This is an optimization exercise on Yosys and OpenROAD, whose aim is small area, a short achievable clock period and few clock cycles, not a production implementation. Where RTL was checked, it was by simulation tests only, not by an equivalence proof against the original. Some runs may be left out. An edit can pass the tests and still lose a function that they never use. Only the layout flow was run in runs 2, 3 and 5; the RTL was not checked for function there.

==> flow/design.v <==
`timescale 1ns / 1ps
module add32(a, b, c);
input [31:0] a, b;
output [31:0] c;
assign c=a+b;
endmodule
`timescale 1ns / 1ps
module mux32_2_1(a0,a1,s,y
    );
	 input [31:0] a0,a1;
	 input s;
	 output [31:0] y;
	 reg [31:0] y;
	 always @ (*)
		begin
			case(s)
				1'b0: y=a0;
				1'b1: y=a1;
				default: y=32'hxxxxxxxx; 
			endcase
		end
endmodule
`timescale 1ns / 1ps
module mux32_4_1(a0,a1,a2,a3,s,y
    );
	 input [31:0] a0,a1,a2,a3;
	 input [1:0] s;
	 output [31:0] y;
	 reg [31:0] y;
	 always @ (*)
		begin
			case(s)
				2'b00: y=a0;
				2'b01: y=a1;
				2'b10: y=a2;
				2'b11: y=a3;
				default: y=2'bx; 
			endcase
		end
endmodule
`timescale 1ns / 1ps
module mux5_2_1(a0,a1,s,y
    );
	 input [4:0] a0,a1;
	 input s;
	 output [4:0] y;
	 reg [4:0] y;
	 always @ (*)
		begin
			case(s)
				1'b0: y=a0;
				1'b1: y=a1;
				default: y=1'bx; 
			endcase
		end
endmodule
`timescale 1ns / 1ps
module dff32(d,clk,clrn,q,write_en
    );
	 input [31:0] d;
	 input clk,clrn,write_en;
	 output [31:0] q;
    reg [31:0] q;
    always @ (negedge clrn or posedge clk)
	 if(clrn==0)
	     begin
		      q<=0;
		  end
    else if(write_en)
        begin		      
		      q<=d;
		  end	 
endmodule
`timescale 1ns / 1ps
module program_counter(
    clk,
    clrn,
    write_en,
    npc,
    pc
    );
	 input clk, clrn,write_en;
	 input [31:0] npc;		
	 output [31:0] pc;		
 	 dff32 program_counter(npc,clk,clrn,pc,write_en);   
endmodule
`timescale 1ns / 1ps
module instruction_fetch(pcsource,pc,bpc,jpc,pc4,npc
    );
	 input [1:0] pcsource;
	 input [31:0] pc, bpc, jpc;
	 output [31:0] pc4, npc;		 
	 add32 pc_plus4(pc,32'h4,pc4);
	 mux32_4_1 next_pc(pc4,bpc,jpc,32'h0,pcsource,npc);
endmodule
`timescale 1ns / 1ps
module instruction_register(if_pc4,if_inst,clk,clrn,id_pc4,id_inst,write_en,flush
                           );
input [31:0] if_pc4, if_inst;
input write_en, flush;
input clk, clrn;
output [31:0] id_pc4,id_inst;
reg [31:0] id_pc4,id_inst;
always @(posedge clk or negedge clrn)
    if(clrn == 0) begin
        id_pc4 <= 32'b0;
        id_inst <= 32'b0;
    end
    else if(flush)
    begin
        id_pc4 <= if_pc4;
        id_inst <= 32'b0;
    end
    else if(write_en)
    begin
        id_pc4 <= if_pc4;
        id_inst <= if_inst;
    end
endmodule
`timescale 1ns / 1ps
module Control_Unit(func,
                    op,wreg,sld,wmem,aluop,regrt,aluimm,
                    sext,pcsource,shift,wz,bne,rs_used,rt_used
                   );
input [5:0] func,op;		 
output wreg;  
output sld;  
output wmem;  
output regrt;  
output aluimm;
output sext;
output shift;
output wz;		 
output bne;		 
output rs_used, rt_used;	 
output [2:0] aluop;		 
output [1:0] pcsource;		 
reg [2:0] aluop;
wire i_add,i_and,i_or,i_xor,i_sll,i_srl;            
wire i_addi,i_andi,i_ori,i_xori;
wire i_lw,i_sw;		
wire i_beq,i_bne;		 
wire i_j;		 
and(i_add,~op[5],~op[4],~op[3],~op[2],~op[1],~op[0],~func[5],~func[4],~func[3],~func[2],~func[1],func[0]);		 
and(i_and,~op[5],~op[4],~op[3],~op[2],~op[1],op[0],~func[5],~func[4],~func[3],~func[2],~func[1],func[0]);		 
and(i_or,~op[5],~op[4],~op[3],~op[2],~op[1],op[0],~func[5],~func[4],~func[3],~func[2],func[1],~func[0]);		 
and(i_xor,~op[5],~op[4],~op[3],~op[2],~op[1],op[0],~func[5],~func[4],~func[3],func[2],~func[1],~func[0]);		 
and(i_srl,~op[5],~op[4],~op[3],~op[2],op[1],~op[0],~func[5],~func[4],~func[3],~func[2],func[1],~func[0]);		 
and(i_sll,~op[5],~op[4],~op[3],~op[2],op[1],~op[0],~func[5],~func[4],~func[3],~func[2],func[1],func[0]);		 
and(i_addi,~op[5],~op[4],~op[3],op[2],~op[1],op[0]);		 
and(i_andi,~op[5],~op[4],op[3],~op[2],~op[1],op[0]);		 
and(i_ori,~op[5],~op[4],op[3],~op[2],op[1],~op[0]);		 
and(i_xori,~op[5],~op[4],op[3],op[2],~op[1],~op[0]);		 
and(i_lw,~op[5],~op[4],op[3],op[2],~op[1],op[0]);		 
and(i_sw,~op[5],~op[4],op[3],op[2],op[1],~op[0]);		 
and(i_beq,~op[5],~op[4],op[3],op[2],op[1],op[0]);		 
and(i_bne,~op[5],op[4],~op[3],~op[2],~op[1],~op[0]);		 
and(i_j,~op[5],op[4],~op[3],~op[2],op[1],~op[0]);		 
assign wreg=i_add|i_and|i_or|i_xor|i_sll|i_srl|i_addi|i_andi|i_ori|i_xori|i_lw;		
assign regrt=i_addi|i_andi|i_ori|i_xori|i_lw;     
assign sld=i_lw;   
assign shift=i_sll|i_srl; 
assign aluimm=i_addi|i_andi|i_ori|i_xori|i_lw|i_sw; 
assign sext=i_addi|i_lw|i_sw|i_beq|i_bne; 
assign wmem=i_sw; 
assign wz=i_beq|i_bne;
assign bne=i_bne;
assign rs_used=i_add|i_and|i_or|i_xor|i_addi|i_andi|i_ori|i_xori|i_lw|i_sw|i_beq|i_bne;
assign rt_used=i_add|i_and|i_or|i_xor|i_sll|i_srl|i_sw|i_beq|i_bne;
assign pcsource={i_j,1'b0};
always @(*)
    if (i_and|i_andi) aluop=3'b001;
    else if (i_or|i_ori) aluop=3'b010;
    else if (i_xor|i_xori) aluop=3'b011;
    else if (i_srl) aluop=3'b100;
    else if (i_sll) aluop=3'b101;
    else if (i_beq|i_bne) aluop=3'b110;
    else aluop=3'b000;
endmodule
`timescale 1ns / 1ps
module Regfile(rna,rnb,d,wn,we,clk,clrn,qa,qb
    );
	 input [4:0] rna,rnb,wn;
    input [31:0] d;
	 input we,clk,clrn;
	 output [31:0] qa,qb;
	 reg [31:0] register [1:31];
	 assign qa=(rna==0)?0:((we&&(wn==rna))?d:register[rna]);
	 assign qb=(rnb==0)?0:((we&&(wn==rnb))?d:register[rnb]);
	 always @(posedge clk or negedge clrn)
	     if(clrn==0)
		  begin:init
		  integer i;
		  for(i=1;i<32;i=i+1)
		      register[i]<=0;
			register[5'h01]<=32'h00000001;
			register[5'h02]<=32'h00000002;
			register[5'h03]<=32'h00000003;
			register[5'h04]<=32'h00000004;
			register[5'h05]<=32'h00000005;
			register[5'h06]<=32'h00000006;
			register[5'h07]<=32'h00000007;
			register[5'h08]<=32'h00000008;		  
		  end
		  else if((wn!=0)&&we)
		     register[wn]<=d;
endmodule
`timescale 1ns / 1ps
module ForwardDecoder(
	input [3:0] depen,
	input shift,
	output [1:0] EXE_A_CTRL,
	output [1:0] EXE_B_CTRL
	 );
	 assign EXE_A_CTRL[1] = ~shift & (depen[3] | depen[1]);
	 assign EXE_A_CTRL[0] = shift | (~depen[3] & depen[1]);
	 assign EXE_B_CTRL[1] = depen[2] | depen[0];
	 assign EXE_B_CTRL[0] = ~depen[2] & depen[0];
endmodule
`timescale 1ns / 1ps
module instruction_decode(
				clk,
				clrn,
				pc4,
				inst,
              	wb_data_in,
				wb_wreg,
                wb_rn,
                depen,
				bpc,
				jpc,
				pcsource,
				sld,
				wmem,
				aluop,
				b_ctrl,
				a,
				b,
				imm,
				a_ctrl,
				id_wreg,
				id_rd,
				id_wz,
				id_bne,
				aluimm,
				rs,
				rt,
				rs_used,
				rt_used
    );
	 input [31:0] pc4,inst,wb_data_in;
	 input clk,clrn;
	 input wb_wreg;		 
	 input [4:0] wb_rn;		 
	 input [3:0] depen;
	 output [31:0] bpc,jpc,a,b,imm;		 
	 output [2:0] aluop;		 
	 output [1:0] pcsource;		
	 output [4:0] id_rd;
	 output sld,wmem,id_wreg;
	 output [1:0] a_ctrl,b_ctrl;
	 output id_wz, id_bne, aluimm;
	 output [4:0] rs,rt;
	 output rs_used, rt_used;
	 wire shift;
	 wire [5:0] op,func;
	 wire [4:0] rd;
	 wire [31:0] qa,qb,br_offset;
	 wire [15:0] ext16;
	 wire regrt,sext,e;
	 assign func=inst[25:20];  
	 assign op=inst[31:26];
	 assign rs=inst[9:5];
	 assign rt=inst[4:0];
	 assign rd=inst[14:10];
	 Control_Unit cu(
	 .func(func),
	 .op(op),
	 .wreg(id_wreg),
	 .sld(sld),
	 .wmem(wmem),
	 .aluop(aluop),
	 .regrt(regrt),
	 .aluimm(aluimm),
	 .sext(sext),
	 .pcsource(pcsource),
	 .shift(shift),
	 .wz(id_wz),
	 .bne(id_bne),
	 .rs_used(rs_used),
	 .rt_used(rt_used)
	 );
	 Regfile rf (rs,rt,wb_data_in,wb_rn,wb_wreg,clk,clrn,qa,qb);
	 mux5_2_1 des_reg_num (rd,rt,regrt,id_rd);
	ForwardDecoder	 forward_decoder(
	.depen(depen),
	.shift(shift),
	.EXE_A_CTRL(a_ctrl),
	.EXE_B_CTRL(b_ctrl)
	);
	 assign a=qa;
	 assign b=qb;
	 assign e=sext&inst[25];
	 assign ext16={16{e}};
	 assign imm={ext16,inst[25:10]};		 
	 assign br_offset={imm[29:0],2'b00};
	 add32 br_addr (pc4,br_offset,bpc);		 
	 assign jpc={pc4[31:28],inst[25:0],2'b00};		 
endmodule
`timescale 1ns / 1ps
module DataHazardDepen(
           input [4:0] ID_rs1,
           input [4:0] ID_rs2,
           input ID_rs1ISReg,
           input ID_rs2ISReg,
           input [4:0]EXE_rd,
           input EXE_wreg,
           input EXE_sld,
           input[4:0] MEM_rd,
           input MEM_Wreg,
           output [3:0] DEPEN,
           output LOAD_DEPEN
       );
wire EXE_ADEPEN,EXE_BDEPEN;
wire MEM_ADEPEN,MEM_BDEPEN;
wire LOAD_A_DEPEN,LOAD_B_DEPEN;
wire EXE_w, MEM_w;
assign EXE_w = EXE_wreg && (EXE_rd != 5'b0);
assign MEM_w = MEM_Wreg && (MEM_rd != 5'b0);
assign LOAD_A_DEPEN = (ID_rs1 == EXE_rd) && EXE_w && EXE_sld && ID_rs1ISReg;
assign LOAD_B_DEPEN = (ID_rs2 == EXE_rd) && EXE_w && EXE_sld && ID_rs2ISReg;
assign EXE_ADEPEN = (ID_rs1 == EXE_rd) && EXE_w && ID_rs1ISReg;
assign EXE_BDEPEN = (ID_rs2 == EXE_rd) && EXE_w && ID_rs2ISReg;
assign MEM_ADEPEN = (ID_rs1 == MEM_rd) && MEM_w && ID_rs1ISReg;
assign MEM_BDEPEN = (ID_rs2 == MEM_rd) && MEM_w && ID_rs2ISReg;
assign DEPEN =  {EXE_ADEPEN ,EXE_BDEPEN , MEM_ADEPEN ,MEM_BDEPEN};
assign LOAD_DEPEN = ~(LOAD_A_DEPEN || LOAD_B_DEPEN);
endmodule
`timescale 1ns / 1ps
module id_exe_register(clk,clrn,
		id_aluop,
		id_a,
		id_b,
		id_imm,
		id_rd,
		id_a_ctrl,
		id_b_ctrl,
		id_wz,
		id_bne,
		id_aluimm,
		id_bpc,
		id_wreg,
		id_m2reg,
		id_wmem,
		write_en,
		flush,
		exe_aluop,
		exe_a,
		exe_b,
		exe_imm,
		exe_rd,
		exe_a_ctrl,
		exe_b_ctrl,
		exe_wz,
		exe_bne,
		exe_aluimm,
		exe_bpc,
		exe_wreg,
		exe_m2reg,
		exe_wmem
    );
	 input [31:0] id_a,id_b,id_imm,id_bpc;
	 input [4:0] id_rd;
	 input [2:0] id_aluop;
	 input id_wreg,id_m2reg,id_wmem,id_wz,id_bne,id_aluimm;
	 input [1:0] id_b_ctrl,id_a_ctrl;
	 input clk,clrn,write_en,flush;
	 output [31:0] exe_a,exe_b,exe_imm,exe_bpc;
	 reg [31:0] exe_a,exe_b,exe_imm,exe_bpc;
	 output [4:0] exe_rd;
	 reg  [4:0] exe_rd;
	 output [2:0] exe_aluop;
	 reg [2:0] exe_aluop;
	 output exe_wreg,exe_m2reg,exe_wmem,exe_wz,exe_bne,exe_aluimm;
	reg exe_wreg,exe_m2reg,exe_wmem,exe_wz,exe_bne,exe_aluimm;
	output [1:0] exe_b_ctrl,exe_a_ctrl;
	reg [1:0] exe_b_ctrl,exe_a_ctrl;
		always @(posedge clk or negedge clrn)
		if(clrn == 0)
			begin
				exe_aluop <= 3'b0;
				exe_a <= 32'b0;
				exe_b <= 32'b0;
				exe_imm <= 32'b0;
				exe_bpc <= 32'b0;
				exe_rd <= 5'b0;
				exe_a_ctrl<= 2'b0;
				exe_b_ctrl<= 2'b0;
				exe_bne <= 0;
				exe_aluimm <= 0;
				exe_wz<= 0;
				exe_wreg <= 0;
				exe_m2reg<= 0;
				exe_wmem <= 0;
			end
		else
			begin
				exe_aluop <= id_aluop;
				exe_a <= id_a;
				exe_b <= id_b;
				exe_imm <= id_imm;
				exe_bpc <= id_bpc;
				exe_rd <= id_rd;
				exe_a_ctrl<= id_a_ctrl;
				exe_b_ctrl<= id_b_ctrl;
				exe_bne <= id_bne;
				exe_aluimm <= id_aluimm;
				if(write_en && !flush)
				begin
					exe_wz<=id_wz;
                    exe_wreg <= id_wreg;
                    exe_m2reg<= id_m2reg;
                    exe_wmem <= id_wmem;
				end
				else
				begin
					exe_wz<=0;
                    exe_wreg <= 0;
                    exe_m2reg<= 0;
                    exe_wmem <= 0;
				end
			end
			endmodule
`timescale 1ns / 1ps
module alu(alua,alub,aluop,alu_output,z
    );
	 input [31:0] alua,alub;
	 input [2:0] aluop;
	 output [31:0] alu_output;
	 output z;
    assign alu_output = (aluop == 3'b000) ? alua + alub :
	               (aluop == 3'b001) ? alua & alub :
	               (aluop == 3'b010) ? alua | alub :
	               (aluop == 3'b011) ? alua ^ alub :
	               (aluop == 3'b100) ? alub >> alua :
	               (aluop == 3'b101) ? alub << alua :
	               (aluop == 3'b110) ? alua - alub :					
	    				32'hxxxxxxxx;	
	 assign z = ~|alu_output;
	 always@(alua or alub)
	 begin
	 end
endmodule
`timescale 1ns / 1ps
module execute(
	aluop,
	exe_a,
	exe_b,
	imm,
	aluimm,
	exe_data_forward,  
	mem_data_forward,  
	a_ctrl,
	b_ctrl,
	exe_output,
	store_data,
	zero_flag
    );
	 input [31:0] exe_a,exe_b,imm;
	 input [2:0] aluop;
	 input aluimm;
	 input [1:0]b_ctrl,a_ctrl;
	 input [31:0] exe_data_forward,mem_data_forward;
	 output [31:0] exe_output;		 
	 output [31:0] store_data;
	 output zero_flag;
	 wire [31:0] alu_in_a,alu_in_b,shift_num;
	 assign shift_num={27'b0,imm[9:5]};
	 mux32_4_1 alu_ina (exe_a,shift_num,exe_data_forward,mem_data_forward,  a_ctrl,alu_in_a);
	 mux32_4_1 fwd_b (exe_b,exe_b,exe_data_forward,mem_data_forward,  b_ctrl,store_data);
	 mux32_2_1 alu_inb (store_data,imm,aluimm,alu_in_b);
 	 alu al_unit (alu_in_a,alu_in_b,aluop,exe_output,zero_flag);
endmodule
`timescale 1ns / 1ps
module exe_mem_register(clk,clrn,
                        exe_wreg,exe_m2reg,exe_wmem,exe_alu,exe_b,exe_rn,
                        mem_wreg,mem_m2reg,mem_wmem,mem_alu,mem_b,mem_rn
                       );
input [31:0] exe_alu,exe_b;		
input [4:0] exe_rn;
input exe_wreg,exe_m2reg,exe_wmem;
input clk,clrn;
output  [31:0] mem_alu,mem_b;
reg  [31:0] mem_alu,mem_b;
output [4:0] mem_rn;
reg  [4:0] mem_rn;
output mem_wreg,mem_m2reg,mem_wmem;		 
reg mem_wreg,mem_m2reg,mem_wmem;
always @(posedge clk or negedge clrn)
    if(clrn == 0) begin
        mem_alu <=32'b0;
        mem_b <=32'b0;
        mem_rn <= 5'b0;
        mem_wreg <= 0;
        mem_m2reg <=0;
        mem_wmem <=0;
    end
    else begin
        mem_alu <=exe_alu;
        mem_b <=exe_b;
        mem_rn <=exe_rn;
        mem_wreg <=exe_wreg;
        mem_m2reg <=exe_m2reg;
        mem_wmem <=exe_wmem;
    end
endmodule
`timescale 1ns / 1ps
module mem_wb_register(
				mem_wreg,
				mem_m2reg,
				mem_mo,
				mem_alu,
				mem_rn,
				clk,clrn,
                 wb_wreg,
				 wb_m2reg,
				 wb_mo,
				 wb_alu,
				 wb_rn
    );
	 input [31:0] mem_alu,mem_mo;
	 input [4:0] mem_rn;
	 input mem_wreg,mem_m2reg;
	 input clk,clrn;
	 output [31:0] wb_alu,wb_mo;
	 reg [31:0] wb_alu,wb_mo;
	 output [4:0] wb_rn;
	 reg [4:0] wb_rn;
	 output wb_wreg,wb_m2reg;
		reg wb_wreg,wb_m2reg;
	 always @(posedge clk or negedge clrn)
		if(clrn == 0)
			begin
			wb_alu <= 32'b0;
				wb_mo <= 32'b0;
				wb_rn <= 4'b0;
				wb_wreg<= 0;
				wb_m2reg <= 0;
			end
		else
			begin
				wb_alu <= mem_alu;
				wb_mo <= mem_mo;
				wb_rn <= mem_rn;
				wb_wreg<= mem_wreg;
				wb_m2reg <= mem_m2reg;
			end
endmodule
`timescale 1ns / 1ps
module write_back(resut_alu,mem_output,sld,wb_data_output
    );
	 input [31:0] resut_alu;
	 input [31:0] mem_output;
	 input sld;
	 output [31:0] wb_data_output;
	 mux32_2_1 wb_stage (resut_alu, mem_output, sld, wb_data_output);
endmodule
`timescale 1ns / 1ps
module PPCPU(Clock, reset, PC, inst, dmem_we, dmem_addr, dmem_wdata, dmem_rdata,
    rf_we, rf_wn, rf_wd
    );
	 input Clock, reset;
	 output [31:0] PC;		 
	 input [31:0] inst;		 
	 output dmem_we;		 
	 output [4:0] dmem_addr;	 
	 output [31:0] dmem_wdata;	 
	 input [31:0] dmem_rdata;	 
	 output rf_we;			 
	 output [4:0] rf_wn;
	 output [31:0] rf_wd;
	 wire [31:0] ID_Inst;
	 wire [31:0] EXE_Alu, MEM_Alu, WB_Alu;
	 wire [3:0] DEPEN;
	 wire LOAD_DEPEN;
	 wire [31:0]new_pc;
	 wire [1:0] id_pcsource, pcsource;
	 wire [31:0] branch_pc, jump_pc4, if_pc4, id_pc4, exe_bpc; 
	 wire [31:0] wb_data;
	 wire id_m2reg, exe_m2reg, mem_m2reg, wb_m2reg;
	 wire id_wmem, exe_wmem, mem_wmem;
	 wire [2:0] id_aluc, exe_aluop;
	 wire[1:0] id_b_ctrl, exe_b_ctrl;
	 wire [31:0] id_a, exe_a;
	 wire [31:0] id_b, exe_b, mem_b, exe_sd;
	 wire [31:0] id_imm, exe_imm;
	 wire[1:0] id_a_ctrl, exe_a_ctrl;
	 wire exe_z;
 	 wire id_wz, exe_wz, id_bne, exe_bne, id_aluimm, exe_aluimm;
	 wire id_wreg, exe_wreg, mem_wreg, wb_wreg;
	 wire [4:0] id_rn, exe_rn, mem_rn, wb_rn;
	 wire [4:0] id_rs, id_rt;
	 wire id_rs_used, id_rt_used;
	 wire [31:0] wb_mo;
	 wire exe_taken, id_jump, pc_we;
	 assign exe_taken = exe_wz & (exe_bne ^ exe_z);
	 assign id_jump = id_pcsource[1];
	 assign pcsource = exe_taken ? 2'b01 : (id_jump ? 2'b10 : 2'b00);
	 assign pc_we = LOAD_DEPEN | exe_taken;
	 program_counter PCR (
	 .clk(Clock),
      .clrn(reset),
      .npc(new_pc),
      .pc(PC),
      .write_en(pc_we)
	 );
	 instruction_fetch IF_STAGE (
	    .pcsource(pcsource),
	    .pc(PC),
	    .jpc(jump_pc4),
	    .bpc(exe_bpc),
	    .pc4(if_pc4),
	    .npc(new_pc)
	 );
	 instruction_register IR(
	 .if_pc4(if_pc4),
	 .if_inst(inst),
	 .clk(Clock),
	 .clrn(reset),
	 .id_inst(ID_Inst),
	 .id_pc4(id_pc4),
	 .write_en(LOAD_DEPEN),
	 .flush(exe_taken | id_jump)
	 );
	 instruction_decode ID_STAGE (
	  .clk(Clock),
	  .clrn(reset),
	  .pc4(id_pc4),
	  .inst(ID_Inst),
	  .wb_data_in(wb_data),
	  .wb_wreg(wb_wreg),
	  .wb_rn(wb_rn),
       .depen(DEPEN),
	  .bpc(branch_pc),
	  .jpc(jump_pc4),
	  .pcsource(id_pcsource),
       .sld(id_m2reg),
       .wmem(id_wmem),
       .aluop(id_aluc),
       .b_ctrl(id_b_ctrl),
       .a(id_a),
       .b(id_b),
       .imm(id_imm),
       .a_ctrl(id_a_ctrl),
	   .id_wz(id_wz),
	   .id_bne(id_bne),
	   .aluimm(id_aluimm),
       .id_rd(id_rn),
       .id_wreg(id_wreg),
       .rs(id_rs),
       .rt(id_rt),
       .rs_used(id_rs_used),
       .rt_used(id_rt_used)
       );
	  DataHazardDepen hazaed (
	 		.ID_rs1(id_rs),
	 		.ID_rs2(id_rt),
	 		.ID_rs1ISReg(id_rs_used),
	 		.ID_rs2ISReg(id_rt_used),
	 		.EXE_rd(exe_rn),
	 		.EXE_wreg(exe_wreg),
	 		.EXE_sld(exe_m2reg),
	 		.MEM_rd(mem_rn),
	  		.MEM_Wreg(mem_wreg),
	 		.DEPEN(DEPEN),
	 		.LOAD_DEPEN(LOAD_DEPEN)
	 );
	 id_exe_register ID_EXE (
		 	.clk(Clock), .clrn(reset),
            .id_aluop (id_aluc),
            .id_a(id_a),
            .id_b(id_b),
            .id_imm(id_imm),
            .id_rd(id_rn),
            .id_a_ctrl(id_a_ctrl),
            .id_b_ctrl(id_b_ctrl),
            .id_wz(id_wz),
            .id_bne(id_bne),
            .id_aluimm(id_aluimm),
            .id_bpc(branch_pc),
            .id_wreg(id_wreg),
            .id_m2reg(id_m2reg),
            .id_wmem(id_wmem),
            .write_en(LOAD_DEPEN),
            .flush(exe_taken),
             .exe_aluop(exe_aluop),
             .exe_a(exe_a),
             .exe_b(exe_b),
             .exe_imm(exe_imm),
             .exe_rd(exe_rn),
             .exe_a_ctrl(exe_a_ctrl),
             .exe_b_ctrl(exe_b_ctrl),
             .exe_wz(exe_wz),
             .exe_bne(exe_bne),
             .exe_aluimm(exe_aluimm),
             .exe_bpc(exe_bpc),
             .exe_wreg(exe_wreg),
             .exe_m2reg(exe_m2reg),
             .exe_wmem(exe_wmem)
             );
	 execute EXE_STAGE (
		 .aluop(exe_aluop),
		 .exe_a(exe_a),
		 .exe_b(exe_b),
		 .imm(exe_imm),
		 .aluimm(exe_aluimm),
		 .exe_data_forward(MEM_Alu),
		 .mem_data_forward(wb_data),
		 .a_ctrl(exe_a_ctrl),
		 .b_ctrl(exe_b_ctrl),
		 .exe_output(EXE_Alu),
		 .store_data(exe_sd),
		 .zero_flag(exe_z));
	 exe_mem_register EXE_MEM (
		.clk(Clock),
	 	.clrn(reset), 
		.exe_wreg(exe_wreg),
		.exe_m2reg(exe_m2reg),
		.exe_wmem(exe_wmem),
		.exe_alu(EXE_Alu),
		.exe_b(exe_sd),
		.exe_rn(exe_rn), 
		.mem_wreg(mem_wreg),
		.mem_m2reg(mem_m2reg),
		.mem_wmem(mem_wmem),
		.mem_alu(MEM_Alu),
		.mem_b(mem_b),
		.mem_rn(mem_rn));
	 assign dmem_we = mem_wmem;
	 assign dmem_addr = MEM_Alu[4:0];
	 assign dmem_wdata = mem_b;
	 mem_wb_register MEM_WB (
		mem_wreg,
		mem_m2reg, 
		dmem_rdata,
		MEM_Alu,
		mem_rn,
		Clock,
		reset,
		wb_wreg,
		wb_m2reg,
		wb_mo,
		WB_Alu, 
		wb_rn);
	 write_back WB_STAGE (
		 .resut_alu(WB_Alu),
		 .mem_output(wb_mo),
		 .sld(wb_m2reg),
		 .wb_data_output(wb_data)
		 );
	 assign rf_we = wb_wreg;
	 assign rf_wn = wb_rn;
	 assign rf_wd = wb_data;
endmodule
==> flow/run.sh <==
#!/bin/bash
# synth_recipe.tcl (not shown) runs the flow's synth.tcl, then flattens the netlist and writes it again
# the make line also repeats each setting of config.mk as NAME=value (left out here)
make -C /OpenROAD-flow-scripts/flow DESIGN_CONFIG=/design/flow/config.mk WORK_HOME=/design/flow/orfs CLKGATE_MAP_FILE= SYNTH_SCRIPT=/design/flow/synth_recipe.tcl finish
==> flow/config.mk <==
export PLATFORM = sky130hd
export DESIGN_NAME = PPCPU
export DESIGN_NICKNAME = PPCPU
export VERILOG_FILES = /design/flow/design.v
export SDC_FILE = /design/flow/constraint.sdc
export NUM_CORES = 4
export LEC_CHECK = 0
export CAP_MARGIN = 20
export CELL_PAD_IN_SITES_DETAIL_PLACEMENT = 1
export CELL_PAD_IN_SITES_GLOBAL_PLACEMENT = 2
export CORE_MARGIN = 2
export CORE_UTILIZATION = 35
export SLEW_MARGIN = 20
==> flow/constraint.sdc <==
create_clock -name core_clock -period 10.0 [get_ports {Clock}]
set_input_delay 2.0000 -clock core_clock [delete_from_list [all_inputs] [get_ports {Clock}]]
set_output_delay 2.0000 -clock core_clock [all_outputs]
set_load 0.01 [all_outputs]
==> impl_results.md, run 1 <==
- Bufs and invs on worst path: 4
- Worst-path maximum fanout: 36
- Initial drt markers: 9,897
- N_diodes: 7
- Synth top cells by count: 1,349 x dfrtp_1, 931 x nor2_1, 822 x a21oi_1, 742 x nand2_1, 681 x o21ai_0
- DRC viols: 0
- Final setup violating endpoints: 0
- Max layer used: met5
- Critical Path Start: MEM_WB.wb_m2reg
- Cell accounting for the most synthesized area: dfrtp_1
- Hold depth: 0
- DIE AREA: 212,600 µm²
- Antenna violations before repair: 17
- Compound-Gate Fraction of Synth Area: 0.2686
- GRT overflow: 0
- FF+latch count: 1,362
- Sequential share of cell area: 0.4029
- Routed wl met2: 185,400 µm
- Mapped cell area: 73,110 µm²
- Crit path kind: flip-flop to flip-flop
- Outcome: finished clean
- Clk Tree Root Cell: clkbuf_16
- Met3 GRT Util: 0.1086
- Data arrival, critical path: 9660 ps
- Non-CTS inverters: 167
- Highest-count cells in the layout ignoring fill and taps: 1,338 x dfrtp_1, 857 x nor2_1, 822 x a21oi_1, 731 x nand2_1, 680 x o21ai_0
- DR vias: 74,090
- WL per Instance: 40.83 µm
- Tapcells: 2,788
- Register area: 34,120 µm²
- CP Launch Type: flip-flop
- H-Tree Depth: 4
- Nets: 8,252
- Ys Warns: 12
- First-pass GRT wire length: 613,600 µm
- Count leader, synth: dfrtp_1
- Non-clk bufs: 481
- Ys flop type: dfrtp_1
- Mux contribution to synthesized area: 0.02896
- Post-CTS Resized: 0
- Worst R2R End: PCR.program_counter.q[23]
- Commonest non-fill, non-tap cell in the layout: dfrtp_1
- Hold Violations, Final: 0
- Hold Crit Start: EXE_MEM.mem_m2reg
- Vias in the first global route: 72,630
- Synth Instances: 8,162
- Mean post-synth cell area: 8.958 µm²
- Fillers: 23,480
- Number of flops mapped to enable cells by yosys: 0
- GPL Wtd Cong: 0.9779
- Unrepaired setup endpoints after global routing: false
- FF-to-FF path depth: 21
- Area share of the largest cell type after synthesis: 0.4617
- Placed cells: 10,680
- Pre-Repair DR Iteration Count: 7
- Largest family of logic cells by synthesized area: compound AO/OA/AOI/OAI gates
- Top cell class by occupied area: multi-input combinational cells
- Slowest cell delay on critical path: 870 ps
- Max Cap Viol: 0
- Row count: 167
- Final wirelength: 448,300 µm
- I/O pin count: 174
- Starting Density: 0.3527
- Area of the multi-input gates: 36,530 µm²
- Hold Buf Count CTS: 0
- Die height: 461.1 µm
- Worst reg2reg startpoint: MEM_WB.wb_m2reg
Testbench counts for the RTL of run 1, summed over its fixed seeds: cycles 34,662.
Fig. 1: run 1, sizing map
Scale bar: 100 µm.
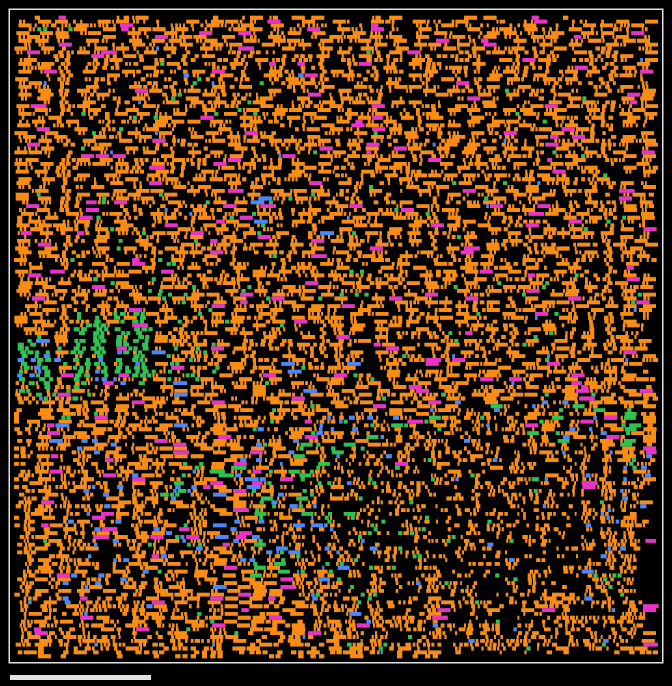
color	size	cells	share
blue	x2	210	2.6%
magenta	x6 and larger	238	2.9%
orange	x1 and smaller	7,309	89%
green	x3 and x4	430	5.3%
post-route setup slack: 1044 ps
Area Overhead vs Synth: 15.83%
cell area after layout: 84,690 µm²

Fig. 2: run 1, worst path highlighted
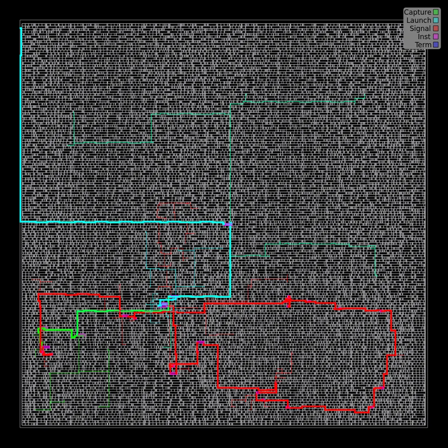
Setup TNS Final: 0 ps
Non-Filler Instances: 10,980
Layout Utilization: 0.4086

Fig. 3: run 1, clock distribution
Scale bar: 100 µm.
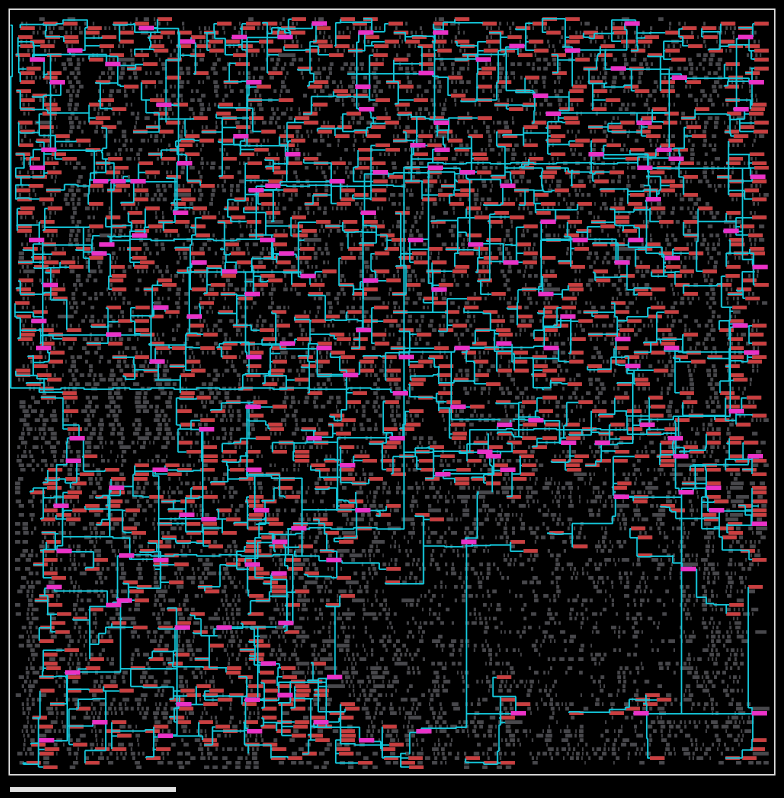
[red] flip-flops | count: 1,362
[magenta] clock-net drivers | count: 166
[cyan] clock wires | length: 21.4 mm
flops lie	spread over the die
routed clock nets	167
Skew-Pair Late Insertion Delay: 860 ps
clk_skew: 49.93 ps

## Run 2: files that changed since run 1, shown whole
==> flow/design.v <==
`timescale 1ns / 1ps
module PPCPU(Clock, reset, PC, inst, dmem_we, dmem_addr, dmem_wdata, dmem_rdata,
    rf_we, rf_wn, rf_wd
    );
	input Clock, reset;
	output [31:0] PC;		 
	input [31:0] inst;		 
	output dmem_we;			 
	output [4:0] dmem_addr;		 
	output [31:0] dmem_wdata;	 
	input [31:0] dmem_rdata;	 
	output rf_we;			 
	output [4:0] rf_wn;
	output [31:0] rf_wd;
	reg [7:0] pc;			 
	reg d_v;			 
	reg [31:0] d_inst;
	reg [7:0] d_alt;		 
	reg d_pt;			 
	reg e_wreg, e_store, e_beq, e_bne;	 
	reg e_load, e_pt;
	reg [31:0] e_a, e_b;
	reg [4:0] e_k5, e_rd;
	reg [7:0] e_alt;
	reg e_add, e_and, e_or, e_xor, e_srl, e_sll, e_pass;
	reg e_fa_r, e_fa_m, e_fa_w, e_fb_r, e_fb_m, e_fb_w;
	reg m_wreg, m_store, m_load;	 
	reg [31:0] m_res;
	reg [4:0] m_addr, m_rd;
	reg w_we;			 
	reg [31:0] w_wd;
	reg [4:0] w_rd;
	reg [31:0] rf [1:31];		 
	reg [31:1] rv;			 
	wire [5:0] f_op = inst[31:26];
	wire f_j  = (f_op == 6'b010010);
	wire f_bt = ((f_op == 6'b001111) | (f_op == 6'b010000)) & inst[25];
	wire [7:0] pc1 = pc + 8'd1;
	wire [7:0] f_btgt = pc1 + inst[17:10];
	wire f_rtype = (f_op == 6'b000000) | (f_op == 6'b000001);
	wire f_shift = (f_op == 6'b000010);
	wire f_itype = (f_op == 6'b000101) | (f_op == 6'b001001) | (f_op == 6'b001010) |
	               (f_op == 6'b001100) | (f_op == 6'b001101);
	wire f_msb   = (f_op == 6'b001110) | (f_op == 6'b001111) | (f_op == 6'b010000);
	wire f_urs = f_rtype | f_itype | f_msb;
	wire f_urt = f_rtype | f_shift | f_msb;
	wire d_load = d_v & (d_inst[31:26] == 6'b001101) & (d_inst[4:0] != 5'd0);
	wire f_stall = d_load & ((f_urs & (inst[9:5] == d_inst[4:0])) |
	                         (f_urt & (inst[4:0] == d_inst[4:0])));
	wire ex_redirect;
	always @(posedge Clock or negedge reset)
		if (!reset) begin
			pc <= 8'd0;
			d_v <= 1'b0;
		end else begin
			if (ex_redirect) pc <= e_alt;
			else if (!f_stall) pc <= f_j ? inst[7:0] : (f_bt ? f_btgt : pc1);
			d_v <= ~ex_redirect & ~f_stall & ~f_j;
		end
	always @(posedge Clock) begin
		d_inst <= inst;
		d_alt <= f_bt ? pc1 : f_btgt;
		d_pt <= f_bt;
	end
	assign PC = {22'b0, pc, 2'b00};
	wire [5:0] op = d_inst[31:26];
	wire [5:0] func = d_inst[25:20];
	wire [4:0] rs = d_inst[9:5];
	wire [4:0] rt = d_inst[4:0];
	wire [4:0] rd = d_inst[14:10];
	wire i_add  = (op == 6'b000000) & (func == 6'b000001);
	wire i_and  = (op == 6'b000001) & (func == 6'b000001);
	wire i_or   = (op == 6'b000001) & (func == 6'b000010);
	wire i_xor  = (op == 6'b000001) & (func == 6'b000100);
	wire i_srl  = (op == 6'b000010) & (func == 6'b000010);
	wire i_sll  = (op == 6'b000010) & (func == 6'b000011);
	wire i_addi = (op == 6'b000101);
	wire i_andi = (op == 6'b001001);
	wire i_ori  = (op == 6'b001010);
	wire i_xori = (op == 6'b001100);
	wire i_lw   = (op == 6'b001101);
	wire i_sw   = (op == 6'b001110);
	wire i_beq  = (op == 6'b001111);
	wire i_bne  = (op == 6'b010000);
	wire r_type = i_add | i_and | i_or | i_xor | i_srl | i_sll;
	wire i_alui = i_addi | i_andi | i_ori | i_xori;
	wire [4:0] dest = r_type ? rd : rt;
	wire wreg = (r_type | i_alui | i_lw) & (dest != 5'd0);
	wire use_rs = i_add | i_and | i_or | i_xor | i_alui | i_lw | i_sw | i_beq | i_bne;
	wire use_rt = r_type | i_sw | i_beq | i_bne;	 
	wire [31:0] immv = {{16{i_addi & d_inst[25]}}, d_inst[25:10]};
	wire [31:0] qa, qb;
	rf_read RA (.a(rs), .rv(rv), .rf_flat(rf_flat), .we(w_we), .wn(w_rd), .wd(w_wd), .q(qa));
	rf_read RB (.a(rt), .rv(rv), .rf_flat(rf_flat), .we(w_we), .wn(w_rd), .wd(w_wd), .q(qb));
	wire fa_m = use_rs & e_wreg & (rs == e_rd);
	wire fa_w = use_rs & m_wreg & (rs == m_rd) & ~fa_m;
	wire fb_m = use_rt & e_wreg & (rt == e_rd);
	wire fb_w = use_rt & m_wreg & (rt == m_rd) & ~fb_m;
	wire d_ok = d_v & ~ex_redirect;
	always @(posedge Clock or negedge reset)
		if (!reset) begin
			e_wreg <= 1'b0;
			e_store <= 1'b0;
			e_beq <= 1'b0;
			e_bne <= 1'b0;
		end else begin
			e_wreg <= d_ok & wreg;
			e_store <= d_ok & i_sw;
			e_beq <= d_ok & i_beq;
			e_bne <= d_ok & i_bne;
		end
	always @(posedge Clock) begin
		e_load <= i_lw;
		e_pt <= d_pt;
		e_a <= qa;
		e_b <= i_alui ? immv : qb;
		e_k5 <= (i_srl | i_sll) ? d_inst[19:15] : d_inst[14:10];
		e_rd <= dest;
		e_alt <= d_alt;
		e_add <= i_add | i_addi;
		e_and <= i_and | i_andi;
		e_or <= i_or | i_ori;
		e_xor <= i_xor | i_xori;
		e_srl <= i_srl;
		e_sll <= i_sll;
		e_pass <= i_sw;
		e_fa_r <= ~fa_m & ~fa_w;
		e_fa_m <= fa_m;
		e_fa_w <= fa_w;
		e_fb_r <= ~fb_m & ~fb_w;
		e_fb_m <= fb_m;
		e_fb_w <= fb_w;
	end
	wire [31:0] A = ({32{e_fa_r}} & e_a) | ({32{e_fa_m}} & m_res) | ({32{e_fa_w}} & w_wd);
	wire [31:0] B = ({32{e_fb_r}} & e_b) | ({32{e_fb_m}} & m_res) | ({32{e_fb_w}} & w_wd);
	wire [31:0] sum;
	add32 ADD (.a(A), .b(B), .s(sum));
	wire [31:0] sh = (e_sll ? rev32(B) : B) >> e_k5;
	wire [31:0] res = ({32{e_add}} & sum) | ({32{e_and}} & (A & B)) |
	                  ({32{e_or}} & (A | B)) | ({32{e_xor}} & (A ^ B)) |
	                  ({32{e_srl}} & sh) | ({32{e_sll}} & rev32(sh)) | ({32{e_pass}} & B);
	wire eq = (A == B);
	wire taken = (e_beq & eq) | (e_bne & ~eq);
	assign ex_redirect = (e_beq | e_bne) & (taken ^ e_pt);
	wire [4:0] addr = A[4:0] + e_k5;
	function [31:0] rev32(input [31:0] x);
		integer i;
		for (i = 0; i < 32; i = i + 1) rev32[i] = x[31 - i];
	endfunction
	always @(posedge Clock or negedge reset)
		if (!reset) begin
			m_wreg <= 1'b0;
			m_store <= 1'b0;
		end else begin
			m_wreg <= e_wreg;
			m_store <= e_store;
		end
	always @(posedge Clock) begin
		m_load <= e_load;
		m_res <= res;
		m_addr <= addr;
		m_rd <= e_rd;
	end
	assign dmem_we = m_store;
	assign dmem_addr = m_addr;
	assign dmem_wdata = m_res;
	always @(posedge Clock or negedge reset)
		if (!reset) w_we <= 1'b0;
		else w_we <= m_wreg;
	always @(posedge Clock) begin
		w_wd <= m_load ? dmem_rdata : m_res;
		w_rd <= m_rd;
	end
	assign rf_we = w_we;
	assign rf_wn = w_rd;
	assign rf_wd = w_wd;
	wire [32*32-1:0] rf_flat;
	assign rf_flat[31:0] = 32'b0;
	wire [31:0] wsel = 32'b1 << w_rd;
	genvar g, b;
	generate
		for (g = 1; g < 32; g = g + 1) begin : regs
			wire we_g = w_we & wsel[g];
			wire [31:0] nxt;
			for (b = 0; b < 32; b = b + 1) begin : bits
				c_ao22 h (.a1(we_g), .a2(w_wd[b]), .b1(~we_g), .b2(rf[g][b]), .x(nxt[b]));
			end
			assign rf_flat[32*g+31:32*g] = rf[g];
			always @(posedge Clock) rf[g] <= nxt;
		end
	endgenerate
	always @(posedge Clock or negedge reset)
		if (!reset) rv <= 31'b0;
		else if (w_we) rv[w_rd] <= 1'b1;
endmodule
module rf_read(a, rv, rf_flat, we, wn, wd, q);
	input [4:0] a;
	input [31:1] rv;
	input [32*32-1:0] rf_flat;
	input we;
	input [4:0] wn;
	input [31:0] wd;
	output [31:0] q;
	wire wt = we && (wn == a) && (a != 5'd0);
	wire [31:0] dec = 32'b1 << a;
	wire [31:1] s = dec[31:1] & rv & {31{~wt}};	 
	wire [8:1] z = dec[8:1] & ~rv[8:1] & {8{~wt}};	 
	wire [3:0] init = {z[8], z[4] | z[5] | z[6] | z[7],
	                   z[2] | z[3] | z[6] | z[7], z[1] | z[3] | z[5] | z[7]};
	genvar b, k;
	generate
		for (b = 0; b < 32; b = b + 1) begin : bits
			wire [10:0] y;
			for (k = 0; k < 10; k = k + 1) begin : t
				c_a222oi c (.a1(s[3*k+1]), .a2(rf_flat[32*(3*k+1)+b]),
				            .b1(s[3*k+2]), .b2(rf_flat[32*(3*k+2)+b]),
				            .c1(s[3*k+3]), .c2(rf_flat[32*(3*k+3)+b]), .y(y[k]));
			end
			c_a22oi c10 (.a1(s[31]), .a2(rf_flat[32*31+b]), .b1(wt), .b2(wd[b]), .y(y[10]));
			if (b < 4) begin : lo
				assign q[b] = ~(&y) | init[b];
			end else begin : hi
				assign q[b] = ~(&y);
			end
		end
	endgenerate
endmodule
module add32(a, b, s);
	input [31:0] a, b;
	output [31:0] s;
	wire [31:0] g0 = a & b, p0 = a ^ b;
	reg [31:0] g, p;
	integer l, i, j;
	always @(*) begin
		g = g0;
		p = p0;
		for (l = 0; l < 5; l = l + 1)
			for (i = 0; i < 32; i = i + 1)
				if ((i >> l) & 1) begin
					j = ((i >> l) << l) - 1;
					g[i] = g[i] | (p[i] & g[j]);
					p[i] = p[i] & p[j];
				end
	end
	assign s = p0 ^ {g[30:0], 1'b0};
endmodule
module c_a222oi(a1, a2, b1, b2, c1, c2, y);
	input a1, a2, b1, b2, c1, c2;
	output y;
	assign y = ~((a1 & a2) | (b1 & b2) | (c1 & c2));
endmodule
module c_a22oi(a1, a2, b1, b2, y);
	input a1, a2, b1, b2;
	output y;
	assign y = ~((a1 & a2) | (b1 & b2));
endmodule
module c_ao22(a1, a2, b1, b2, x);
	input a1, a2, b1, b2;
	output x;
	assign x = (a1 & a2) | (b1 & b2);
endmodule
==> flow/config.mk <==
export PLATFORM = sky130hd
export DESIGN_NAME = PPCPU
export DESIGN_NICKNAME = PPCPU
export VERILOG_FILES = /design/flow/design.v
export SDC_FILE = /design/flow/constraint.sdc
export NUM_CORES = 4
export LEC_CHECK = 0
export ABC_CLOCK_PERIOD_IN_PS = 3000
export CAP_MARGIN = 20
export CELL_PAD_IN_SITES_DETAIL_PLACEMENT = 1
export CELL_PAD_IN_SITES_GLOBAL_PLACEMENT = 2
export CORE_MARGIN = 2
export CORE_UTILIZATION = 35
export SETUP_SLACK_MARGIN = 5
export SLEW_MARGIN = 20
export SYNTH_HIERARCHICAL = 1
Fig. 4: run 2, sizing map
Scale bar: 100 µm.
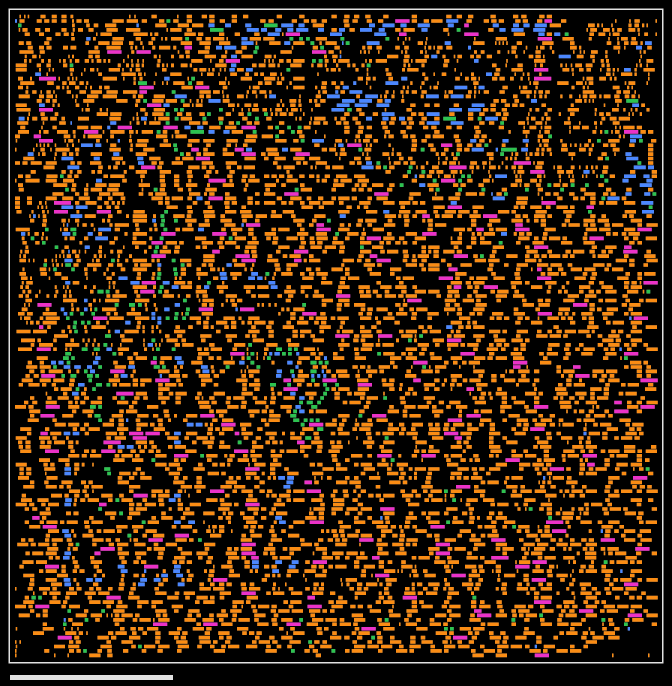
color	size	cells	share
magenta	x6 and larger	211	3.9%
blue	x2	295	5.5%
orange	x1 and smaller	4,613	85%
green	x3 and x4	280	5.2%
cell area after layout: 65,520 µm²
Non-clk bufs: 394

Fig. 5: run 2, clock distribution
Scale bar: 100 µm.
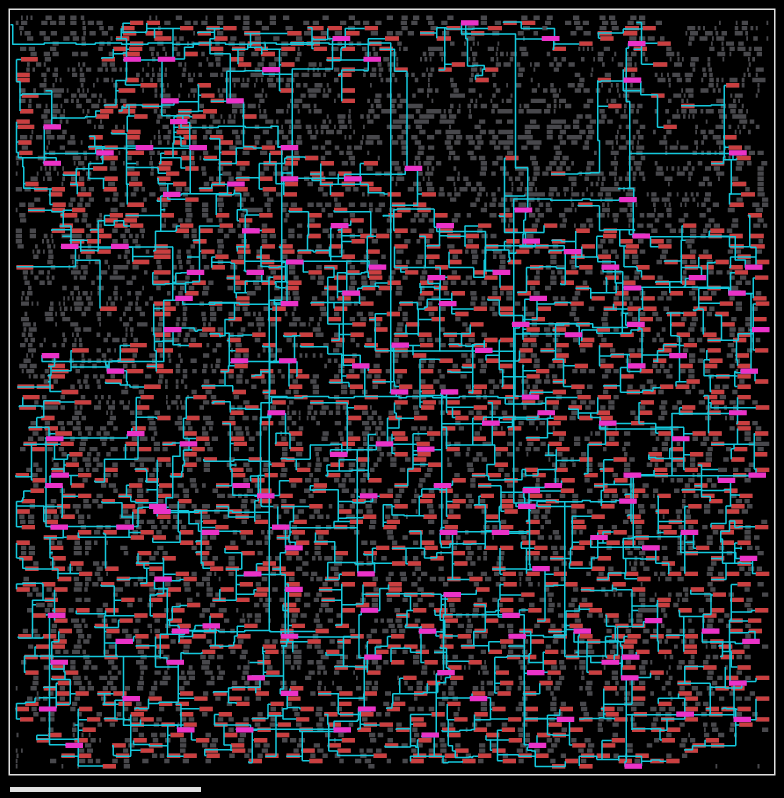
clk_skew: 31.35 ps

Fig. 6: run 2, worst path highlighted
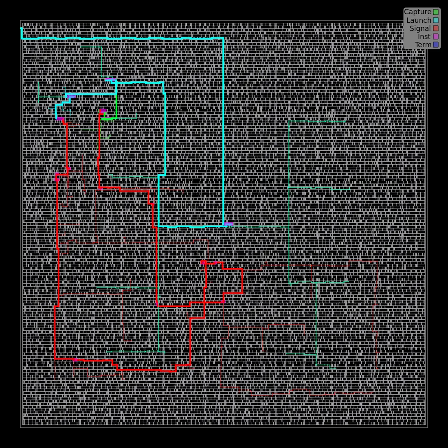
post-route setup slack: 5033 ps
Layout Utilization: 0.4204

==> run 2 against run 1 <==
  * Still clean
  * Register-to-register slack better by 4000 ps
  * Cell area fell by 23%
  * Global-route usage decreased by 4.7 points
  * Cell count shrank 32%
  * Routed wire length decreased by 32%
  * Sequential share of layout area is 1.4 points lower
  * Worst setup slack better by 4000 ps
  * Fmax up 80%
  * Critical path type unchanged
  * Largest cell class unchanged
==> impl_results.md, run 2 <==
- GRT busiest layer: met2
- Sequential share of cell area: 0.3885 (-0.01438)
- Routed wl met2: 127,900 µm (-31%)
- Non-CTS inverters: 144 (-14%)
- Largest family of logic cells by synthesized area: compound AO/OA/AOI/OAI gates
- Vias per Instance: 7.123
- Nets: 5,473 (-34%)
- Crit path kind: flip-flop to flip-flop
- Ys async rst share: 0.03739
- Post-route ant nets: 0
- CP Launch Type: flip-flop
- Fillers: 16,700 (-29%)
- Hold crit path type: flip-flop to flip-flop
- Postcts setup bufs: 3
- Clk pin slew, worst setup/hold paths: 60 ps
- Slowest cell on the critical path: a222oi_1
- Unrepaired setup endpoints after global routing: true
- Cell accounting for the most synthesized area: dfxtp_1
- Ys Warns: 10 (-2)
- Top reg by flops: rf
- Max Cap Viol: 0 (unchanged)
- Bufs and invs on worst path: 2 (-2)
- DRC viols: 0 (unchanged)
- Synth Instances: 4,853 (-41%)
- CTS buffer count: 150
- Slew Viols, Final: 0
- CTS tree: built
- Non-Filler Instances: 7,462 (-32%)
- Maximum root-to-sink buffer count: 3
- Data arrival, critical path: 5640 ps (-4020 ps)
- Count leader, synth: dfxtp_1
- Critical Path End: e_b[2]
- Met3 GRT Util: 0.09386 (-0.01472)
- Hold WS: 328.4 ps
- Number of flops mapped to enable cells by yosys: 0 (unchanged)
- First-pass GRT wire length: 417,700 µm (-32%)
- Met1 GRT Util: 0.5087
- Max Freq: 201.3 MHz
- DR vias: 53,150 (-28%)
- Worst hold endpoint: e_alt[4]
- Post-synthesis xor/xnor area fraction: 0.01406
- Die X: 399.8 µm
- FF+latch count: 1,257 (-7.7%)
- Yosys reg bits: 1,257
- FF-to-FF path depth: 11 (-48%)
- I/O pin count: 174 (unchanged)
- Critical Path Start: d_inst[0]
- Multi-input combinational area share: 0.4352
- Clock-cell share of area: 0.07778
- Area share of the largest cell type after synthesis: 0.4418 (-0.01988)
- Ys flop type: dfxtp_1
- Worst Max-Slew Pin Slew: 1185 ps
- Post-CTS Resized: 2 (+2)
- Area Overhead vs Synth: 19.51%
- Starting Density: 0.3518 (-0.0009356)
- Adder-cell share of the synthesized area: 0.02967
- WL per Instance: 40.64 µm (-0.44%)
- Antenna violations before repair: 18 (+1)
- Signal buffers share of area: 0.05079
- Compound-Gate Fraction of Synth Area: 0.3513 (+0.08274)
- Worst R2R End: e_b[2]
- Setup TNS Final: 0 ps (unchanged)
- Synth top cells by count: 1,210 x dfxtp_1, 997 x a22o_1, 704 x a222oi_1, 201 x nand4_1, 152 x nor2_1
- Worst-path maximum fanout: 32 (-11%)
- Hold Crit Start: d_alt[4]
- Mapped cell area: 54,830 µm² (-25%)
- Mux contribution to synthesized area: 0.04478 (+0.01582)
- Vias in the first global route: 50,340 (-31%)
- Worst reg-to-reg setup slack: 5030 ps
- DIE AREA: 159,800 µm² (-25%)
- Slew headroom: 0.2049
- Clock sink count: 1,257
- Hold Buf Count CTS: 0 (unchanged)
- Final wirelength: 303,300 µm (-32%)
- Initial drt markers: 9,858 (-0.39%)
- Hold Violations, Final: 0 (unchanged)
- Mean post-synth cell area: 11.30 µm² (+26%)
- Max layer used: met5
- Max reg flops: 992
- Tapcells: 2,058 (-26%)
- Commonest non-fill, non-tap cell in the layout: dfxtp_1
- IO buf count: 149
- Outcome: finished clean
- Most used cell, CP: nor3_2
- Pre-Repair DR Iteration Count: 11 (+4)
- Worst reg2reg startpoint: d_inst[0]
- Top cell class by occupied area: multi-input combinational cells
- Area of the multi-input gates: 28,510 µm² (-22%)
- Row count: 145 (-13%)
- Slowest cell delay on critical path: 660 ps (-210 ps)
- Skew-Pair Late Insertion Delay: 810 ps (-50 ps)
- Placed cells: 7,174 (-33%)
- Final setup violating endpoints: 0 (unchanged)
- GRT overflow: 0 (unchanged)
- H-Tree Depth: 4 (unchanged)
- N_diodes: 5 (-2)
- Clk Tree Root Cell: clkbuf_16
- Die height: 399.8 µm (-13%)
- Highest-count cells in the layout ignoring fill and taps: 1,170 x dfxtp_1, 997 x a22o_1, 704 x a222oi_1, 241 x buf_4, 201 x nand4_1
- Register area share after synthesis: 0.4633
- Register area: 25,460 µm² (-25%)
- Placed Area: 60,280 µm²
- Hold depth: 0 (unchanged)
- GPL Wtd Cong: 0.9520 (-2.6%)
## Run 3: what changed since run 2
==> flow/flow/run.sh (new file) <==
#!/bin/bash
set -euo pipefail
bash standard.sh SETUP_SLACK_MARGIN=6.5 finish > standard_make.log 2>&1
==> flow/standard.sh (new file) <==
#!/bin/bash
# synth_recipe.tcl (not shown) runs the flow's synth.tcl, then flattens the netlist and writes it again
# the make line also repeats each setting of config.mk as NAME=value (left out here)
make -C /OpenROAD-flow-scripts/flow DESIGN_CONFIG=/design/flow/config.mk WORK_HOME=/design/flow/orfs CLKGATE_MAP_FILE= SYNTH_SCRIPT=/design/flow/synth_recipe.tcl "${@:-finish}"
--- a/flow/config.mk
+++ b/flow/config.mk
@@ -12,5 +12,4 @@
 export CORE_MARGIN = 2
 export CORE_UTILIZATION = 35
-export SETUP_SLACK_MARGIN = 5
 export SLEW_MARGIN = 20
 export SYNTH_HIERARCHICAL = 1
removed: flow/run.sh
Fig. 7: run 3, logic cells by family
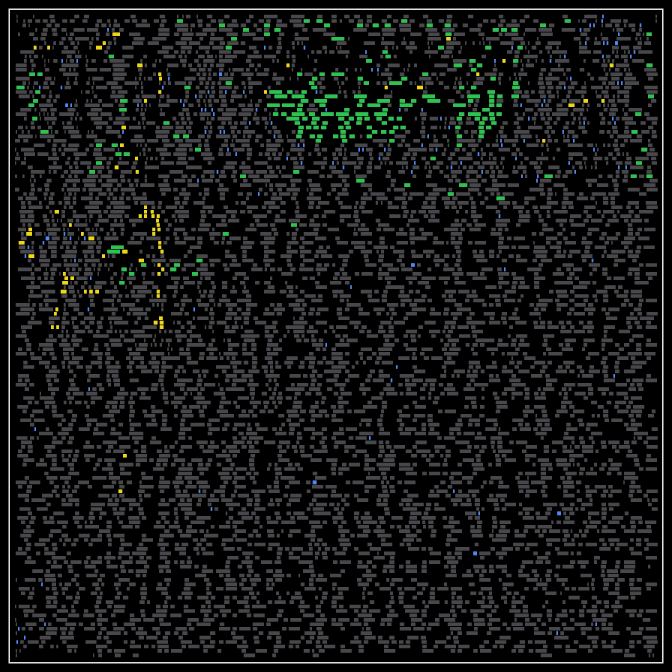
color	family	cells	most used
yellow	and/or cells	76	and3_1
green	mux cells	205	mux2i_1
blue	inv cells	144	inv_1
commonest non-fill, non-tap cell in the layout: dfxtp_1
multi-input combinational area share: 0.4250

Fig. 8: run 3, M1 wires
Scale bar: 100 µm. Supply wires on this layer in gray.
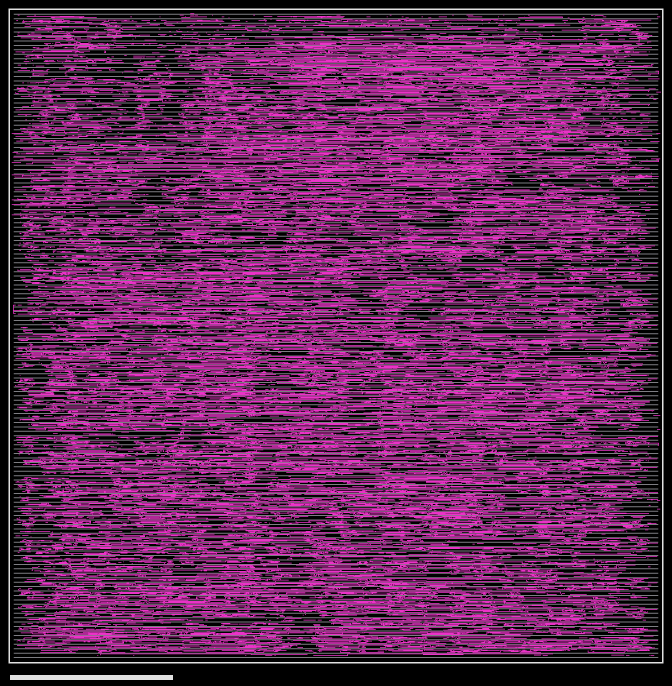
wire length on this layer	133 mm
share of all routed wire	41%
main direction	horizontal
nets with wire on the layer	5,530
longest straight run	167 µm
met1 GRT Util: 0.5243
final wirelength: 326,800 µm
DR vias: 55,420

Fig. 9: run 3, sizing map
Scale bar: 100 µm.
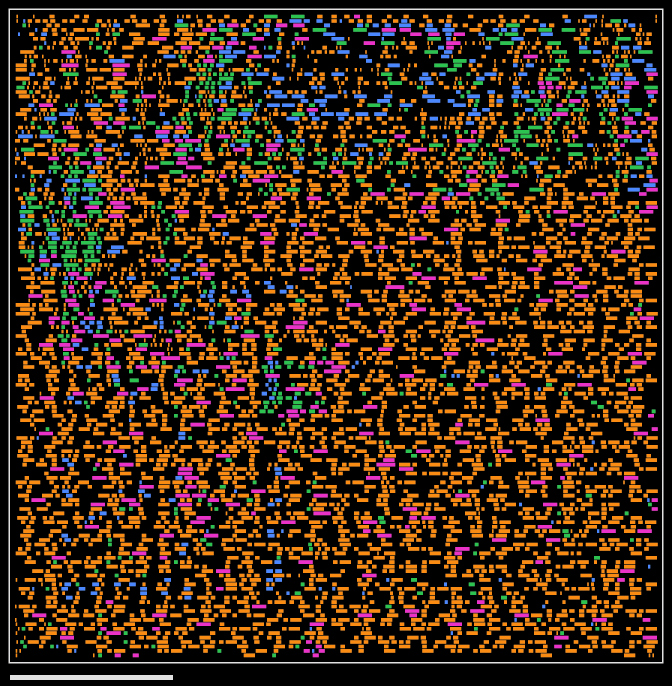
color	size	cells	share
orange	x1 and smaller	4,291	75%
blue	x2	418	7.3%
green	x3 and x4	636	11%
magenta	x6 and larger	356	6.2%
Non-clk bufs: 702
cell area after layout: 71,090 µm²

==> run 3 against run 2 <==
  * Critical path type unchanged
  * Register-to-register slack improved by 770 ps
  * Non-clock buffer count increased by 308
  * Still clean on timing, DRC and antenna
  * Routed wire length increased by 7.7%
  * Global-route usage increased by 2.0 points
  * Largest cell class unchanged
  * Sequential share of layout area decreased by 2.8 points
  * Clock skew increased by 3.3 ps
  * Synthesized cell count unchanged
  * Worst setup slack improved by 770 ps
  * Via count increased by 4.3%
==> impl_results.md, run 3 <==
- Fin crit period: 4197 ps
- Unrepaired setup endpoints after global routing: true
- Number of flops mapped to enable cells by yosys: 0 (unchanged)
- Hpwl dp: 193,900 µm
- Worst-path maximum fanout: 7 (-78%)
- Clk_skew: 34.65 ps (+3.305 ps)
- Synth top cells by count: 1,210 x dfxtp_1, 997 x a22o_1, 704 x a222oi_1, 201 x nand4_1, 152 x nor2_1
- Mapped cell area: 54,830 µm² (unchanged)
- Worst Max-Slew Pin Slew: 1326 ps (+140.2 ps)
- Worst hold endpoint: m_load
- I/O pin count: 174 (unchanged)
- H-Tree Depth: 4 (unchanged)
- Hold Violations, Final: 0 (unchanged)
- Tcrit/Tclk final: 0.4197
- Top reg by flops: rf
- Highest-count cells in the layout ignoring fill and taps: 1,127 x dfxtp_1, 996 x a22o_1, 704 x a222oi_1, 414 x buf_4, 201 x nand4_1
- GPL Wtd Cong: 0.9413 (-1.1%)
- CP required: 10,670 ps
- GRT Total Usage: 0.3867
- Hold Buf Count CTS: 0 (unchanged)
- FF-to-FF path depth: 18 (+7)
- GRT busiest layer: met2
- Hold WS: 324.3 ps (-4.048 ps)
- Compound-Gate Fraction of Synth Area: 0.3513 (unchanged)
- Die height: 399.8 µm (unchanged)
- Initial drt markers: 10,350 (+5.0%)
- Max layer used: met5
- Nets: 5,781 (+5.6%)
- CTS buffer count: 148 (-1.3%)
- Post-Place Worst Slack: 4809 ps
- Outcome: finished clean
- Data arrival, critical path: 4860 ps (-780 ps)
- Vias per Instance: 7.132 (+0.13%)
- Clock sink count: 1,257 (unchanged)
- CP endpoint kind: flip-flop
- Routed wl met2: 137,100 µm (+7.2%)
- Critical path depth in cells: 18
- Max reg flops: 992 (unchanged)
- IO buf count: 149 (unchanged)
- Slowest cell delay on critical path: 390 ps (-270 ps)
- Post-route setup slack: 5803 ps (+769.3 ps)
- Synth Instances: 4,853 (unchanged)
- Hold crit path type: flip-flop to flip-flop
- CP cell instances: buf_12 > a222oi_1 > buf_4 > inv_4 > ha_4 > fa_2 > a211oi_4 > buf_4 > o21ai_2 > a21oi_2 > o21ai_2 > fa_2 > xor2_1 > a221oi_1 > o21ai_1 > a31oi_1 > o21ai_0 > a221o_1
- Adder-cell share of the synthesized area: 0.02967 (unchanged)
- Slew headroom: 0.1162 (-0.08872)
- Clock buffer count: 209
- Top cell class by occupied area: multi-input combinational cells
- Yosys reg bits: 1,257 (unchanged)
- Area share of the largest cell type after synthesis: 0.4418 (unchanged)
- DIE AREA: 159,800 µm² (unchanged)
- Largest family of logic cells by synthesized area: compound AO/OA/AOI/OAI gates
- Non-CTS inverters: 144 (unchanged)
- Critical Path Start: e_fb_r
- CORE AREA: 155,800 µm²
- Area contributors post-synth: dfxtp_1 44%, a22o_1 16%, a222oi_1 13%, ha_1 2.7%, nand4_1 2.3%
- Die X: 399.8 µm (unchanged)
- Placed Area: 60,440 µm² (+0.27%)
- Hold depth: 0 (unchanged)
- Maximum root-to-sink buffer count: 3 (unchanged)
- Worst reg2reg startpoint: e_fb_r
- First-pass GRT wire length: 436,700 µm (+4.5%)
- Post-CTS Resized: 641 (+639)
- WL per Instance: 42.05 µm (+3.5%)
- Layout Utilization: 0.4561 (+0.03570)
- Mux contribution to synthesized area: 0.04478 (unchanged)
- Ys flop type: dfxtp_1
- Final setup violating endpoints: 0 (unchanged)
- Area of the multi-input gates: 30,210 µm² (+6.0%)
- Vias in the first global route: 52,160 (+3.6%)
- Post-synthesis xor/xnor area fraction: 0.01406 (unchanged)
- Non-Filler Instances: 7,771 (+4.1%)
- Share of cells above drive strength 1: 0.2473
- Post-synth cell types: 99
- M1 WL: 133,200 µm
- Skew-Pair Late Insertion Delay: 810 ps (about the same)
- Multi-input logic cell count: 3,337
- CTS tree: built
- GRT overflow: 0 (unchanged)
- Register area share after synthesis: 0.4633 (unchanged)
- Worst reg-to-reg setup slack: 5800 ps (+770 ps)
- Max Cap Viol: 0 (unchanged)
- Crit path kind: flip-flop to flip-flop
- Post-synthesis simple-gate area fraction: 0.07187
- Fillers: 16,360 (-2.0%)
- Slew Viols, Final: 0 (unchanged)
- Placed cells: 7,161 (-0.18%)
- Register area: 25,640 µm² (+0.70%)
- Antenna violations before repair: 21 (+3)
- Critical Path End: m_res[9]
- CP delay by family, top: compound AO/OA/AOI/OAI gates
- Ys async rst share: 0.03739 (unchanged)
- Signal buffers share of area: 0.1016 (+0.05080)
- Post-route ant nets: 0 (unchanged)
- Ys Warns: 10 (unchanged)
- Row count: 145 (unchanged)
- Worst R2R End: m_res[9]
- Mean post-synth cell area: 11.30 µm² (unchanged)
- Met3 wire len: 40,440 µm
- Pin count of the biggest net entering global routing: 64
- DRC viols: 0 (unchanged)
- Area Overhead vs Synth: 29.66%
- Hold Crit Start: e_load
- Clk pin slew, worst setup/hold paths: 60 ps (about the same)
- Met3 GRT Util: 0.1224 (+0.02856)
- CP Launch Type: flip-flop
- Max Freq: 238.2 MHz (+18%)
- Bufs and invs on worst path: 4 (+2)
- Pre-Repair DR Iteration Count: 11 (unchanged)
- FF+latch count: 1,257 (unchanged)
- Sequential share of cell area: 0.3606 (-0.02789)
- N_diodes: 12 (+7)
- Cell accounting for the most synthesized area: dfxtp_1
- Starting Density: 0.3518 (unchanged)
- Postcts setup bufs: 226 (+223)
- Tapcells: 2,058 (unchanged)
- Count leader, synth: dfxtp_1
- Grt met2 use: 0.5585
- Clock-cell share of area: 0.06817 (-0.009608)
- Clk Tree Root Cell: clkbuf_16
- Setup TNS Final: 0 ps (unchanged)
- Slowest cell on the critical path: dfxtp_4
## Run 4: what changed since run 3
--- a/flow/design.v
+++ b/flow/design.v
@@ -134,18 +134,14 @@
 	wire [31:0] A = ({32{e_fa_r}} & e_a) | ({32{e_fa_m}} & m_res) | ({32{e_fa_w}} & w_wd);
 	wire [31:0] B = ({32{e_fb_r}} & e_b) | ({32{e_fb_m}} & m_res) | ({32{e_fb_w}} & w_wd);
-	wire [31:0] sum;
-	add32 ADD (.a(A), .b(B), .s(sum));
-	wire [31:0] sh = (e_sll ? rev32(B) : B) >> e_k5;
+	wire [31:0] sum = A + B;
+	wire [31:0] shr = B >> e_k5;
+	wire [31:0] shl = B << e_k5;
 	wire [31:0] res = ({32{e_add}} & sum) | ({32{e_and}} & (A & B)) |
 	                  ({32{e_or}} & (A | B)) | ({32{e_xor}} & (A ^ B)) |
-	                  ({32{e_srl}} & sh) | ({32{e_sll}} & rev32(sh)) | ({32{e_pass}} & B);
+	                  ({32{e_srl}} & shr) | ({32{e_sll}} & shl) | ({32{e_pass}} & B);
 	wire eq = (A == B);
 	wire taken = (e_beq & eq) | (e_bne & ~eq);
 	assign ex_redirect = (e_beq | e_bne) & (taken ^ e_pt);
 	wire [4:0] addr = A[4:0] + e_k5;
-	function [31:0] rev32(input [31:0] x);
-		integer i;
-		for (i = 0; i < 32; i = i + 1) rev32[i] = x[31 - i];
-	endfunction
 	always @(posedge Clock or negedge reset)
 		if (!reset) begin
@@ -177,15 +173,10 @@
 	wire [32*32-1:0] rf_flat;
 	assign rf_flat[31:0] = 32'b0;
-	wire [31:0] wsel = 32'b1 << w_rd;
-	genvar g, b;
+	genvar g;
 	generate
 		for (g = 1; g < 32; g = g + 1) begin : regs
-			wire we_g = w_we & wsel[g];
-			wire [31:0] nxt;
-			for (b = 0; b < 32; b = b + 1) begin : bits
-				c_ao22 h (.a1(we_g), .a2(w_wd[b]), .b1(~we_g), .b2(rf[g][b]), .x(nxt[b]));
-			end
 			assign rf_flat[32*g+31:32*g] = rf[g];
-			always @(posedge Clock) rf[g] <= nxt;
+			always @(posedge Clock)
+				if (w_we && w_rd == g) rf[g] <= w_wd;
 		end
 	endgenerate
@@ -202,60 +193,18 @@
 	input [31:0] wd;
 	output [31:0] q;
+	reg [31:0] sel;
+	reg v;
+	integer i;
+	always @(*) begin
+		sel = 32'b0;
+		v = 1'b0;
+		for (i = 1; i < 32; i = i + 1)
+			if (a == i) begin
+				sel = rf_flat[32*i +: 32];
+				v = rv[i];
+			end
+	end
+	wire [31:0] init = (a != 5'd0 && a <= 5'd8) ? {27'b0, a} : 32'b0;
 	wire wt = we && (wn == a) && (a != 5'd0);
-	wire [31:0] dec = 32'b1 << a;
-	wire [31:1] s = dec[31:1] & rv & {31{~wt}};	 
-	wire [8:1] z = dec[8:1] & ~rv[8:1] & {8{~wt}};	 
-	wire [3:0] init = {z[8], z[4] | z[5] | z[6] | z[7],
-	                   z[2] | z[3] | z[6] | z[7], z[1] | z[3] | z[5] | z[7]};
-	genvar b, k;
-	generate
-		for (b = 0; b < 32; b = b + 1) begin : bits
-			wire [10:0] y;
-			for (k = 0; k < 10; k = k + 1) begin : t
-				c_a222oi c (.a1(s[3*k+1]), .a2(rf_flat[32*(3*k+1)+b]),
-				            .b1(s[3*k+2]), .b2(rf_flat[32*(3*k+2)+b]),
-				            .c1(s[3*k+3]), .c2(rf_flat[32*(3*k+3)+b]), .y(y[k]));
-			end
-			c_a22oi c10 (.a1(s[31]), .a2(rf_flat[32*31+b]), .b1(wt), .b2(wd[b]), .y(y[10]));
-			if (b < 4) begin : lo
-				assign q[b] = ~(&y) | init[b];
-			end else begin : hi
-				assign q[b] = ~(&y);
-			end
-		end
-	endgenerate
+	assign q = wt ? wd : (v ? sel : init);
 endmodule
-module add32(a, b, s);
-	input [31:0] a, b;
-	output [31:0] s;
-	wire [31:0] g0 = a & b, p0 = a ^ b;
-	reg [31:0] g, p;
-	integer l, i, j;
-	always @(*) begin
-		g = g0;
-		p = p0;
-		for (l = 0; l < 5; l = l + 1)
-			for (i = 0; i < 32; i = i + 1)
-				if ((i >> l) & 1) begin
-					j = ((i >> l) << l) - 1;
-					g[i] = g[i] | (p[i] & g[j]);
-					p[i] = p[i] & p[j];
-				end
-	end
-	assign s = p0 ^ {g[30:0], 1'b0};
-endmodule
-module c_a222oi(a1, a2, b1, b2, c1, c2, y);
-	input a1, a2, b1, b2, c1, c2;
-	output y;
-	assign y = ~((a1 & a2) | (b1 & b2) | (c1 & c2));
-endmodule
-module c_a22oi(a1, a2, b1, b2, y);
-	input a1, a2, b1, b2;
-	output y;
-	assign y = ~((a1 & a2) | (b1 & b2));
-endmodule
-module c_ao22(a1, a2, b1, b2, x);
-	input a1, a2, b1, b2;
-	output x;
-	assign x = (a1 & a2) | (b1 & b2);
-endmodule
==> flow/run.sh (new file) <==
#!/bin/bash
# synth_recipe.tcl (not shown) runs the flow's synth.tcl, then flattens the netlist and writes it again
# the make line also repeats each setting of config.mk as NAME=value (left out here)
make -C /OpenROAD-flow-scripts/flow DESIGN_CONFIG=/design/flow/config.mk WORK_HOME=/design/flow/orfs CLKGATE_MAP_FILE= SYNTH_SCRIPT=/design/flow/synth_recipe.tcl finish
--- a/flow/config.mk
+++ b/flow/config.mk
@@ -6,5 +6,4 @@
 export NUM_CORES = 4
 export LEC_CHECK = 0
-export ABC_CLOCK_PERIOD_IN_PS = 3000
 export CAP_MARGIN = 20
 export CELL_PAD_IN_SITES_DETAIL_PLACEMENT = 1
@@ -13,3 +12,2 @@
 export CORE_UTILIZATION = 35
 export SLEW_MARGIN = 20
-export SYNTH_HIERARCHICAL = 1
removed: flow/flow/run.sh
removed: flow/standard.sh
Fig. 10: run 4, clock distribution
Scale bar: 100 µm.
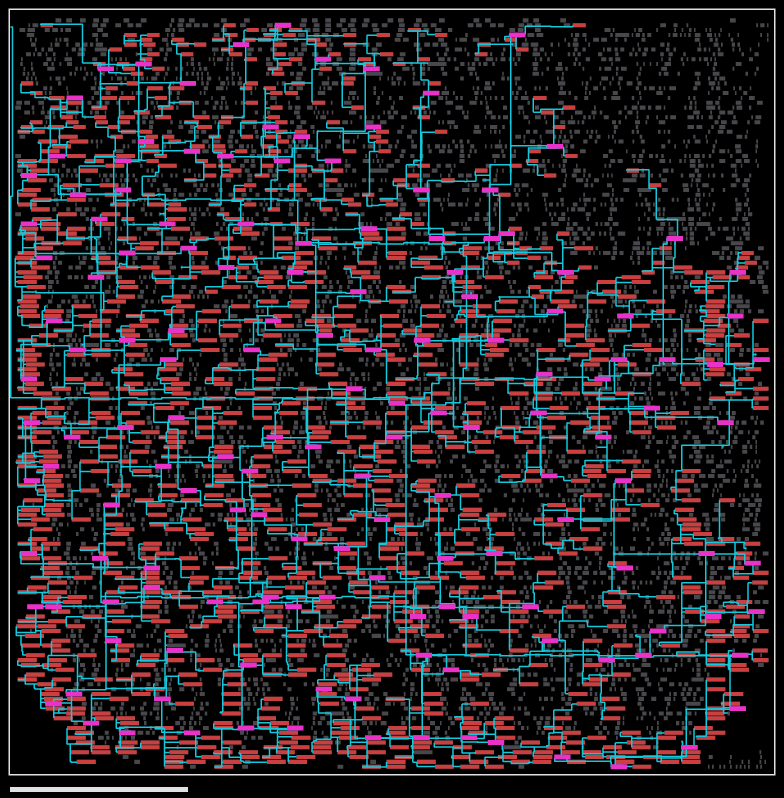
clk_skew: 33.40 ps
Skew-Pair Late Insertion Delay: 830 ps

Fig. 11: run 4, worst path highlighted
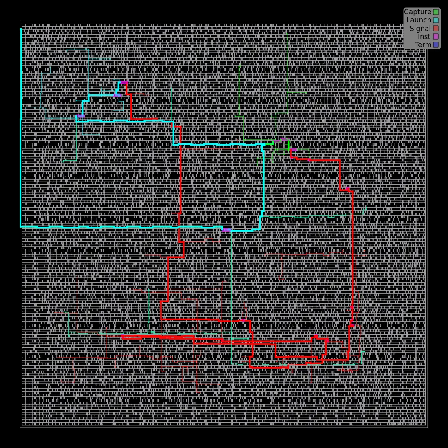
post-route setup slack: 4514 ps
Layout Utilization: 0.4111

Fig. 12: run 4, logic cells by family
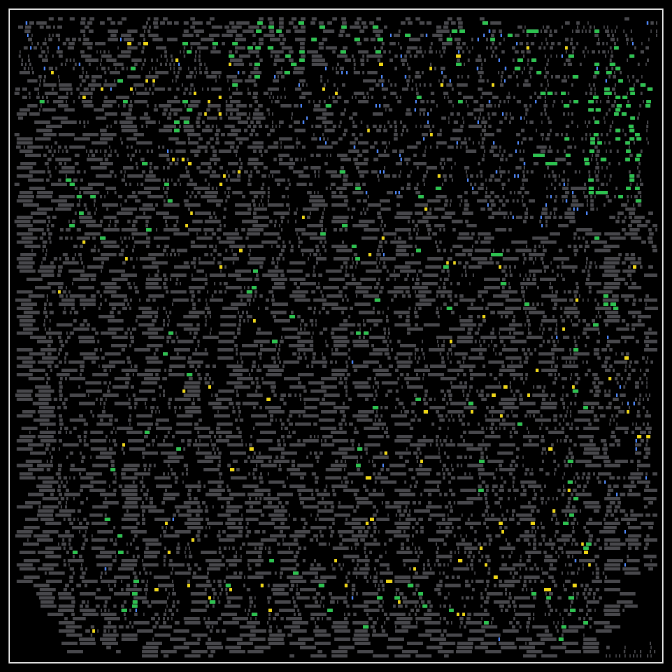
color	family	cells	most used	where
green	mux cells	219	mux2i_1	spread over the die
blue	inv cells	109	inv_1	spread over the die
yellow	and/or cells	109	and3_1	spread over the die
multi-input combinational area share: 0.3530
Non-Filler Instances: 8,417
commonest non-fill, non-tap cell in the layout: edfxtp_1

==> run 4 against run 3 <==
  * Sequential share of layout area is 12 points higher
  * Non-clock buffer count fell by 257
  * Worst hold slack hardly changed
  * Worst setup slack lost 1300 ps
  * Core utilization is 4.5 points lower
  * Synthesized cell count grew 18%
  * Cell count increased by 8.3%
  * Critical path depth decreased by 7
  * Critical endpoint is now e_b[1]
  * Largest cell class is now flip-flops and latches
==> impl_results.md, run 4 <==
- Unrepaired setup endpoints after global routing: false
- Post-CTS Resized: 0 (-100%)
- Antenna violations before repair: 41 (+95%)
- CTS tree: built
- Max Cap Viol: 0 (unchanged)
- Hold crit path type: flip-flop to flip-flop
- CP delay by family, top: compound AO/OA/AOI/OAI gates
- Yosys reg bits: 1,257 (unchanged)
- CP Launch Type: flip-flop
- Register area share after synthesis: 0.5594 (+0.09613)
- Hpwl dp: 283,900 µm (+46%)
- Mapped cell area: 63,150 µm² (+15%)
- Compound-Gate Fraction of Synth Area: 0.2220 (-0.1293)
- Setup TNS Final: 0 ps (unchanged)
- Row count: 155 (+6.9%)
- Largest family of logic cells by synthesized area: compound AO/OA/AOI/OAI gates
- Fillers: 19,150 (+17%)
- Placed Area: 68,400 µm² (+13%)
- Worst R2R End: e_b[1]
- Worst Max-Slew Pin Slew: 1274 ps (-51.89 ps)
- Worst reg2reg startpoint: d_inst[3]
- Met1 GRT Util: 0.5827 (+0.05836)
- Slowest cell delay on critical path: 1060 ps (+670 ps)
- Number of flops mapped to enable cells by yosys: 992 (+992)
- Non-CTS inverters: 109 (-24%)
- CP required: 10,750 ps (+80 ps)
- CTS buffer count: 152 (+2.7%)
- Pin count of the biggest net entering global routing: 74 (+16%)
- Pre-Repair DR Iteration Count: 7 (-4)
- Clock buffer count: 184 (-12%)
- Hold Crit Start: d_alt[0]
- GRT Total Usage: 0.4257 (+0.03909)
- Fin crit period: 5486 ps (+1288 ps)
- Signal buffers share of area: 0.05096 (-0.05063)
- Starting Density: 0.3532 (+0.001398)
- Sequential share of cell area: 0.4816 (+0.1210)
- Initial drt markers: 10,800 (+4.3%)
- Max layer used: met5
- Ys async rst share: 0.03739 (unchanged)
- Final setup violating endpoints: 0 (unchanged)
- Tapcells: 2,355 (+14%)
- IO buf count: 149 (unchanged)
- Slew headroom: 0.1477 (+0.03146)
- Hold Buf Count CTS: 0 (unchanged)
- Post-Place Worst Slack: 4871 ps (+61.74 ps)
- Worst-path maximum fanout: 32 (+25)
- Postcts setup bufs: 0 (-100%)
- Mux contribution to synthesized area: 0.03782 (-0.006955)
- Top reg by flops: rf
- N_diodes: 16 (+4)
- Synth Instances: 5,725 (+18%)
- Hold WS: 324.4 ps (+0.04800 ps)
- Vias in the first global route: 57,120 (+9.5%)
- FF+latch count: 1,257 (unchanged)
- Clock-cell share of area: 0.06823 (about the same)
- DR vias: 59,630 (+7.6%)
- Met3 wire len: 50,420 µm (+25%)
- Critical Path Start: d_inst[3]
- Non-clk bufs: 445 (-37%)
- CP cell instances: buf_4 > or3b_1 > buf_4 > nor2_2 > buf_4 > a22oi_1 > nand3_1 > o221ai_1 > a2111oi_0 > a211oi_1 > nor3_1
- GPL Wtd Cong: 0.9758 (+3.7%)
- Share of cells above drive strength 1: 0.1396 (-0.1077)
- Die X: 428.8 µm (+7.3%)
- Ys Warns: 3 (-7)
- Bufs and invs on worst path: 3 (-1)
- Met3 GRT Util: 0.1230 (+0.0005589)
- Post-synthesis xor/xnor area fraction: 0.01123 (-0.002825)
- Post-synthesis simple-gate area fraction: 0.1113 (+0.03946)
- Cell accounting for the most synthesized area: edfxtp_1
- Worst reg-to-reg setup slack: 4510 ps (-1290 ps)
- Clk pin slew, worst setup/hold paths: 60 ps (about the same)
- Area share of the largest cell type after synthesis: 0.4717 (+0.02985)
- GRT overflow: 0 (unchanged)
- Final wirelength: 405,200 µm (+24%)
- Placed cells: 8,117 (+13%)
- Most used cell, CP: buf_4
- Slowest cell on the critical path: a2111oi_0
- Register area: 35,410 µm² (+38%)
- Data arrival, critical path: 6230 ps (+1370 ps)
- First-pass GRT wire length: 531,600 µm (+22%)
- M1 WL: 162,700 µm (+22%)
- Area contributors post-synth: edfxtp_1 47%, dfxtp_1 6.9%, a22oi_1 4.5%, nand2_1 3.1%, o21ai_0 3.0%
- GRT busiest layer: met2
- Critical path depth in cells: 11 (-7)
- Area of the multi-input gates: 25,950 µm² (-14%)
- Count leader, synth: edfxtp_1
- Vias per Instance: 7.085 (-0.66%)
- Crit path kind: flip-flop to flip-flop
- Grt met2 use: 0.6045 (+0.04600)
- Cell area after layout: 73,510 µm² (+3.4%)
- Slew Viols, Final: 0 (unchanged)
- WL per Instance: 48.14 µm (+14%)
- Tcrit/Tclk final: 0.5486 (+0.1288)
- DRC viols: 0 (unchanged)
- Max reg flops: 992 (unchanged)
- H-Tree Depth: 4 (unchanged)
- Die height: 428.8 µm (+7.3%)
- Highest-count cells in the layout ignoring fill and taps: 992 x edfxtp_1, 529 x nand2_1, 381 x a22oi_1, 380 x o21ai_0, 348 x a21oi_1
- Max Freq: 182.3 MHz (-23%)
- Nets: 6,077 (+5.1%)
- Clock sink count: 1,257 (unchanged)
- Multi-input logic cell count: 3,955 (+19%)
- Clk Tree Root Cell: clkbuf_16
- Post-route ant nets: 0 (unchanged)
- Routed wl met2: 166,800 µm (+22%)
- Worst hold endpoint: e_alt[0]
- Adder-cell share of the synthesized area: 0.01854 (-0.01112)
- Top cell class by occupied area: flip-flops and latches
- CORE AREA: 178,800 µm² (+15%)
- Mean post-synth cell area: 11.03 µm² (-2.4%)
- Hold depth: 0 (unchanged)
- Critical Path End: e_b[1]
- Outcome: finished clean
- Maximum root-to-sink buffer count: 3 (unchanged)
- Ys flop type: edfxtp_1
- Area Overhead vs Synth: 16.40%
- FF-to-FF path depth: 11 (-7)
- I/O pin count: 174 (unchanged)
- Hold Violations, Final: 0 (unchanged)
- CP endpoint kind: flip-flop
- Synth top cells by count: 992 x edfxtp_1, 529 x nand2_1, 410 x nor2_1, 381 x a22oi_1, 380 x o21ai_0
- DIE AREA: 183,900 µm² (+15%)
- Post-synth cell types: 111 (+12%)
Testbench counts for the RTL of run 4, summed over its fixed seeds: cycles 33,338.
## Run 5: files that changed since run 4, shown whole
removed: flow/run.sh
==> flow/design.v <==
`timescale 1ns / 1ps
module PPCPU(Clock, reset, PC, inst, dmem_we, dmem_addr, dmem_wdata, dmem_rdata,
    rf_we, rf_wn, rf_wd
    );
	input Clock, reset;
	output [31:0] PC;		 
	input [31:0] inst;		 
	output dmem_we;			 
	output [4:0] dmem_addr;		 
	output [31:0] dmem_wdata;	 
	input [31:0] dmem_rdata;	 
	output rf_we;			 
	output [4:0] rf_wn;
	output [31:0] rf_wd;
	reg [7:0] pc;			 
	reg d_v;			 
	reg [31:0] d_inst;
	reg [7:0] d_alt;		 
	reg d_pt;			 
	reg d_fa1, d_fa2, d_faw;	 
	reg d_fb1, d_fb2, d_fbw;	 
	reg e_wreg, e_store, e_beq, e_bne;	 
	reg e_load, e_pt;
	reg [31:0] e_a, e_b;
	reg [4:0] e_k5, e_rd;
	reg [7:0] e_alt;
	reg e_add, e_and, e_or, e_xor, e_srl, e_sll, e_pass;
	reg m_wreg, m_store, m_load;	 
	reg [31:0] m_res;
	reg [4:0] m_addr, m_rd;
	reg w_we;			 
	reg [31:0] w_wd;
	reg [4:0] w_rd;
	reg [31:0] rf [1:31];		 
	reg [31:1] rv;			 
	wire [5:0] f_op = inst[31:26];
	wire f_j  = (f_op == 6'b010010);
	wire f_bt = ((f_op == 6'b001111) | (f_op == 6'b010000)) & inst[25];
	wire [7:0] pc1 = pc + 8'd1;
	wire [7:0] f_btgt = pc1 + inst[17:10];
	wire f_rtype = (f_op == 6'b000000) | (f_op == 6'b000001);
	wire f_shift = (f_op == 6'b000010);
	wire f_itype = (f_op == 6'b000101) | (f_op == 6'b001001) | (f_op == 6'b001010) |
	               (f_op == 6'b001100) | (f_op == 6'b001101);
	wire f_msb   = (f_op == 6'b001110) | (f_op == 6'b001111) | (f_op == 6'b010000);
	wire f_urs = f_rtype | f_itype | f_msb;
	wire f_urt = f_rtype | f_shift | f_msb;
	wire d_load = d_v & (d_inst[31:26] == 6'b001101) & (d_inst[4:0] != 5'd0);
	wire f_stall = d_load & ((f_urs & (inst[9:5] == d_inst[4:0])) |
	                         (f_urt & (inst[4:0] == d_inst[4:0])));
	wire ex_redirect;
	always @(posedge Clock or negedge reset)
		if (!reset) begin
			pc <= 8'd0;
			d_v <= 1'b0;
		end else begin
			if (ex_redirect) pc <= e_alt;
			else if (!f_stall) pc <= f_j ? inst[7:0] : (f_bt ? f_btgt : pc1);
			d_v <= ~ex_redirect & ~f_stall & ~f_j;
		end
	wire id_w;
	wire [4:0] id_dest;
	always @(posedge Clock) begin
		d_inst <= inst;
		d_alt <= f_bt ? pc1 : f_btgt;
		d_pt <= f_bt;
		d_fa1 <= id_w & (inst[9:5] == id_dest);
		d_fa2 <= e_wreg & (inst[9:5] == e_rd);
		d_faw <= m_wreg & (inst[9:5] == m_rd);
		d_fb1 <= id_w & (inst[4:0] == id_dest);
		d_fb2 <= e_wreg & (inst[4:0] == e_rd);
		d_fbw <= m_wreg & (inst[4:0] == m_rd);
	end
	assign PC = {22'b0, pc, 2'b00};
	wire [5:0] op = d_inst[31:26];
	wire [5:0] func = d_inst[25:20];
	wire [4:0] rs = d_inst[9:5];
	wire [4:0] rt = d_inst[4:0];
	wire [4:0] rd = d_inst[14:10];
	wire i_add  = (op == 6'b000000) & (func == 6'b000001);
	wire i_and  = (op == 6'b000001) & (func == 6'b000001);
	wire i_or   = (op == 6'b000001) & (func == 6'b000010);
	wire i_xor  = (op == 6'b000001) & (func == 6'b000100);
	wire i_srl  = (op == 6'b000010) & (func == 6'b000010);
	wire i_sll  = (op == 6'b000010) & (func == 6'b000011);
	wire i_addi = (op == 6'b000101);
	wire i_andi = (op == 6'b001001);
	wire i_ori  = (op == 6'b001010);
	wire i_xori = (op == 6'b001100);
	wire i_lw   = (op == 6'b001101);
	wire i_sw   = (op == 6'b001110);
	wire i_beq  = (op == 6'b001111);
	wire i_bne  = (op == 6'b010000);
	wire r_type = i_add | i_and | i_or | i_xor | i_srl | i_sll;
	wire i_alui = i_addi | i_andi | i_ori | i_xori;
	wire [4:0] dest = r_type ? rd : rt;
	wire wreg = (r_type | i_alui | i_lw) & (dest != 5'd0);
	wire [31:0] immv = {{16{i_addi & d_inst[25]}}, d_inst[25:10]};
	assign id_w = d_v & wreg;
	assign id_dest = dest;
	wire [31:0] res;
	wire [31:0] wd_next = m_load ? dmem_rdata : m_res;
	wire [31:0] opa, opb;
	rf_read RA (.a(rs), .rv(rv), .rf_flat(rf_flat), .fw(d_faw), .wd(w_wd),
	            .f1(d_fa1), .r1(res), .f2(d_fa2), .r2(wd_next), .fx(1'b0), .rx(32'b0), .q(opa));
	rf_read RB (.a(rt), .rv(rv), .rf_flat(rf_flat), .fw(d_fbw), .wd(w_wd),
	            .f1(d_fb1), .r1(res), .f2(d_fb2), .r2(wd_next), .fx(i_alui), .rx(immv), .q(opb));
	wire d_ok = d_v & ~ex_redirect;
	always @(posedge Clock or negedge reset)
		if (!reset) begin
			e_wreg <= 1'b0;
			e_store <= 1'b0;
			e_beq <= 1'b0;
			e_bne <= 1'b0;
		end else begin
			e_wreg <= d_ok & wreg;
			e_store <= d_ok & i_sw;
			e_beq <= d_ok & i_beq;
			e_bne <= d_ok & i_bne;
		end
	always @(posedge Clock) begin
		e_load <= i_lw;
		e_pt <= d_pt;
		e_a <= opa;
		e_b <= opb;
		e_k5 <= (i_srl | i_sll) ? d_inst[19:15] : d_inst[14:10];
		e_rd <= dest;
		e_alt <= d_alt;
		e_add <= i_add | i_addi;
		e_and <= i_and | i_andi;
		e_or <= i_or | i_ori;
		e_xor <= i_xor | i_xori;
		e_srl <= i_srl;
		e_sll <= i_sll;
		e_pass <= i_sw;
	end
	wire [31:0] A = e_a;
	wire [31:0] B = e_b;
	wire [31:0] g, p, c;
	add_pg PG (.a(A), .b(B), .g(g), .p(p));
	add_prefix PF (.g(g), .p(p), .c(c));
	wire [31:0] sum = p ^ {c[30:0], 1'b0};
	wire [31:0] sh = (e_sll ? rev32(B) : B) >> e_k5;
	wire [31:0] other = ({32{e_and}} & g) | ({32{e_or}} & (A | B)) | ({32{e_xor}} & p) |
	                    ({32{e_srl}} & sh) | ({32{e_sll}} & rev32(sh)) | ({32{e_pass}} & B);
	genvar gi;
	generate
		for (gi = 0; gi < 32; gi = gi + 1) begin : rmux
			c_a21o r (.a1(e_add), .a2(sum[gi]), .b1(other[gi]), .x(res[gi]));
		end
	endgenerate
	wire eq = (A == B);
	wire taken = (e_beq & eq) | (e_bne & ~eq);
	assign ex_redirect = (e_beq | e_bne) & (taken ^ e_pt);
	wire [4:0] addr = A[4:0] + e_k5;
	function [31:0] rev32(input [31:0] x);
		integer i;
		for (i = 0; i < 32; i = i + 1) rev32[i] = x[31 - i];
	endfunction
	always @(posedge Clock or negedge reset)
		if (!reset) begin
			m_wreg <= 1'b0;
			m_store <= 1'b0;
		end else begin
			m_wreg <= e_wreg;
			m_store <= e_store;
		end
	always @(posedge Clock) begin
		m_load <= e_load;
		m_res <= res;
		m_addr <= addr;
		m_rd <= e_rd;
	end
	assign dmem_we = m_store;
	assign dmem_addr = m_addr;
	assign dmem_wdata = m_res;
	always @(posedge Clock or negedge reset)
		if (!reset) w_we <= 1'b0;
		else w_we <= m_wreg;
	always @(posedge Clock) begin
		w_wd <= wd_next;
		w_rd <= m_rd;
	end
	assign rf_we = w_we;
	assign rf_wn = w_rd;
	assign rf_wd = w_wd;
	wire [32*32-1:0] rf_flat;
	assign rf_flat[31:0] = 32'b0;
	wire [31:0] wsel = 32'b1 << w_rd;
	genvar g2, b2;
	generate
		for (g2 = 1; g2 < 32; g2 = g2 + 1) begin : regs
			wire we_g = w_we & wsel[g2];
			wire [31:0] nxt;
			for (b2 = 0; b2 < 32; b2 = b2 + 1) begin : bits
				c_ao22 h (.a1(we_g), .a2(w_wd[b2]), .b1(~we_g), .b2(rf[g2][b2]), .x(nxt[b2]));
			end
			assign rf_flat[32*g2+31:32*g2] = rf[g2];
			always @(posedge Clock) rf[g2] <= nxt;
		end
	endgenerate
	always @(posedge Clock or negedge reset)
		if (!reset) rv <= 31'b0;
		else if (w_we) rv[w_rd] <= 1'b1;
endmodule
module rf_read(a, rv, rf_flat, fw, wd, f1, r1, f2, r2, fx, rx, q);
	input [4:0] a;
	input [31:1] rv;
	input [32*32-1:0] rf_flat;
	input fw;
	input [31:0] wd;
	input f1, f2, fx;
	input [31:0] r1, r2, rx;
	output [31:0] q;
	wire kx = fx;
	wire k1 = ~fx & f1;
	wire k2 = ~fx & ~f1 & f2;
	wire kw = ~fx & ~f1 & ~f2 & fw;
	wire kr = ~fx & ~f1 & ~f2 & ~fw;
	wire [31:0] dec = 32'b1 << a;
	wire [31:1] s = dec[31:1] & rv & {31{kr}};	 
	wire [8:1] z = dec[8:1] & ~rv[8:1] & {8{kr}};	 
	wire [3:0] init = {z[8], z[4] | z[5] | z[6] | z[7],
	                   z[2] | z[3] | z[6] | z[7], z[1] | z[3] | z[5] | z[7]};
	genvar b, k;
	generate
		for (b = 0; b < 32; b = b + 1) begin : bits
			wire [11:0] y;
			for (k = 0; k < 10; k = k + 1) begin : t
				c_a222oi c (.a1(s[3*k+1]), .a2(rf_flat[32*(3*k+1)+b]),
				            .b1(s[3*k+2]), .b2(rf_flat[32*(3*k+2)+b]),
				            .c1(s[3*k+3]), .c2(rf_flat[32*(3*k+3)+b]), .y(y[k]));
			end
			c_a222oi c10 (.a1(s[31]), .a2(rf_flat[32*31+b]), .b1(kw), .b2(wd[b]),
			              .c1(k2), .c2(r2[b]), .y(y[10]));
			c_nand2 c11 (.a(kx), .b(rx[b]), .y(y[11]));
			wire tree;
			if (b < 4) begin : lo
				assign tree = ~(&y) | init[b];
			end else begin : hi
				assign tree = ~(&y);
			end
			c_a21o cl (.a1(k1), .a2(r1[b]), .b1(tree), .x(q[b]));
		end
	endgenerate
endmodule
module add_pg(a, b, g, p);
	input [31:0] a, b;
	output [31:0] g, p;
	assign g = a & b;
	assign p = a ^ b;
endmodule
module add_prefix(g, p, c);
	input [31:0] g, p;
	output [31:0] c;		 
	reg [31:0] gg, pp;
	integer l, i, j;
	always @(*) begin
		gg = g;
		pp = p;
		for (l = 0; l < 5; l = l + 1)
			for (i = 0; i < 32; i = i + 1)
				if ((i >> l) & 1) begin
					j = ((i >> l) << l) - 1;
					gg[i] = gg[i] | (pp[i] & gg[j]);
					pp[i] = pp[i] & pp[j];
				end
	end
	assign c = gg;
endmodule
module c_a222oi(a1, a2, b1, b2, c1, c2, y);
	input a1, a2, b1, b2, c1, c2;
	output y;
	assign y = ~((a1 & a2) | (b1 & b2) | (c1 & c2));
endmodule
module c_nand2(a, b, y);
	input a, b;
	output y;
	assign y = ~(a & b);
endmodule
module c_a21o(a1, a2, b1, x);
	input a1, a2, b1;
	output x;
	assign x = (a1 & a2) | b1;
endmodule
module c_ao22(a1, a2, b1, b2, x);
	input a1, a2, b1, b2;
	output x;
	assign x = (a1 & a2) | (b1 & b2);
endmodule
==> flow/flow/run.sh <==
#!/bin/bash
set -euo pipefail
bash standard.sh SETUP_SLACK_MARGIN=6.6 \
  "BUFFER_PORTS_ARGS=-buffer_cell sky130_fd_sc_hd__buf_2" \
  "CTS_ARGS=-sink_clustering_enable -repair_clock_nets -buf_list sky130_fd_sc_hd__clkbuf_8 -dont_use_dummy_load" \
  finish > standard_make.log 2>&1
==> flow/standard.sh <==
#!/bin/bash
# synth_recipe.tcl (not shown) runs the flow's synth.tcl, then flattens the netlist and writes it again
# the make line also repeats each setting of config.mk as NAME=value (left out here)
make -C /OpenROAD-flow-scripts/flow DESIGN_CONFIG=/design/flow/config.mk WORK_HOME=/design/flow/orfs CLKGATE_MAP_FILE= SYNTH_SCRIPT=/design/flow/synth_recipe.tcl "${@:-finish}"
==> flow/config.mk <==
export PLATFORM = sky130hd
export DESIGN_NAME = PPCPU
export DESIGN_NICKNAME = PPCPU
export VERILOG_FILES = /design/flow/design.v
export SDC_FILE = /design/flow/constraint.sdc
export NUM_CORES = 4
export LEC_CHECK = 0
export ABC_CLOCK_PERIOD_IN_PS = 3000
export CAP_MARGIN = 20
export CELL_PAD_IN_SITES_DETAIL_PLACEMENT = 1
export CELL_PAD_IN_SITES_GLOBAL_PLACEMENT = 2
export CORE_MARGIN = 2
export CORE_UTILIZATION = 60
export SLEW_MARGIN = 20
export SYNTH_HIERARCHICAL = 1
==> run 5 against run 4 <==
  * The flow now stops in global placement without I/O
  * Area after synthesis is 15% lower
  * Synthesized cell count is 16% lower
==> impl_results.md, run 5 <==
- Outcome: did not finish
- Exit stage: global placement without I/O
- Log Error: [ERROR GPL-0301] Utilization 102.646 % exceeds 100%.
- Starting Density: 0.6073 (+0.2541)
- Row count: 109 (-30%)
- Synth Instances: 4,800 (-16%)
- Mean post-synth cell area: 11.23 µm² (+1.8%)
- Die X: 303.8 µm (-29%)
- Ys Warns: 10 (+7)
- Mapped cell area: 53,910 µm² (-15%)
- Die height: 303.8 µm (-29%)
--- run 6 (changed files replaced; the others as in run 5) ---
==> flow/design.v <==
`timescale 1ns / 1ps
module PPCPU(Clock, reset, PC, inst, dmem_we, dmem_addr, dmem_wdata, dmem_rdata,
    rf_we, rf_wn, rf_wd
    );
	input Clock, reset;
	output [31:0] PC;		 
	input [31:0] inst;		 
	output dmem_we;			 
	output [4:0] dmem_addr;		 
	output [31:0] dmem_wdata;	 
	input [31:0] dmem_rdata;	 
	output rf_we;			 
	output [4:0] rf_wn;
	output [31:0] rf_wd;
	reg [7:0] pc;			 
	reg d_v;			 
	reg [31:0] d_inst;
	reg [7:0] d_alt;		 
	reg d_pt;			 
	reg d_ka1, d_ka2, d_kaw, d_kb1, d_kb2, d_kbw, d_kbx;
	reg [31:1] d_sela, d_selb;
	reg [3:0] d_inita, d_initb;
	reg e_wreg, e_store, e_beq, e_bne;	 
	reg e_load, e_pt;
	reg [31:0] e_a, e_b;
	reg [4:0] e_k5, e_rd;
	reg [7:0] e_alt;
	reg e_add, e_and, e_or, e_xor, e_srl, e_sll, e_pass;
	reg m_wreg, m_store, m_load;	 
	reg [31:0] m_res;
	reg [4:0] m_addr, m_rd;
	reg w_we;			 
	reg [31:0] w_wd;
	reg [4:0] w_rd;
	reg [31:0] rf [1:31];		 
	reg [31:1] rv;			 
	wire [5:0] f_op = inst[31:26];
	wire f_j  = (f_op == 6'b010010);
	wire f_bt = ((f_op == 6'b001111) & (inst[9:5] == inst[4:0])) |
	            ((f_op == 6'b010000) & (inst[9:5] != inst[4:0]));
	wire [7:0] pc1 = pc + 8'd1;
	wire [7:0] f_btgt = pc1 + inst[17:10];
	wire f_rtype = (f_op == 6'b000000) | (f_op == 6'b000001);
	wire f_shift = (f_op == 6'b000010);
	wire f_itype = (f_op == 6'b000101) | (f_op == 6'b001001) | (f_op == 6'b001010) |
	               (f_op == 6'b001100) | (f_op == 6'b001101);
	wire f_msb   = (f_op == 6'b001110) | (f_op == 6'b001111) | (f_op == 6'b010000);
	wire f_urs = f_rtype | f_itype | f_msb;
	wire f_urt = f_rtype | f_shift | f_msb;
	wire d_load = d_v & (d_inst[31:26] == 6'b001101) & (d_inst[4:0] != 5'd0);
	wire f_stall = d_load & ((f_urs & (inst[9:5] == d_inst[4:0])) |
	                         (f_urt & (inst[4:0] == d_inst[4:0])));
	wire ex_redirect;
	always @(posedge Clock or negedge reset)
		if (!reset) begin
			pc <= 8'd0;
			d_v <= 1'b0;
		end else begin
			if (ex_redirect) pc <= e_alt;
			else if (!f_stall) pc <= f_j ? inst[7:0] : (f_bt ? f_btgt : pc1);
			d_v <= ~ex_redirect & ~f_stall & ~f_j;
		end
	wire id_w;
	wire [4:0] id_dest;
	wire f_alui = (f_op == 6'b000101) | (f_op == 6'b001001) | (f_op == 6'b001010) |
	              (f_op == 6'b001100);
	wire [31:0] wsel = 32'b1 << w_rd;
	wire [31:1] rv_n = rv | ({31{w_we}} & wsel[31:1]);
	wire fa1 = id_w & (inst[9:5] == id_dest);
	wire fa2 = e_wreg & (inst[9:5] == e_rd);
	wire faw = m_wreg & (inst[9:5] == m_rd);
	wire fb1 = id_w & (inst[4:0] == id_dest);
	wire fb2 = e_wreg & (inst[4:0] == e_rd);
	wire fbw = m_wreg & (inst[4:0] == m_rd);
	wire kar = ~fa1 & ~fa2 & ~faw;
	wire kbr = ~f_alui & ~fb1 & ~fb2 & ~fbw;
	wire [31:0] deca = 32'b1 << inst[9:5];
	wire [31:0] decb = 32'b1 << inst[4:0];
	always @(posedge Clock) begin
		d_inst <= inst;
		d_alt <= f_bt ? pc1 : f_btgt;
		d_pt <= f_bt;
		d_ka1 <= fa1;
		d_ka2 <= ~fa1 & fa2;
		d_kaw <= ~fa1 & ~fa2 & faw;
		d_kbx <= f_alui;
		d_kb1 <= ~f_alui & fb1;
		d_kb2 <= ~f_alui & ~fb1 & fb2;
		d_kbw <= ~f_alui & ~fb1 & ~fb2 & fbw;
		d_sela <= deca[31:1] & rv_n & {31{kar}};
		d_selb <= decb[31:1] & rv_n & {31{kbr}};
		d_inita <= initv(deca[8:1] & ~rv_n[8:1] & {8{kar}});
		d_initb <= initv(decb[8:1] & ~rv_n[8:1] & {8{kbr}});
	end
	function [3:0] initv(input [8:1] z);
		initv = {z[8], z[4] | z[5] | z[6] | z[7], z[2] | z[3] | z[6] | z[7],
		         z[1] | z[3] | z[5] | z[7]};
	endfunction
	assign PC = {22'b0, pc, 2'b00};
	wire [5:0] op = d_inst[31:26];
	wire [5:0] func = d_inst[25:20];
	wire [4:0] rs = d_inst[9:5];
	wire [4:0] rt = d_inst[4:0];
	wire [4:0] rd = d_inst[14:10];
	wire i_add  = (op == 6'b000000) & (func == 6'b000001);
	wire i_and  = (op == 6'b000001) & (func == 6'b000001);
	wire i_or   = (op == 6'b000001) & (func == 6'b000010);
	wire i_xor  = (op == 6'b000001) & (func == 6'b000100);
	wire i_srl  = (op == 6'b000010) & (func == 6'b000010);
	wire i_sll  = (op == 6'b000010) & (func == 6'b000011);
	wire i_addi = (op == 6'b000101);
	wire i_andi = (op == 6'b001001);
	wire i_ori  = (op == 6'b001010);
	wire i_xori = (op == 6'b001100);
	wire i_lw   = (op == 6'b001101);
	wire i_sw   = (op == 6'b001110);
	wire i_beq  = (op == 6'b001111);
	wire i_bne  = (op == 6'b010000);
	wire r_type = i_add | i_and | i_or | i_xor | i_srl | i_sll;
	wire i_alui = i_addi | i_andi | i_ori | i_xori;
	wire [4:0] dest = r_type ? rd : rt;
	wire wreg = (r_type | i_alui | i_lw) & (dest != 5'd0);
	wire [31:0] immv = {{16{i_addi & d_inst[25]}}, d_inst[25:10]};
	assign id_w = d_v & wreg;
	assign id_dest = dest;
	wire [31:0] res;
	wire [31:0] wd_next = m_load ? dmem_rdata : m_res;
	wire [31:0] opa, opb;
	rf_read #(.HASX(0)) RA (.sel(d_sela), .init(d_inita), .rf_flat(rf_flat), .kw(d_kaw), .wd(w_wd),
	            .k1(d_ka1), .r1(res), .k2(d_ka2), .r2(wd_next), .kx(1'b0), .rx(32'b0), .q(opa));
	rf_read #(.HASX(1)) RB (.sel(d_selb), .init(d_initb), .rf_flat(rf_flat), .kw(d_kbw), .wd(w_wd),
	            .k1(d_kb1), .r1(res), .k2(d_kb2), .r2(wd_next), .kx(d_kbx), .rx(immv), .q(opb));
	wire d_ok = d_v & ~ex_redirect;
	always @(posedge Clock or negedge reset)
		if (!reset) begin
			e_wreg <= 1'b0;
			e_store <= 1'b0;
			e_beq <= 1'b0;
			e_bne <= 1'b0;
		end else begin
			e_wreg <= d_ok & wreg;
			e_store <= d_ok & i_sw;
			e_beq <= d_ok & i_beq;
			e_bne <= d_ok & i_bne;
		end
	always @(posedge Clock) begin
		e_load <= i_lw;
		e_pt <= d_pt;
		e_a <= opa;
		e_b <= opb;
		e_k5 <= (i_srl | i_sll) ? d_inst[19:15] : d_inst[14:10];
		e_rd <= dest;
		e_alt <= d_alt;
		e_add <= i_add | i_addi;
		e_and <= i_and | i_andi;
		e_or <= i_or | i_ori;
		e_xor <= i_xor | i_xori;
		e_srl <= i_srl;
		e_sll <= i_sll;
		e_pass <= i_sw;
	end
	wire [31:0] A = e_a;
	wire [31:0] B = e_b;
	wire [31:0] g, p, c;
	add_pg PG (.a(A), .b(B), .g(g), .p(p));
	add_prefix PF (.g(g), .p(p), .c(c));
	wire [31:0] sum = p ^ {c[30:0], 1'b0};
	wire [31:0] sh = (e_sll ? rev32(B) : B) >> e_k5;
	wire [31:0] other = ({32{e_and}} & g) | ({32{e_or}} & (A | B)) | ({32{e_xor}} & p) |
	                    ({32{e_srl}} & sh) | ({32{e_sll}} & rev32(sh)) | ({32{e_pass}} & B);
	genvar gi;
	generate
		for (gi = 0; gi < 32; gi = gi + 1) begin : rmux
			c_a21o r (.a1(e_add), .a2(sum[gi]), .b1(other[gi]), .x(res[gi]));
		end
	endgenerate
	wire eq = (A == B);
	wire taken = (e_beq & eq) | (e_bne & ~eq);
	assign ex_redirect = (e_beq | e_bne) & (taken ^ e_pt);
	wire [4:0] addr = A[4:0] + e_k5;
	function [31:0] rev32(input [31:0] x);
		integer i;
		for (i = 0; i < 32; i = i + 1) rev32[i] = x[31 - i];
	endfunction
	always @(posedge Clock or negedge reset)
		if (!reset) begin
			m_wreg <= 1'b0;
			m_store <= 1'b0;
		end else begin
			m_wreg <= e_wreg;
			m_store <= e_store;
		end
	always @(posedge Clock) begin
		m_load <= e_load;
		m_res <= res;
		m_addr <= addr;
		m_rd <= e_rd;
	end
	assign dmem_we = m_store;
	assign dmem_addr = m_addr;
	assign dmem_wdata = m_res;
	always @(posedge Clock or negedge reset)
		if (!reset) w_we <= 1'b0;
		else w_we <= m_wreg;
	always @(posedge Clock) begin
		w_wd <= wd_next;
		w_rd <= m_rd;
	end
	assign rf_we = w_we;
	assign rf_wn = w_rd;
	assign rf_wd = w_wd;
	wire [32*32-1:0] rf_flat;
	assign rf_flat[31:0] = 32'b0;
	genvar g2, b2;
	generate
		for (g2 = 1; g2 < 32; g2 = g2 + 1) begin : regs
			wire we_g = w_we & wsel[g2];
			wire [31:0] nxt;
			for (b2 = 0; b2 < 32; b2 = b2 + 1) begin : bits
				c_ao22 h (.a1(we_g), .a2(w_wd[b2]), .b1(~we_g), .b2(rf[g2][b2]), .x(nxt[b2]));
			end
			assign rf_flat[32*g2+31:32*g2] = rf[g2];
			always @(posedge Clock) rf[g2] <= nxt;
		end
	endgenerate
	always @(posedge Clock or negedge reset)
		if (!reset) rv <= 31'b0;
		else if (w_we) rv[w_rd] <= 1'b1;
endmodule
module rf_read(sel, init, rf_flat, kw, wd, k1, r1, k2, r2, kx, rx, q);
	parameter HASX = 1;
	input [31:1] sel;
	input [3:0] init;
	input [32*32-1:0] rf_flat;
	input kw, k1, k2, kx;
	input [31:0] wd, r1, r2, rx;
	output [31:0] q;
	genvar b, k;
	generate
		for (b = 0; b < 32; b = b + 1) begin : bits
			wire [11:0] y;
			wire [2:0] n;
			for (k = 0; k < 10; k = k + 1) begin : t
				c_a222oi c (.a1(sel[3*k+1]), .a2(rf_flat[32*(3*k+1)+b]),
				            .b1(sel[3*k+2]), .b2(rf_flat[32*(3*k+2)+b]),
				            .c1(sel[3*k+3]), .c2(rf_flat[32*(3*k+3)+b]), .y(y[k]));
			end
			c_a222oi c10 (.a1(sel[31]), .a2(rf_flat[32*31+b]), .b1(kw), .b2(wd[b]),
			              .c1(k2), .c2(r2[b]), .y(y[10]));
			c_nand4 n0 (.a(y[0]), .b(y[1]), .c(y[2]), .d(y[3]), .y(n[0]));
			c_nand4 n1 (.a(y[4]), .b(y[5]), .c(y[6]), .d(y[7]), .y(n[1]));
			if (HASX && b < 4) begin : xl
				c_a21oi c11 (.a1(kx), .a2(rx[b]), .b1(init[b]), .y(y[11]));
				c_nand4 n2 (.a(y[8]), .b(y[9]), .c(y[10]), .d(y[11]), .y(n[2]));
			end else if (HASX) begin : xh
				c_nand2 c11 (.a(kx), .b(rx[b]), .y(y[11]));
				c_nand4 n2 (.a(y[8]), .b(y[9]), .c(y[10]), .d(y[11]), .y(n[2]));
			end else if (b < 4) begin : ol
				c_inv c11 (.a(init[b]), .y(y[11]));
				c_nand4 n2 (.a(y[8]), .b(y[9]), .c(y[10]), .d(y[11]), .y(n[2]));
			end else begin : oh
				assign y[11] = 1'b1;
				c_nand3 n2 (.a(y[8]), .b(y[9]), .c(y[10]), .y(n[2]));
			end
			c_a2111o cl (.a1(k1), .a2(r1[b]), .b1(n[0]), .c1(n[1]), .d1(n[2]), .x(q[b]));
		end
	endgenerate
endmodule
module add_pg(a, b, g, p);
	input [31:0] a, b;
	output [31:0] g, p;
	assign g = a & b;
	assign p = a ^ b;
endmodule
module add_prefix(g, p, c);
	input [31:0] g, p;
	output [31:0] c;		 
	reg [31:0] gg, pp;
	integer l, i, j;
	always @(*) begin
		gg = g;
		pp = p;
		for (l = 0; l < 5; l = l + 1)
			for (i = 0; i < 32; i = i + 1)
				if ((i >> l) & 1) begin
					j = ((i >> l) << l) - 1;
					gg[i] = gg[i] | (pp[i] & gg[j]);
					pp[i] = pp[i] & pp[j];
				end
	end
	assign c = gg;
endmodule
module c_a222oi(a1, a2, b1, b2, c1, c2, y);
	input a1, a2, b1, b2, c1, c2;
	output y;
	assign y = ~((a1 & a2) | (b1 & b2) | (c1 & c2));
endmodule
module c_nand4(a, b, c, d, y);
	input a, b, c, d;
	output y;
	assign y = ~(a & b & c & d);
endmodule
module c_nand3(a, b, c, y);
	input a, b, c;
	output y;
	assign y = ~(a & b & c);
endmodule
module c_a21oi(a1, a2, b1, y);
	input a1, a2, b1;
	output y;
	assign y = ~((a1 & a2) | b1);
endmodule
module c_inv(a, y);
	input a;
	output y;
	assign y = ~a;
endmodule
module c_a2111o(a1, a2, b1, c1, d1, x);
	input a1, a2, b1, c1, d1;
	output x;
	assign x = (a1 & a2) | b1 | c1 | d1;
endmodule
module c_nand2(a, b, y);
	input a, b;
	output y;
	assign y = ~(a & b);
endmodule
module c_a21o(a1, a2, b1, x);
	input a1, a2, b1;
	output x;
	assign x = (a1 & a2) | b1;
endmodule
module c_ao22(a1, a2, b1, b2, x);
	input a1, a2, b1, b2;
	output x;
	assign x = (a1 & a2) | (b1 & b2);
endmodule
==> flow/flow/run.sh <==
#!/bin/bash
set -euo pipefail
bash standard.sh SETUP_SLACK_MARGIN=6.6 \
  "BUFFER_PORTS_ARGS=-buffer_cell sky130_fd_sc_hd__buf_2" \
  finish > standard_make.log 2>&1
==> flow/config.mk <==
export PLATFORM = sky130hd
export DESIGN_NAME = PPCPU
export DESIGN_NICKNAME = PPCPU
export VERILOG_FILES = /design/flow/design.v
export SDC_FILE = /design/flow/constraint.sdc
export NUM_CORES = 4
export LEC_CHECK = 0
export ABC_CLOCK_PERIOD_IN_PS = 3000
export CAP_MARGIN = 20
export CELL_PAD_IN_SITES_DETAIL_PLACEMENT = 0
export CELL_PAD_IN_SITES_GLOBAL_PLACEMENT = 1
export CORE_MARGIN = 2
export CORE_UTILIZATION = 55
export CTS_CLUSTER_DIAMETER = 100
export CTS_CLUSTER_SIZE = 30
export SLEW_MARGIN = 20
export SYNTH_HIERARCHICAL = 1
Fig. 13: run 6, logic cells by family
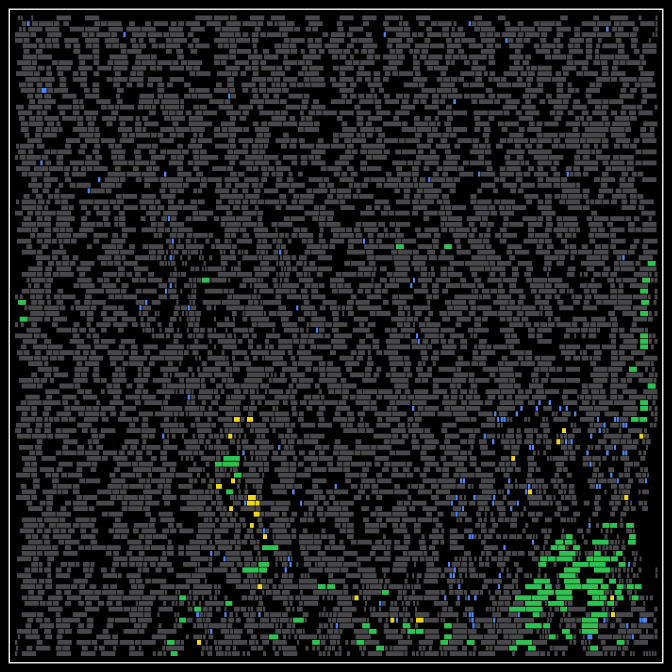
color	family	cells	most used
yellow	and/or cells	25	and3_1
green	mux cells	124	mux2_2
blue	inv cells	136	inv_1
commonest non-fill, non-tap cell in the layout: dfxtp_1
Non-Filler Instances: 6,437
multi-input combinational area share: 0.4398

Fig. 14: run 6, sizing map
Scale bar: 100 µm.
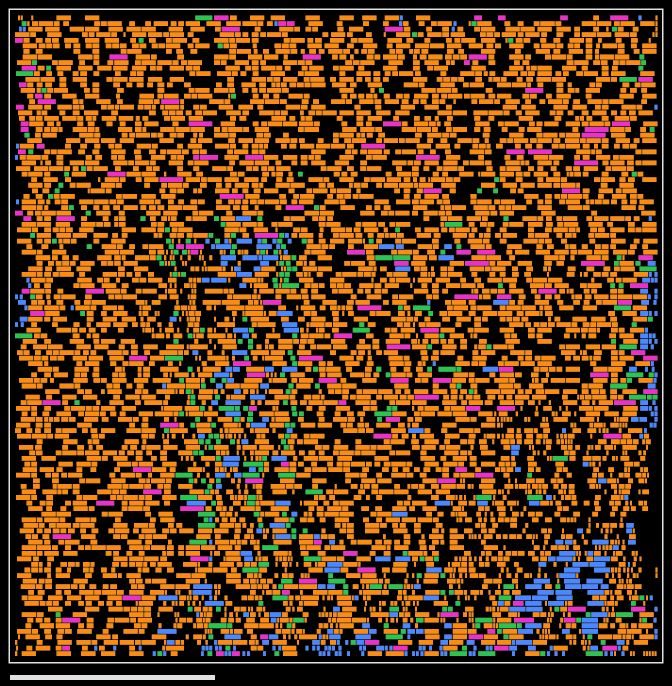
color	size	cells	share
blue	x2	326	6.4%
green	x3 and x4	282	5.5%
magenta	x6 and larger	129	2.5%
orange	x1 and smaller	4,393	86%
post-route setup slack: 6530 ps
Non-clk bufs: 418
cell area after layout: 61,130 µm²
Area Overhead vs Synth: 12.69%

Fig. 15: run 6, worst path highlighted
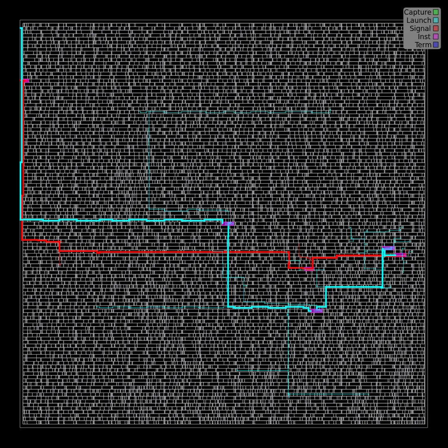
Layout Utilization: 0.6229
fin crit period: 3470 ps

==> run 6 against run 5 <==
  * The run now finishes clean
  * Synthesized cell count is 1.6% lower
  * Area after synthesis increased by 0.61%
==> impl_results.md, run 6 <==
- Synth Instances: 4,723 (-1.6%)
- CP Launch Type: flip-flop
- GRT Total Usage: 0.4895
- I/O pin count: 174
- Hold WS: 333.4 ps
- Register area: 26,910 µm²
- M1 WL: 92,170 µm
- Max reg flops: 992
- First-pass GRT wire length: 360,500 µm
- CP cell instances: buf_12 > buf_6
- Die height: 318.1 µm (+4.7%)
- Final setup violating endpoints: 0
- Slew Viols, Final: 0
- Pre-Repair DR Iteration Count: 15
- IO buf count: 149
- Antenna violations before repair: 30
- Worst Max-Slew Pin Slew: 1256 ps
- Critical path depth in cells: 2
- Row count: 115 (+5.5%)
- DRC viols: 0
- DIE AREA: 101,200 µm²
- Tcrit/Tclk final: 0.3470
- Clock-cell share of area: 0.02356
- Fillers: 8,133
- Slowest cell on the critical path: dfxtp_4
- Hold crit path type: flip-flop to flip-flop
- Met1 GRT Util: 0.6054
- Outcome: finished clean
- Max Freq: 288.2 MHz
- Final wirelength: 262,800 µm
- Hold Crit Start: e_load
- Tapcells: 1,287
- CP delay by family, top: flip-flops
- Clock buffer count: 63
- GRT busiest layer: met2
- Critical Path Start: w_wd[8]
- Worst R2R End: d_sela[15]
- Worst reg2reg startpoint: w_we
- CTS buffer count: 51
- Data arrival, critical path: 1470 ps
- Placed cells: 6,249
- Met3 GRT Util: 0.2075
- Maximum root-to-sink buffer count: 3
- Clk_skew: 65.49 ps
- Die X: 318.1 µm (+4.7%)
- Nets: 5,269
- Multi-input logic cell count: 3,182
- Critical Path End: rf_wd[8]
- Pin count of the biggest net entering global routing: 48
- Slew headroom: 0.1625
- Mean post-synth cell area: 11.49 µm² (+2.3%)
- Unrepaired setup endpoints after global routing: true
- CP required: 8000 ps
- Post-route ant nets: 0
- Top cell class by occupied area: flip-flops and latches
- Sequential share of cell area: 0.4401
- Hold Buf Count CTS: 0
- Clk pin slew, worst setup/hold paths: 110 ps
- Max layer used: met5
- Routed wl met2: 104,300 µm
- Starting Density: 0.5528 (-0.05447)
- Ys Warns: 10 (unchanged)
- Max Cap Viol: 0
- WL per Instance: 40.82 µm
- Hold depth: 0
- GPL Wtd Cong: 1.003
- Post-Place Worst Slack: 5555 ps
- Slowest cell delay on critical path: 430 ps
- Share of cells above drive strength 1: 0.1437
- H-Tree Depth: 2
- Bufs and invs on worst path: 2
- Highest-count cells in the layout ignoring fill and taps: 1,202 x dfxtp_1, 992 x a22o_1, 704 x a222oi_1, 217 x buf_4, 175 x nand4_1
- Hpwl dp: 154,700 µm
- Clock sink count: 1,323
- GRT overflow: 0
- Hold Violations, Final: 0
- Worst hold endpoint: m_load
- Placed Area: 57,630 µm²
- Vias in the first global route: 48,050
- Worst-path maximum fanout: 5
- Mapped cell area: 54,250 µm² (+0.61%)
- FF-to-FF path depth: 9
- CORE AREA: 98,130 µm²
- N_diodes: 20
- FF+latch count: 1,323
- Vias per Instance: 8.252
- Postcts setup bufs: 50
- CTS tree: built
- Grt met2 use: 0.6850
- DR vias: 53,120
- Non-CTS inverters: 136
- CP endpoint kind: primary output
- Top reg by flops: rf
- Area of the multi-input gates: 26,890 µm²
- Worst reg-to-reg setup slack: 6620 ps
- Signal buffers share of area: 0.06075
- Met3 wire len: 43,140 µm
- Initial drt markers: 12,960
- Setup TNS Final: 0 ps
- Clk Tree Root Cell: clkbuf_16
- Post-CTS Resized: 155
- Crit path kind: flip-flop to primary output
- Skew-Pair Late Insertion Delay: 770 ps
Testbench counts for the RTL of run 6, summed over its fixed seeds: cycles 31,810.
## Run 7: what changed since run 6
--- a/flow/config.mk
+++ b/flow/config.mk
@@ -11,7 +11,7 @@
 export CELL_PAD_IN_SITES_GLOBAL_PLACEMENT = 1
 export CORE_MARGIN = 2
-export CORE_UTILIZATION = 55
-export CTS_CLUSTER_DIAMETER = 100
-export CTS_CLUSTER_SIZE = 30
+export CORE_UTILIZATION = 40
+export CTS_CLUSTER_DIAMETER = 80
+export CTS_CLUSTER_SIZE = 20
 export SLEW_MARGIN = 20
 export SYNTH_HIERARCHICAL = 1
Fig. 16: run 7, clock distribution
Scale bar: 100 µm.
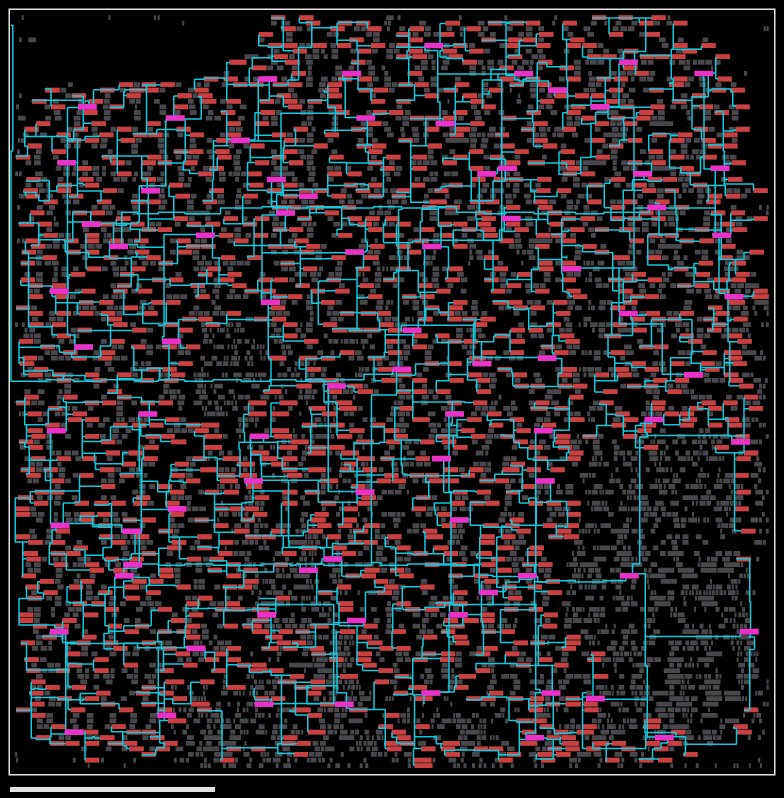
[red] flip-flops | count: 1,323
[cyan] clock wires | length: 16,100 µm
[magenta] clock-net drivers | count: 80
routed clock nets	81

Fig. 17: run 7, worst path highlighted
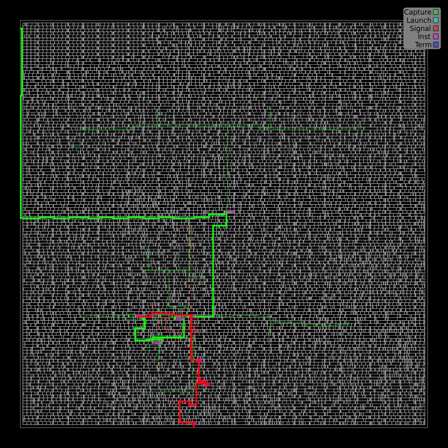
Layout Utilization: 0.4602
fin crit period: 3433 ps
post-route setup slack: 6567 ps
Non-Filler Instances: 6,925

Fig. 18: run 7, M1 wires
Scale bar: 100 µm. Supply wires on this layer in gray.
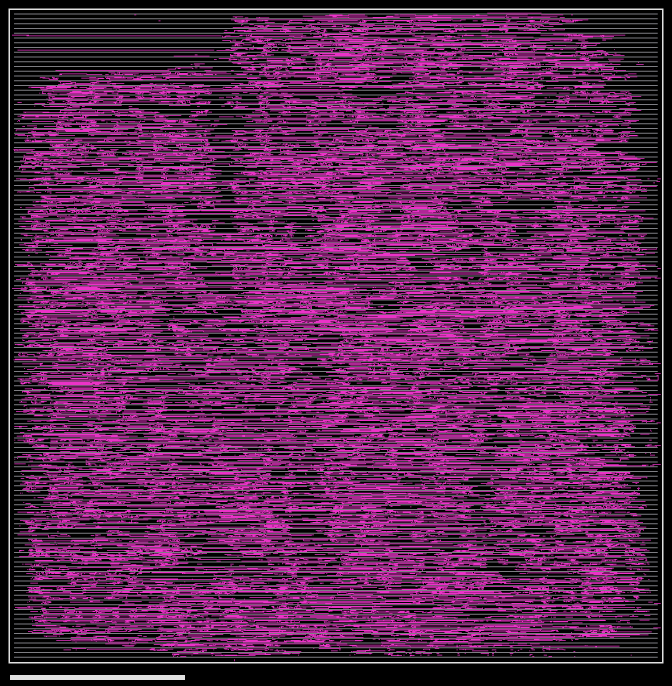
DR vias: 52,320
final wirelength: 290,000 µm
met1 GRT Util: 0.5361

==> run 7 against run 6 <==
  * Sequential share of layout area is 0.65 points lower
  * Register-to-register slack worse by 40 ps
  * Worst hold slack worse by 3.4 ps
  * Clock-buffer cell count increased by 35
  * Critical endpoint is now d_sela[2]
  * Largest cell class unchanged
==> impl_results.md, run 7 <==
- Setup TNS Final: 0 ps (unchanged)
- Post-Place Worst Slack: 5504 ps (-51.04 ps)
- Mean post-synth cell area: 11.49 µm² (unchanged)
- GRT busiest layer: met2
- Share of cells above drive strength 1: 0.1539 (+0.01026)
- Mapped cell area: 54,250 µm² (unchanged)
- Crit path kind: input port to flip-flop
- Top cell class by occupied area: flip-flops and latches
- GPL Wtd Cong: 0.9292 (-7.4%)
- Starting Density: 0.4019 (-0.1508)
- Clock-cell share of area: 0.03685 (+0.01329)
- N_diodes: 5 (-75%)
- Slew Viols, Final: 0 (unchanged)
- Vias in the first global route: 48,580 (+1.1%)
- FF+latch count: 1,323 (unchanged)
- Max Freq: 291.3 MHz (+1.1%)
- CP Launch Type: input port
- Row count: 135 (+17%)
- FF-to-FF path depth: 10 (+1)
- Hold Crit Start: e_load
- Slew headroom: 0.1307 (-0.03177)
- Die height: 372.3 µm (+17%)
- Max layer used: met5
- Met3 wire len: 38,780 µm (-10%)
- Commonest non-fill, non-tap cell in the layout: dfxtp_1
- GRT Total Usage: 0.4015 (-0.08795)
- Tapcells: 1,781 (+38%)
- Hold depth: 0 (unchanged)
- Highest-count cells in the layout ignoring fill and taps: 1,176 x dfxtp_1, 992 x a22o_1, 704 x a222oi_1, 205 x buf_4, 175 x nand4_1
- Max reg flops: 992 (unchanged)
- CTS buffer count: 80 (+57%)
- Area Overhead vs Synth: 14.49%
- Postcts setup bufs: 42 (-16%)
- Non-clk bufs: 388 (-7.2%)
- Multi-input combinational area share: 0.4335 (-0.006346)
- Placed cells: 6,733 (+7.7%)
- Outcome: finished clean
- CP cell instances: buf_4 > o221ai_1 > o22ai_1 > o21ai_0 > nor3_1 > a21oi_2 > nand4bb_1 > nor3_1
- Top reg by flops: rf
- M1 WL: 113,200 µm (+23%)
- Worst-path maximum fanout: 21 (+16)
- GRT overflow: 0 (unchanged)
- Hold crit path type: flip-flop to flip-flop
- Max Cap Viol: 0 (unchanged)
- Clk pin slew, worst setup/hold paths: 90 ps (-20 ps)
- Hold Violations, Final: 0 (unchanged)
- Initial drt markers: 11,830 (-8.8%)
- DIE AREA: 138,600 µm² (+37%)
- Pre-Repair DR Iteration Count: 12 (-3)
- Post-route ant nets: 0 (unchanged)
- Vias per Instance: 7.555 (-8.4%)
- Worst Max-Slew Pin Slew: 1304 ps (+47.66 ps)
- First-pass GRT wire length: 394,000 µm (+9.3%)
- Multi-input logic cell count: 3,182 (unchanged)
- Cell area after layout: 62,110 µm² (+1.6%)
- Data arrival, critical path: 4060 ps (+2590 ps)
- Signal buffers share of area: 0.05161 (-0.009134)
- Critical path depth in cells: 8 (+6)
- Final setup violating endpoints: 0 (unchanged)
- Clock sink count: 1,323 (unchanged)
- Non-CTS inverters: 136 (unchanged)
- Unrepaired setup endpoints after global routing: true
- CTS tree: built
- CP delay by family, top: simple AND/OR/NAND/NOR gates
- H-Tree Depth: 3 (+1)
- I/O pin count: 174 (unchanged)
- Clk_skew: 50.03 ps (-15.45 ps)
- Skew-Pair Late Insertion Delay: 740 ps (-30 ps)
- Hold WS: 329.9 ps (-3.422 ps)
- WL per Instance: 41.88 µm (+2.6%)
- Worst reg-to-reg setup slack: 6580 ps (-40 ps)
- Clock buffer count: 98 (+56%)
- Register area: 26,930 µm² (+0.11%)
- Critical Path End: d_sela[2]
- Met3 GRT Util: 0.1234 (-0.08413)
- Post-CTS Resized: 121 (-22%)
- Maximum root-to-sink buffer count: 3 (unchanged)
- Worst reg2reg startpoint: e_b[3]
- Die X: 372.3 µm (+17%)
- Worst hold endpoint: m_load
- Slowest cell delay on critical path: 490 ps (+60 ps)
- Critical Path Start: inst[7]
- Routed wl met2: 121,700 µm (+17%)
- Sequential share of cell area: 0.4337 (-0.006452)
- Placed Area: 58,250 µm² (+1.1%)
- Synth Instances: 4,723 (unchanged)
- Hold Buf Count CTS: 0 (unchanged)
- Area of the multi-input gates: 26,920 µm² (+0.13%)
- Pin count of the biggest net entering global routing: 48 (unchanged)
- IO buf count: 149 (unchanged)
- Ys Warns: 10 (unchanged)
- Most used cell, CP: nor3_1
- Tcrit/Tclk final: 0.3433 (-0.003630)
- DRC viols: 0 (unchanged)
- Slowest cell on the critical path: nand4bb_1
- CP endpoint kind: flip-flop
- Grt met2 use: 0.5863 (-0.09866)
- Hpwl dp: 169,300 µm (+9.4%)
- CP required: 10,630 ps (+2630 ps)
- Nets: 5,268 (-0.019%)
- Clk Tree Root Cell: clkbuf_16
- Fillers: 12,560 (+54%)
- Worst R2R End: e_b[17]
- Bufs and invs on worst path: 1 (-1)
- Antenna violations before repair: 28 (-6.7%)
- CORE AREA: 135,000 µm² (+38%)

==> re-timing with driven ports <==
No port has a modelled driver above. Below, the same layouts with a new extraction and two added sets of constraints.
Step 1 sets driving cells, clkbuf_16 on the clock port and buf_2 on the other inputs (assumed; they add their load-dependent delay and slew).
Step 2 adds t to the input delays and takes it off the output delays; t is the mean of the earliest and latest rising clock arrival at the registers after step 1. Input paths then give back, and output paths get back, about the clock's delay inside the block.
Slacks: no drivers / after step 1 / after step 2; pairs: no drivers / after step 1.
run	t (ns)	slack for setup (ns)	worst setup path at the end	worst data-port slew with drivers (ns)	pins driven straight from the clock port
run 1	0.925	1.044 / 1.044 / 1.044	register to register	0.10	1
run 2	0.883	5.033 / 5.033 / 4.972	input to register	0.06	1
run 3	0.872	5.803 / 5.803 / 5.575	input to register	0.08	1
run 4	0.912	4.514 / 4.514 / 4.514	register to register	0.17	1
run 6	0.814	6.530 / 6.451 / 5.903	input to register	0.04	1
run 7	0.799	6.567 / 6.527 / 5.830	input to register	0.05	1
After both steps every run listed still meets setup and hold. For run 7, which loses most, drivers alone change the setup slack by -0.040 ns; drivers and shift together by -0.737 ns.
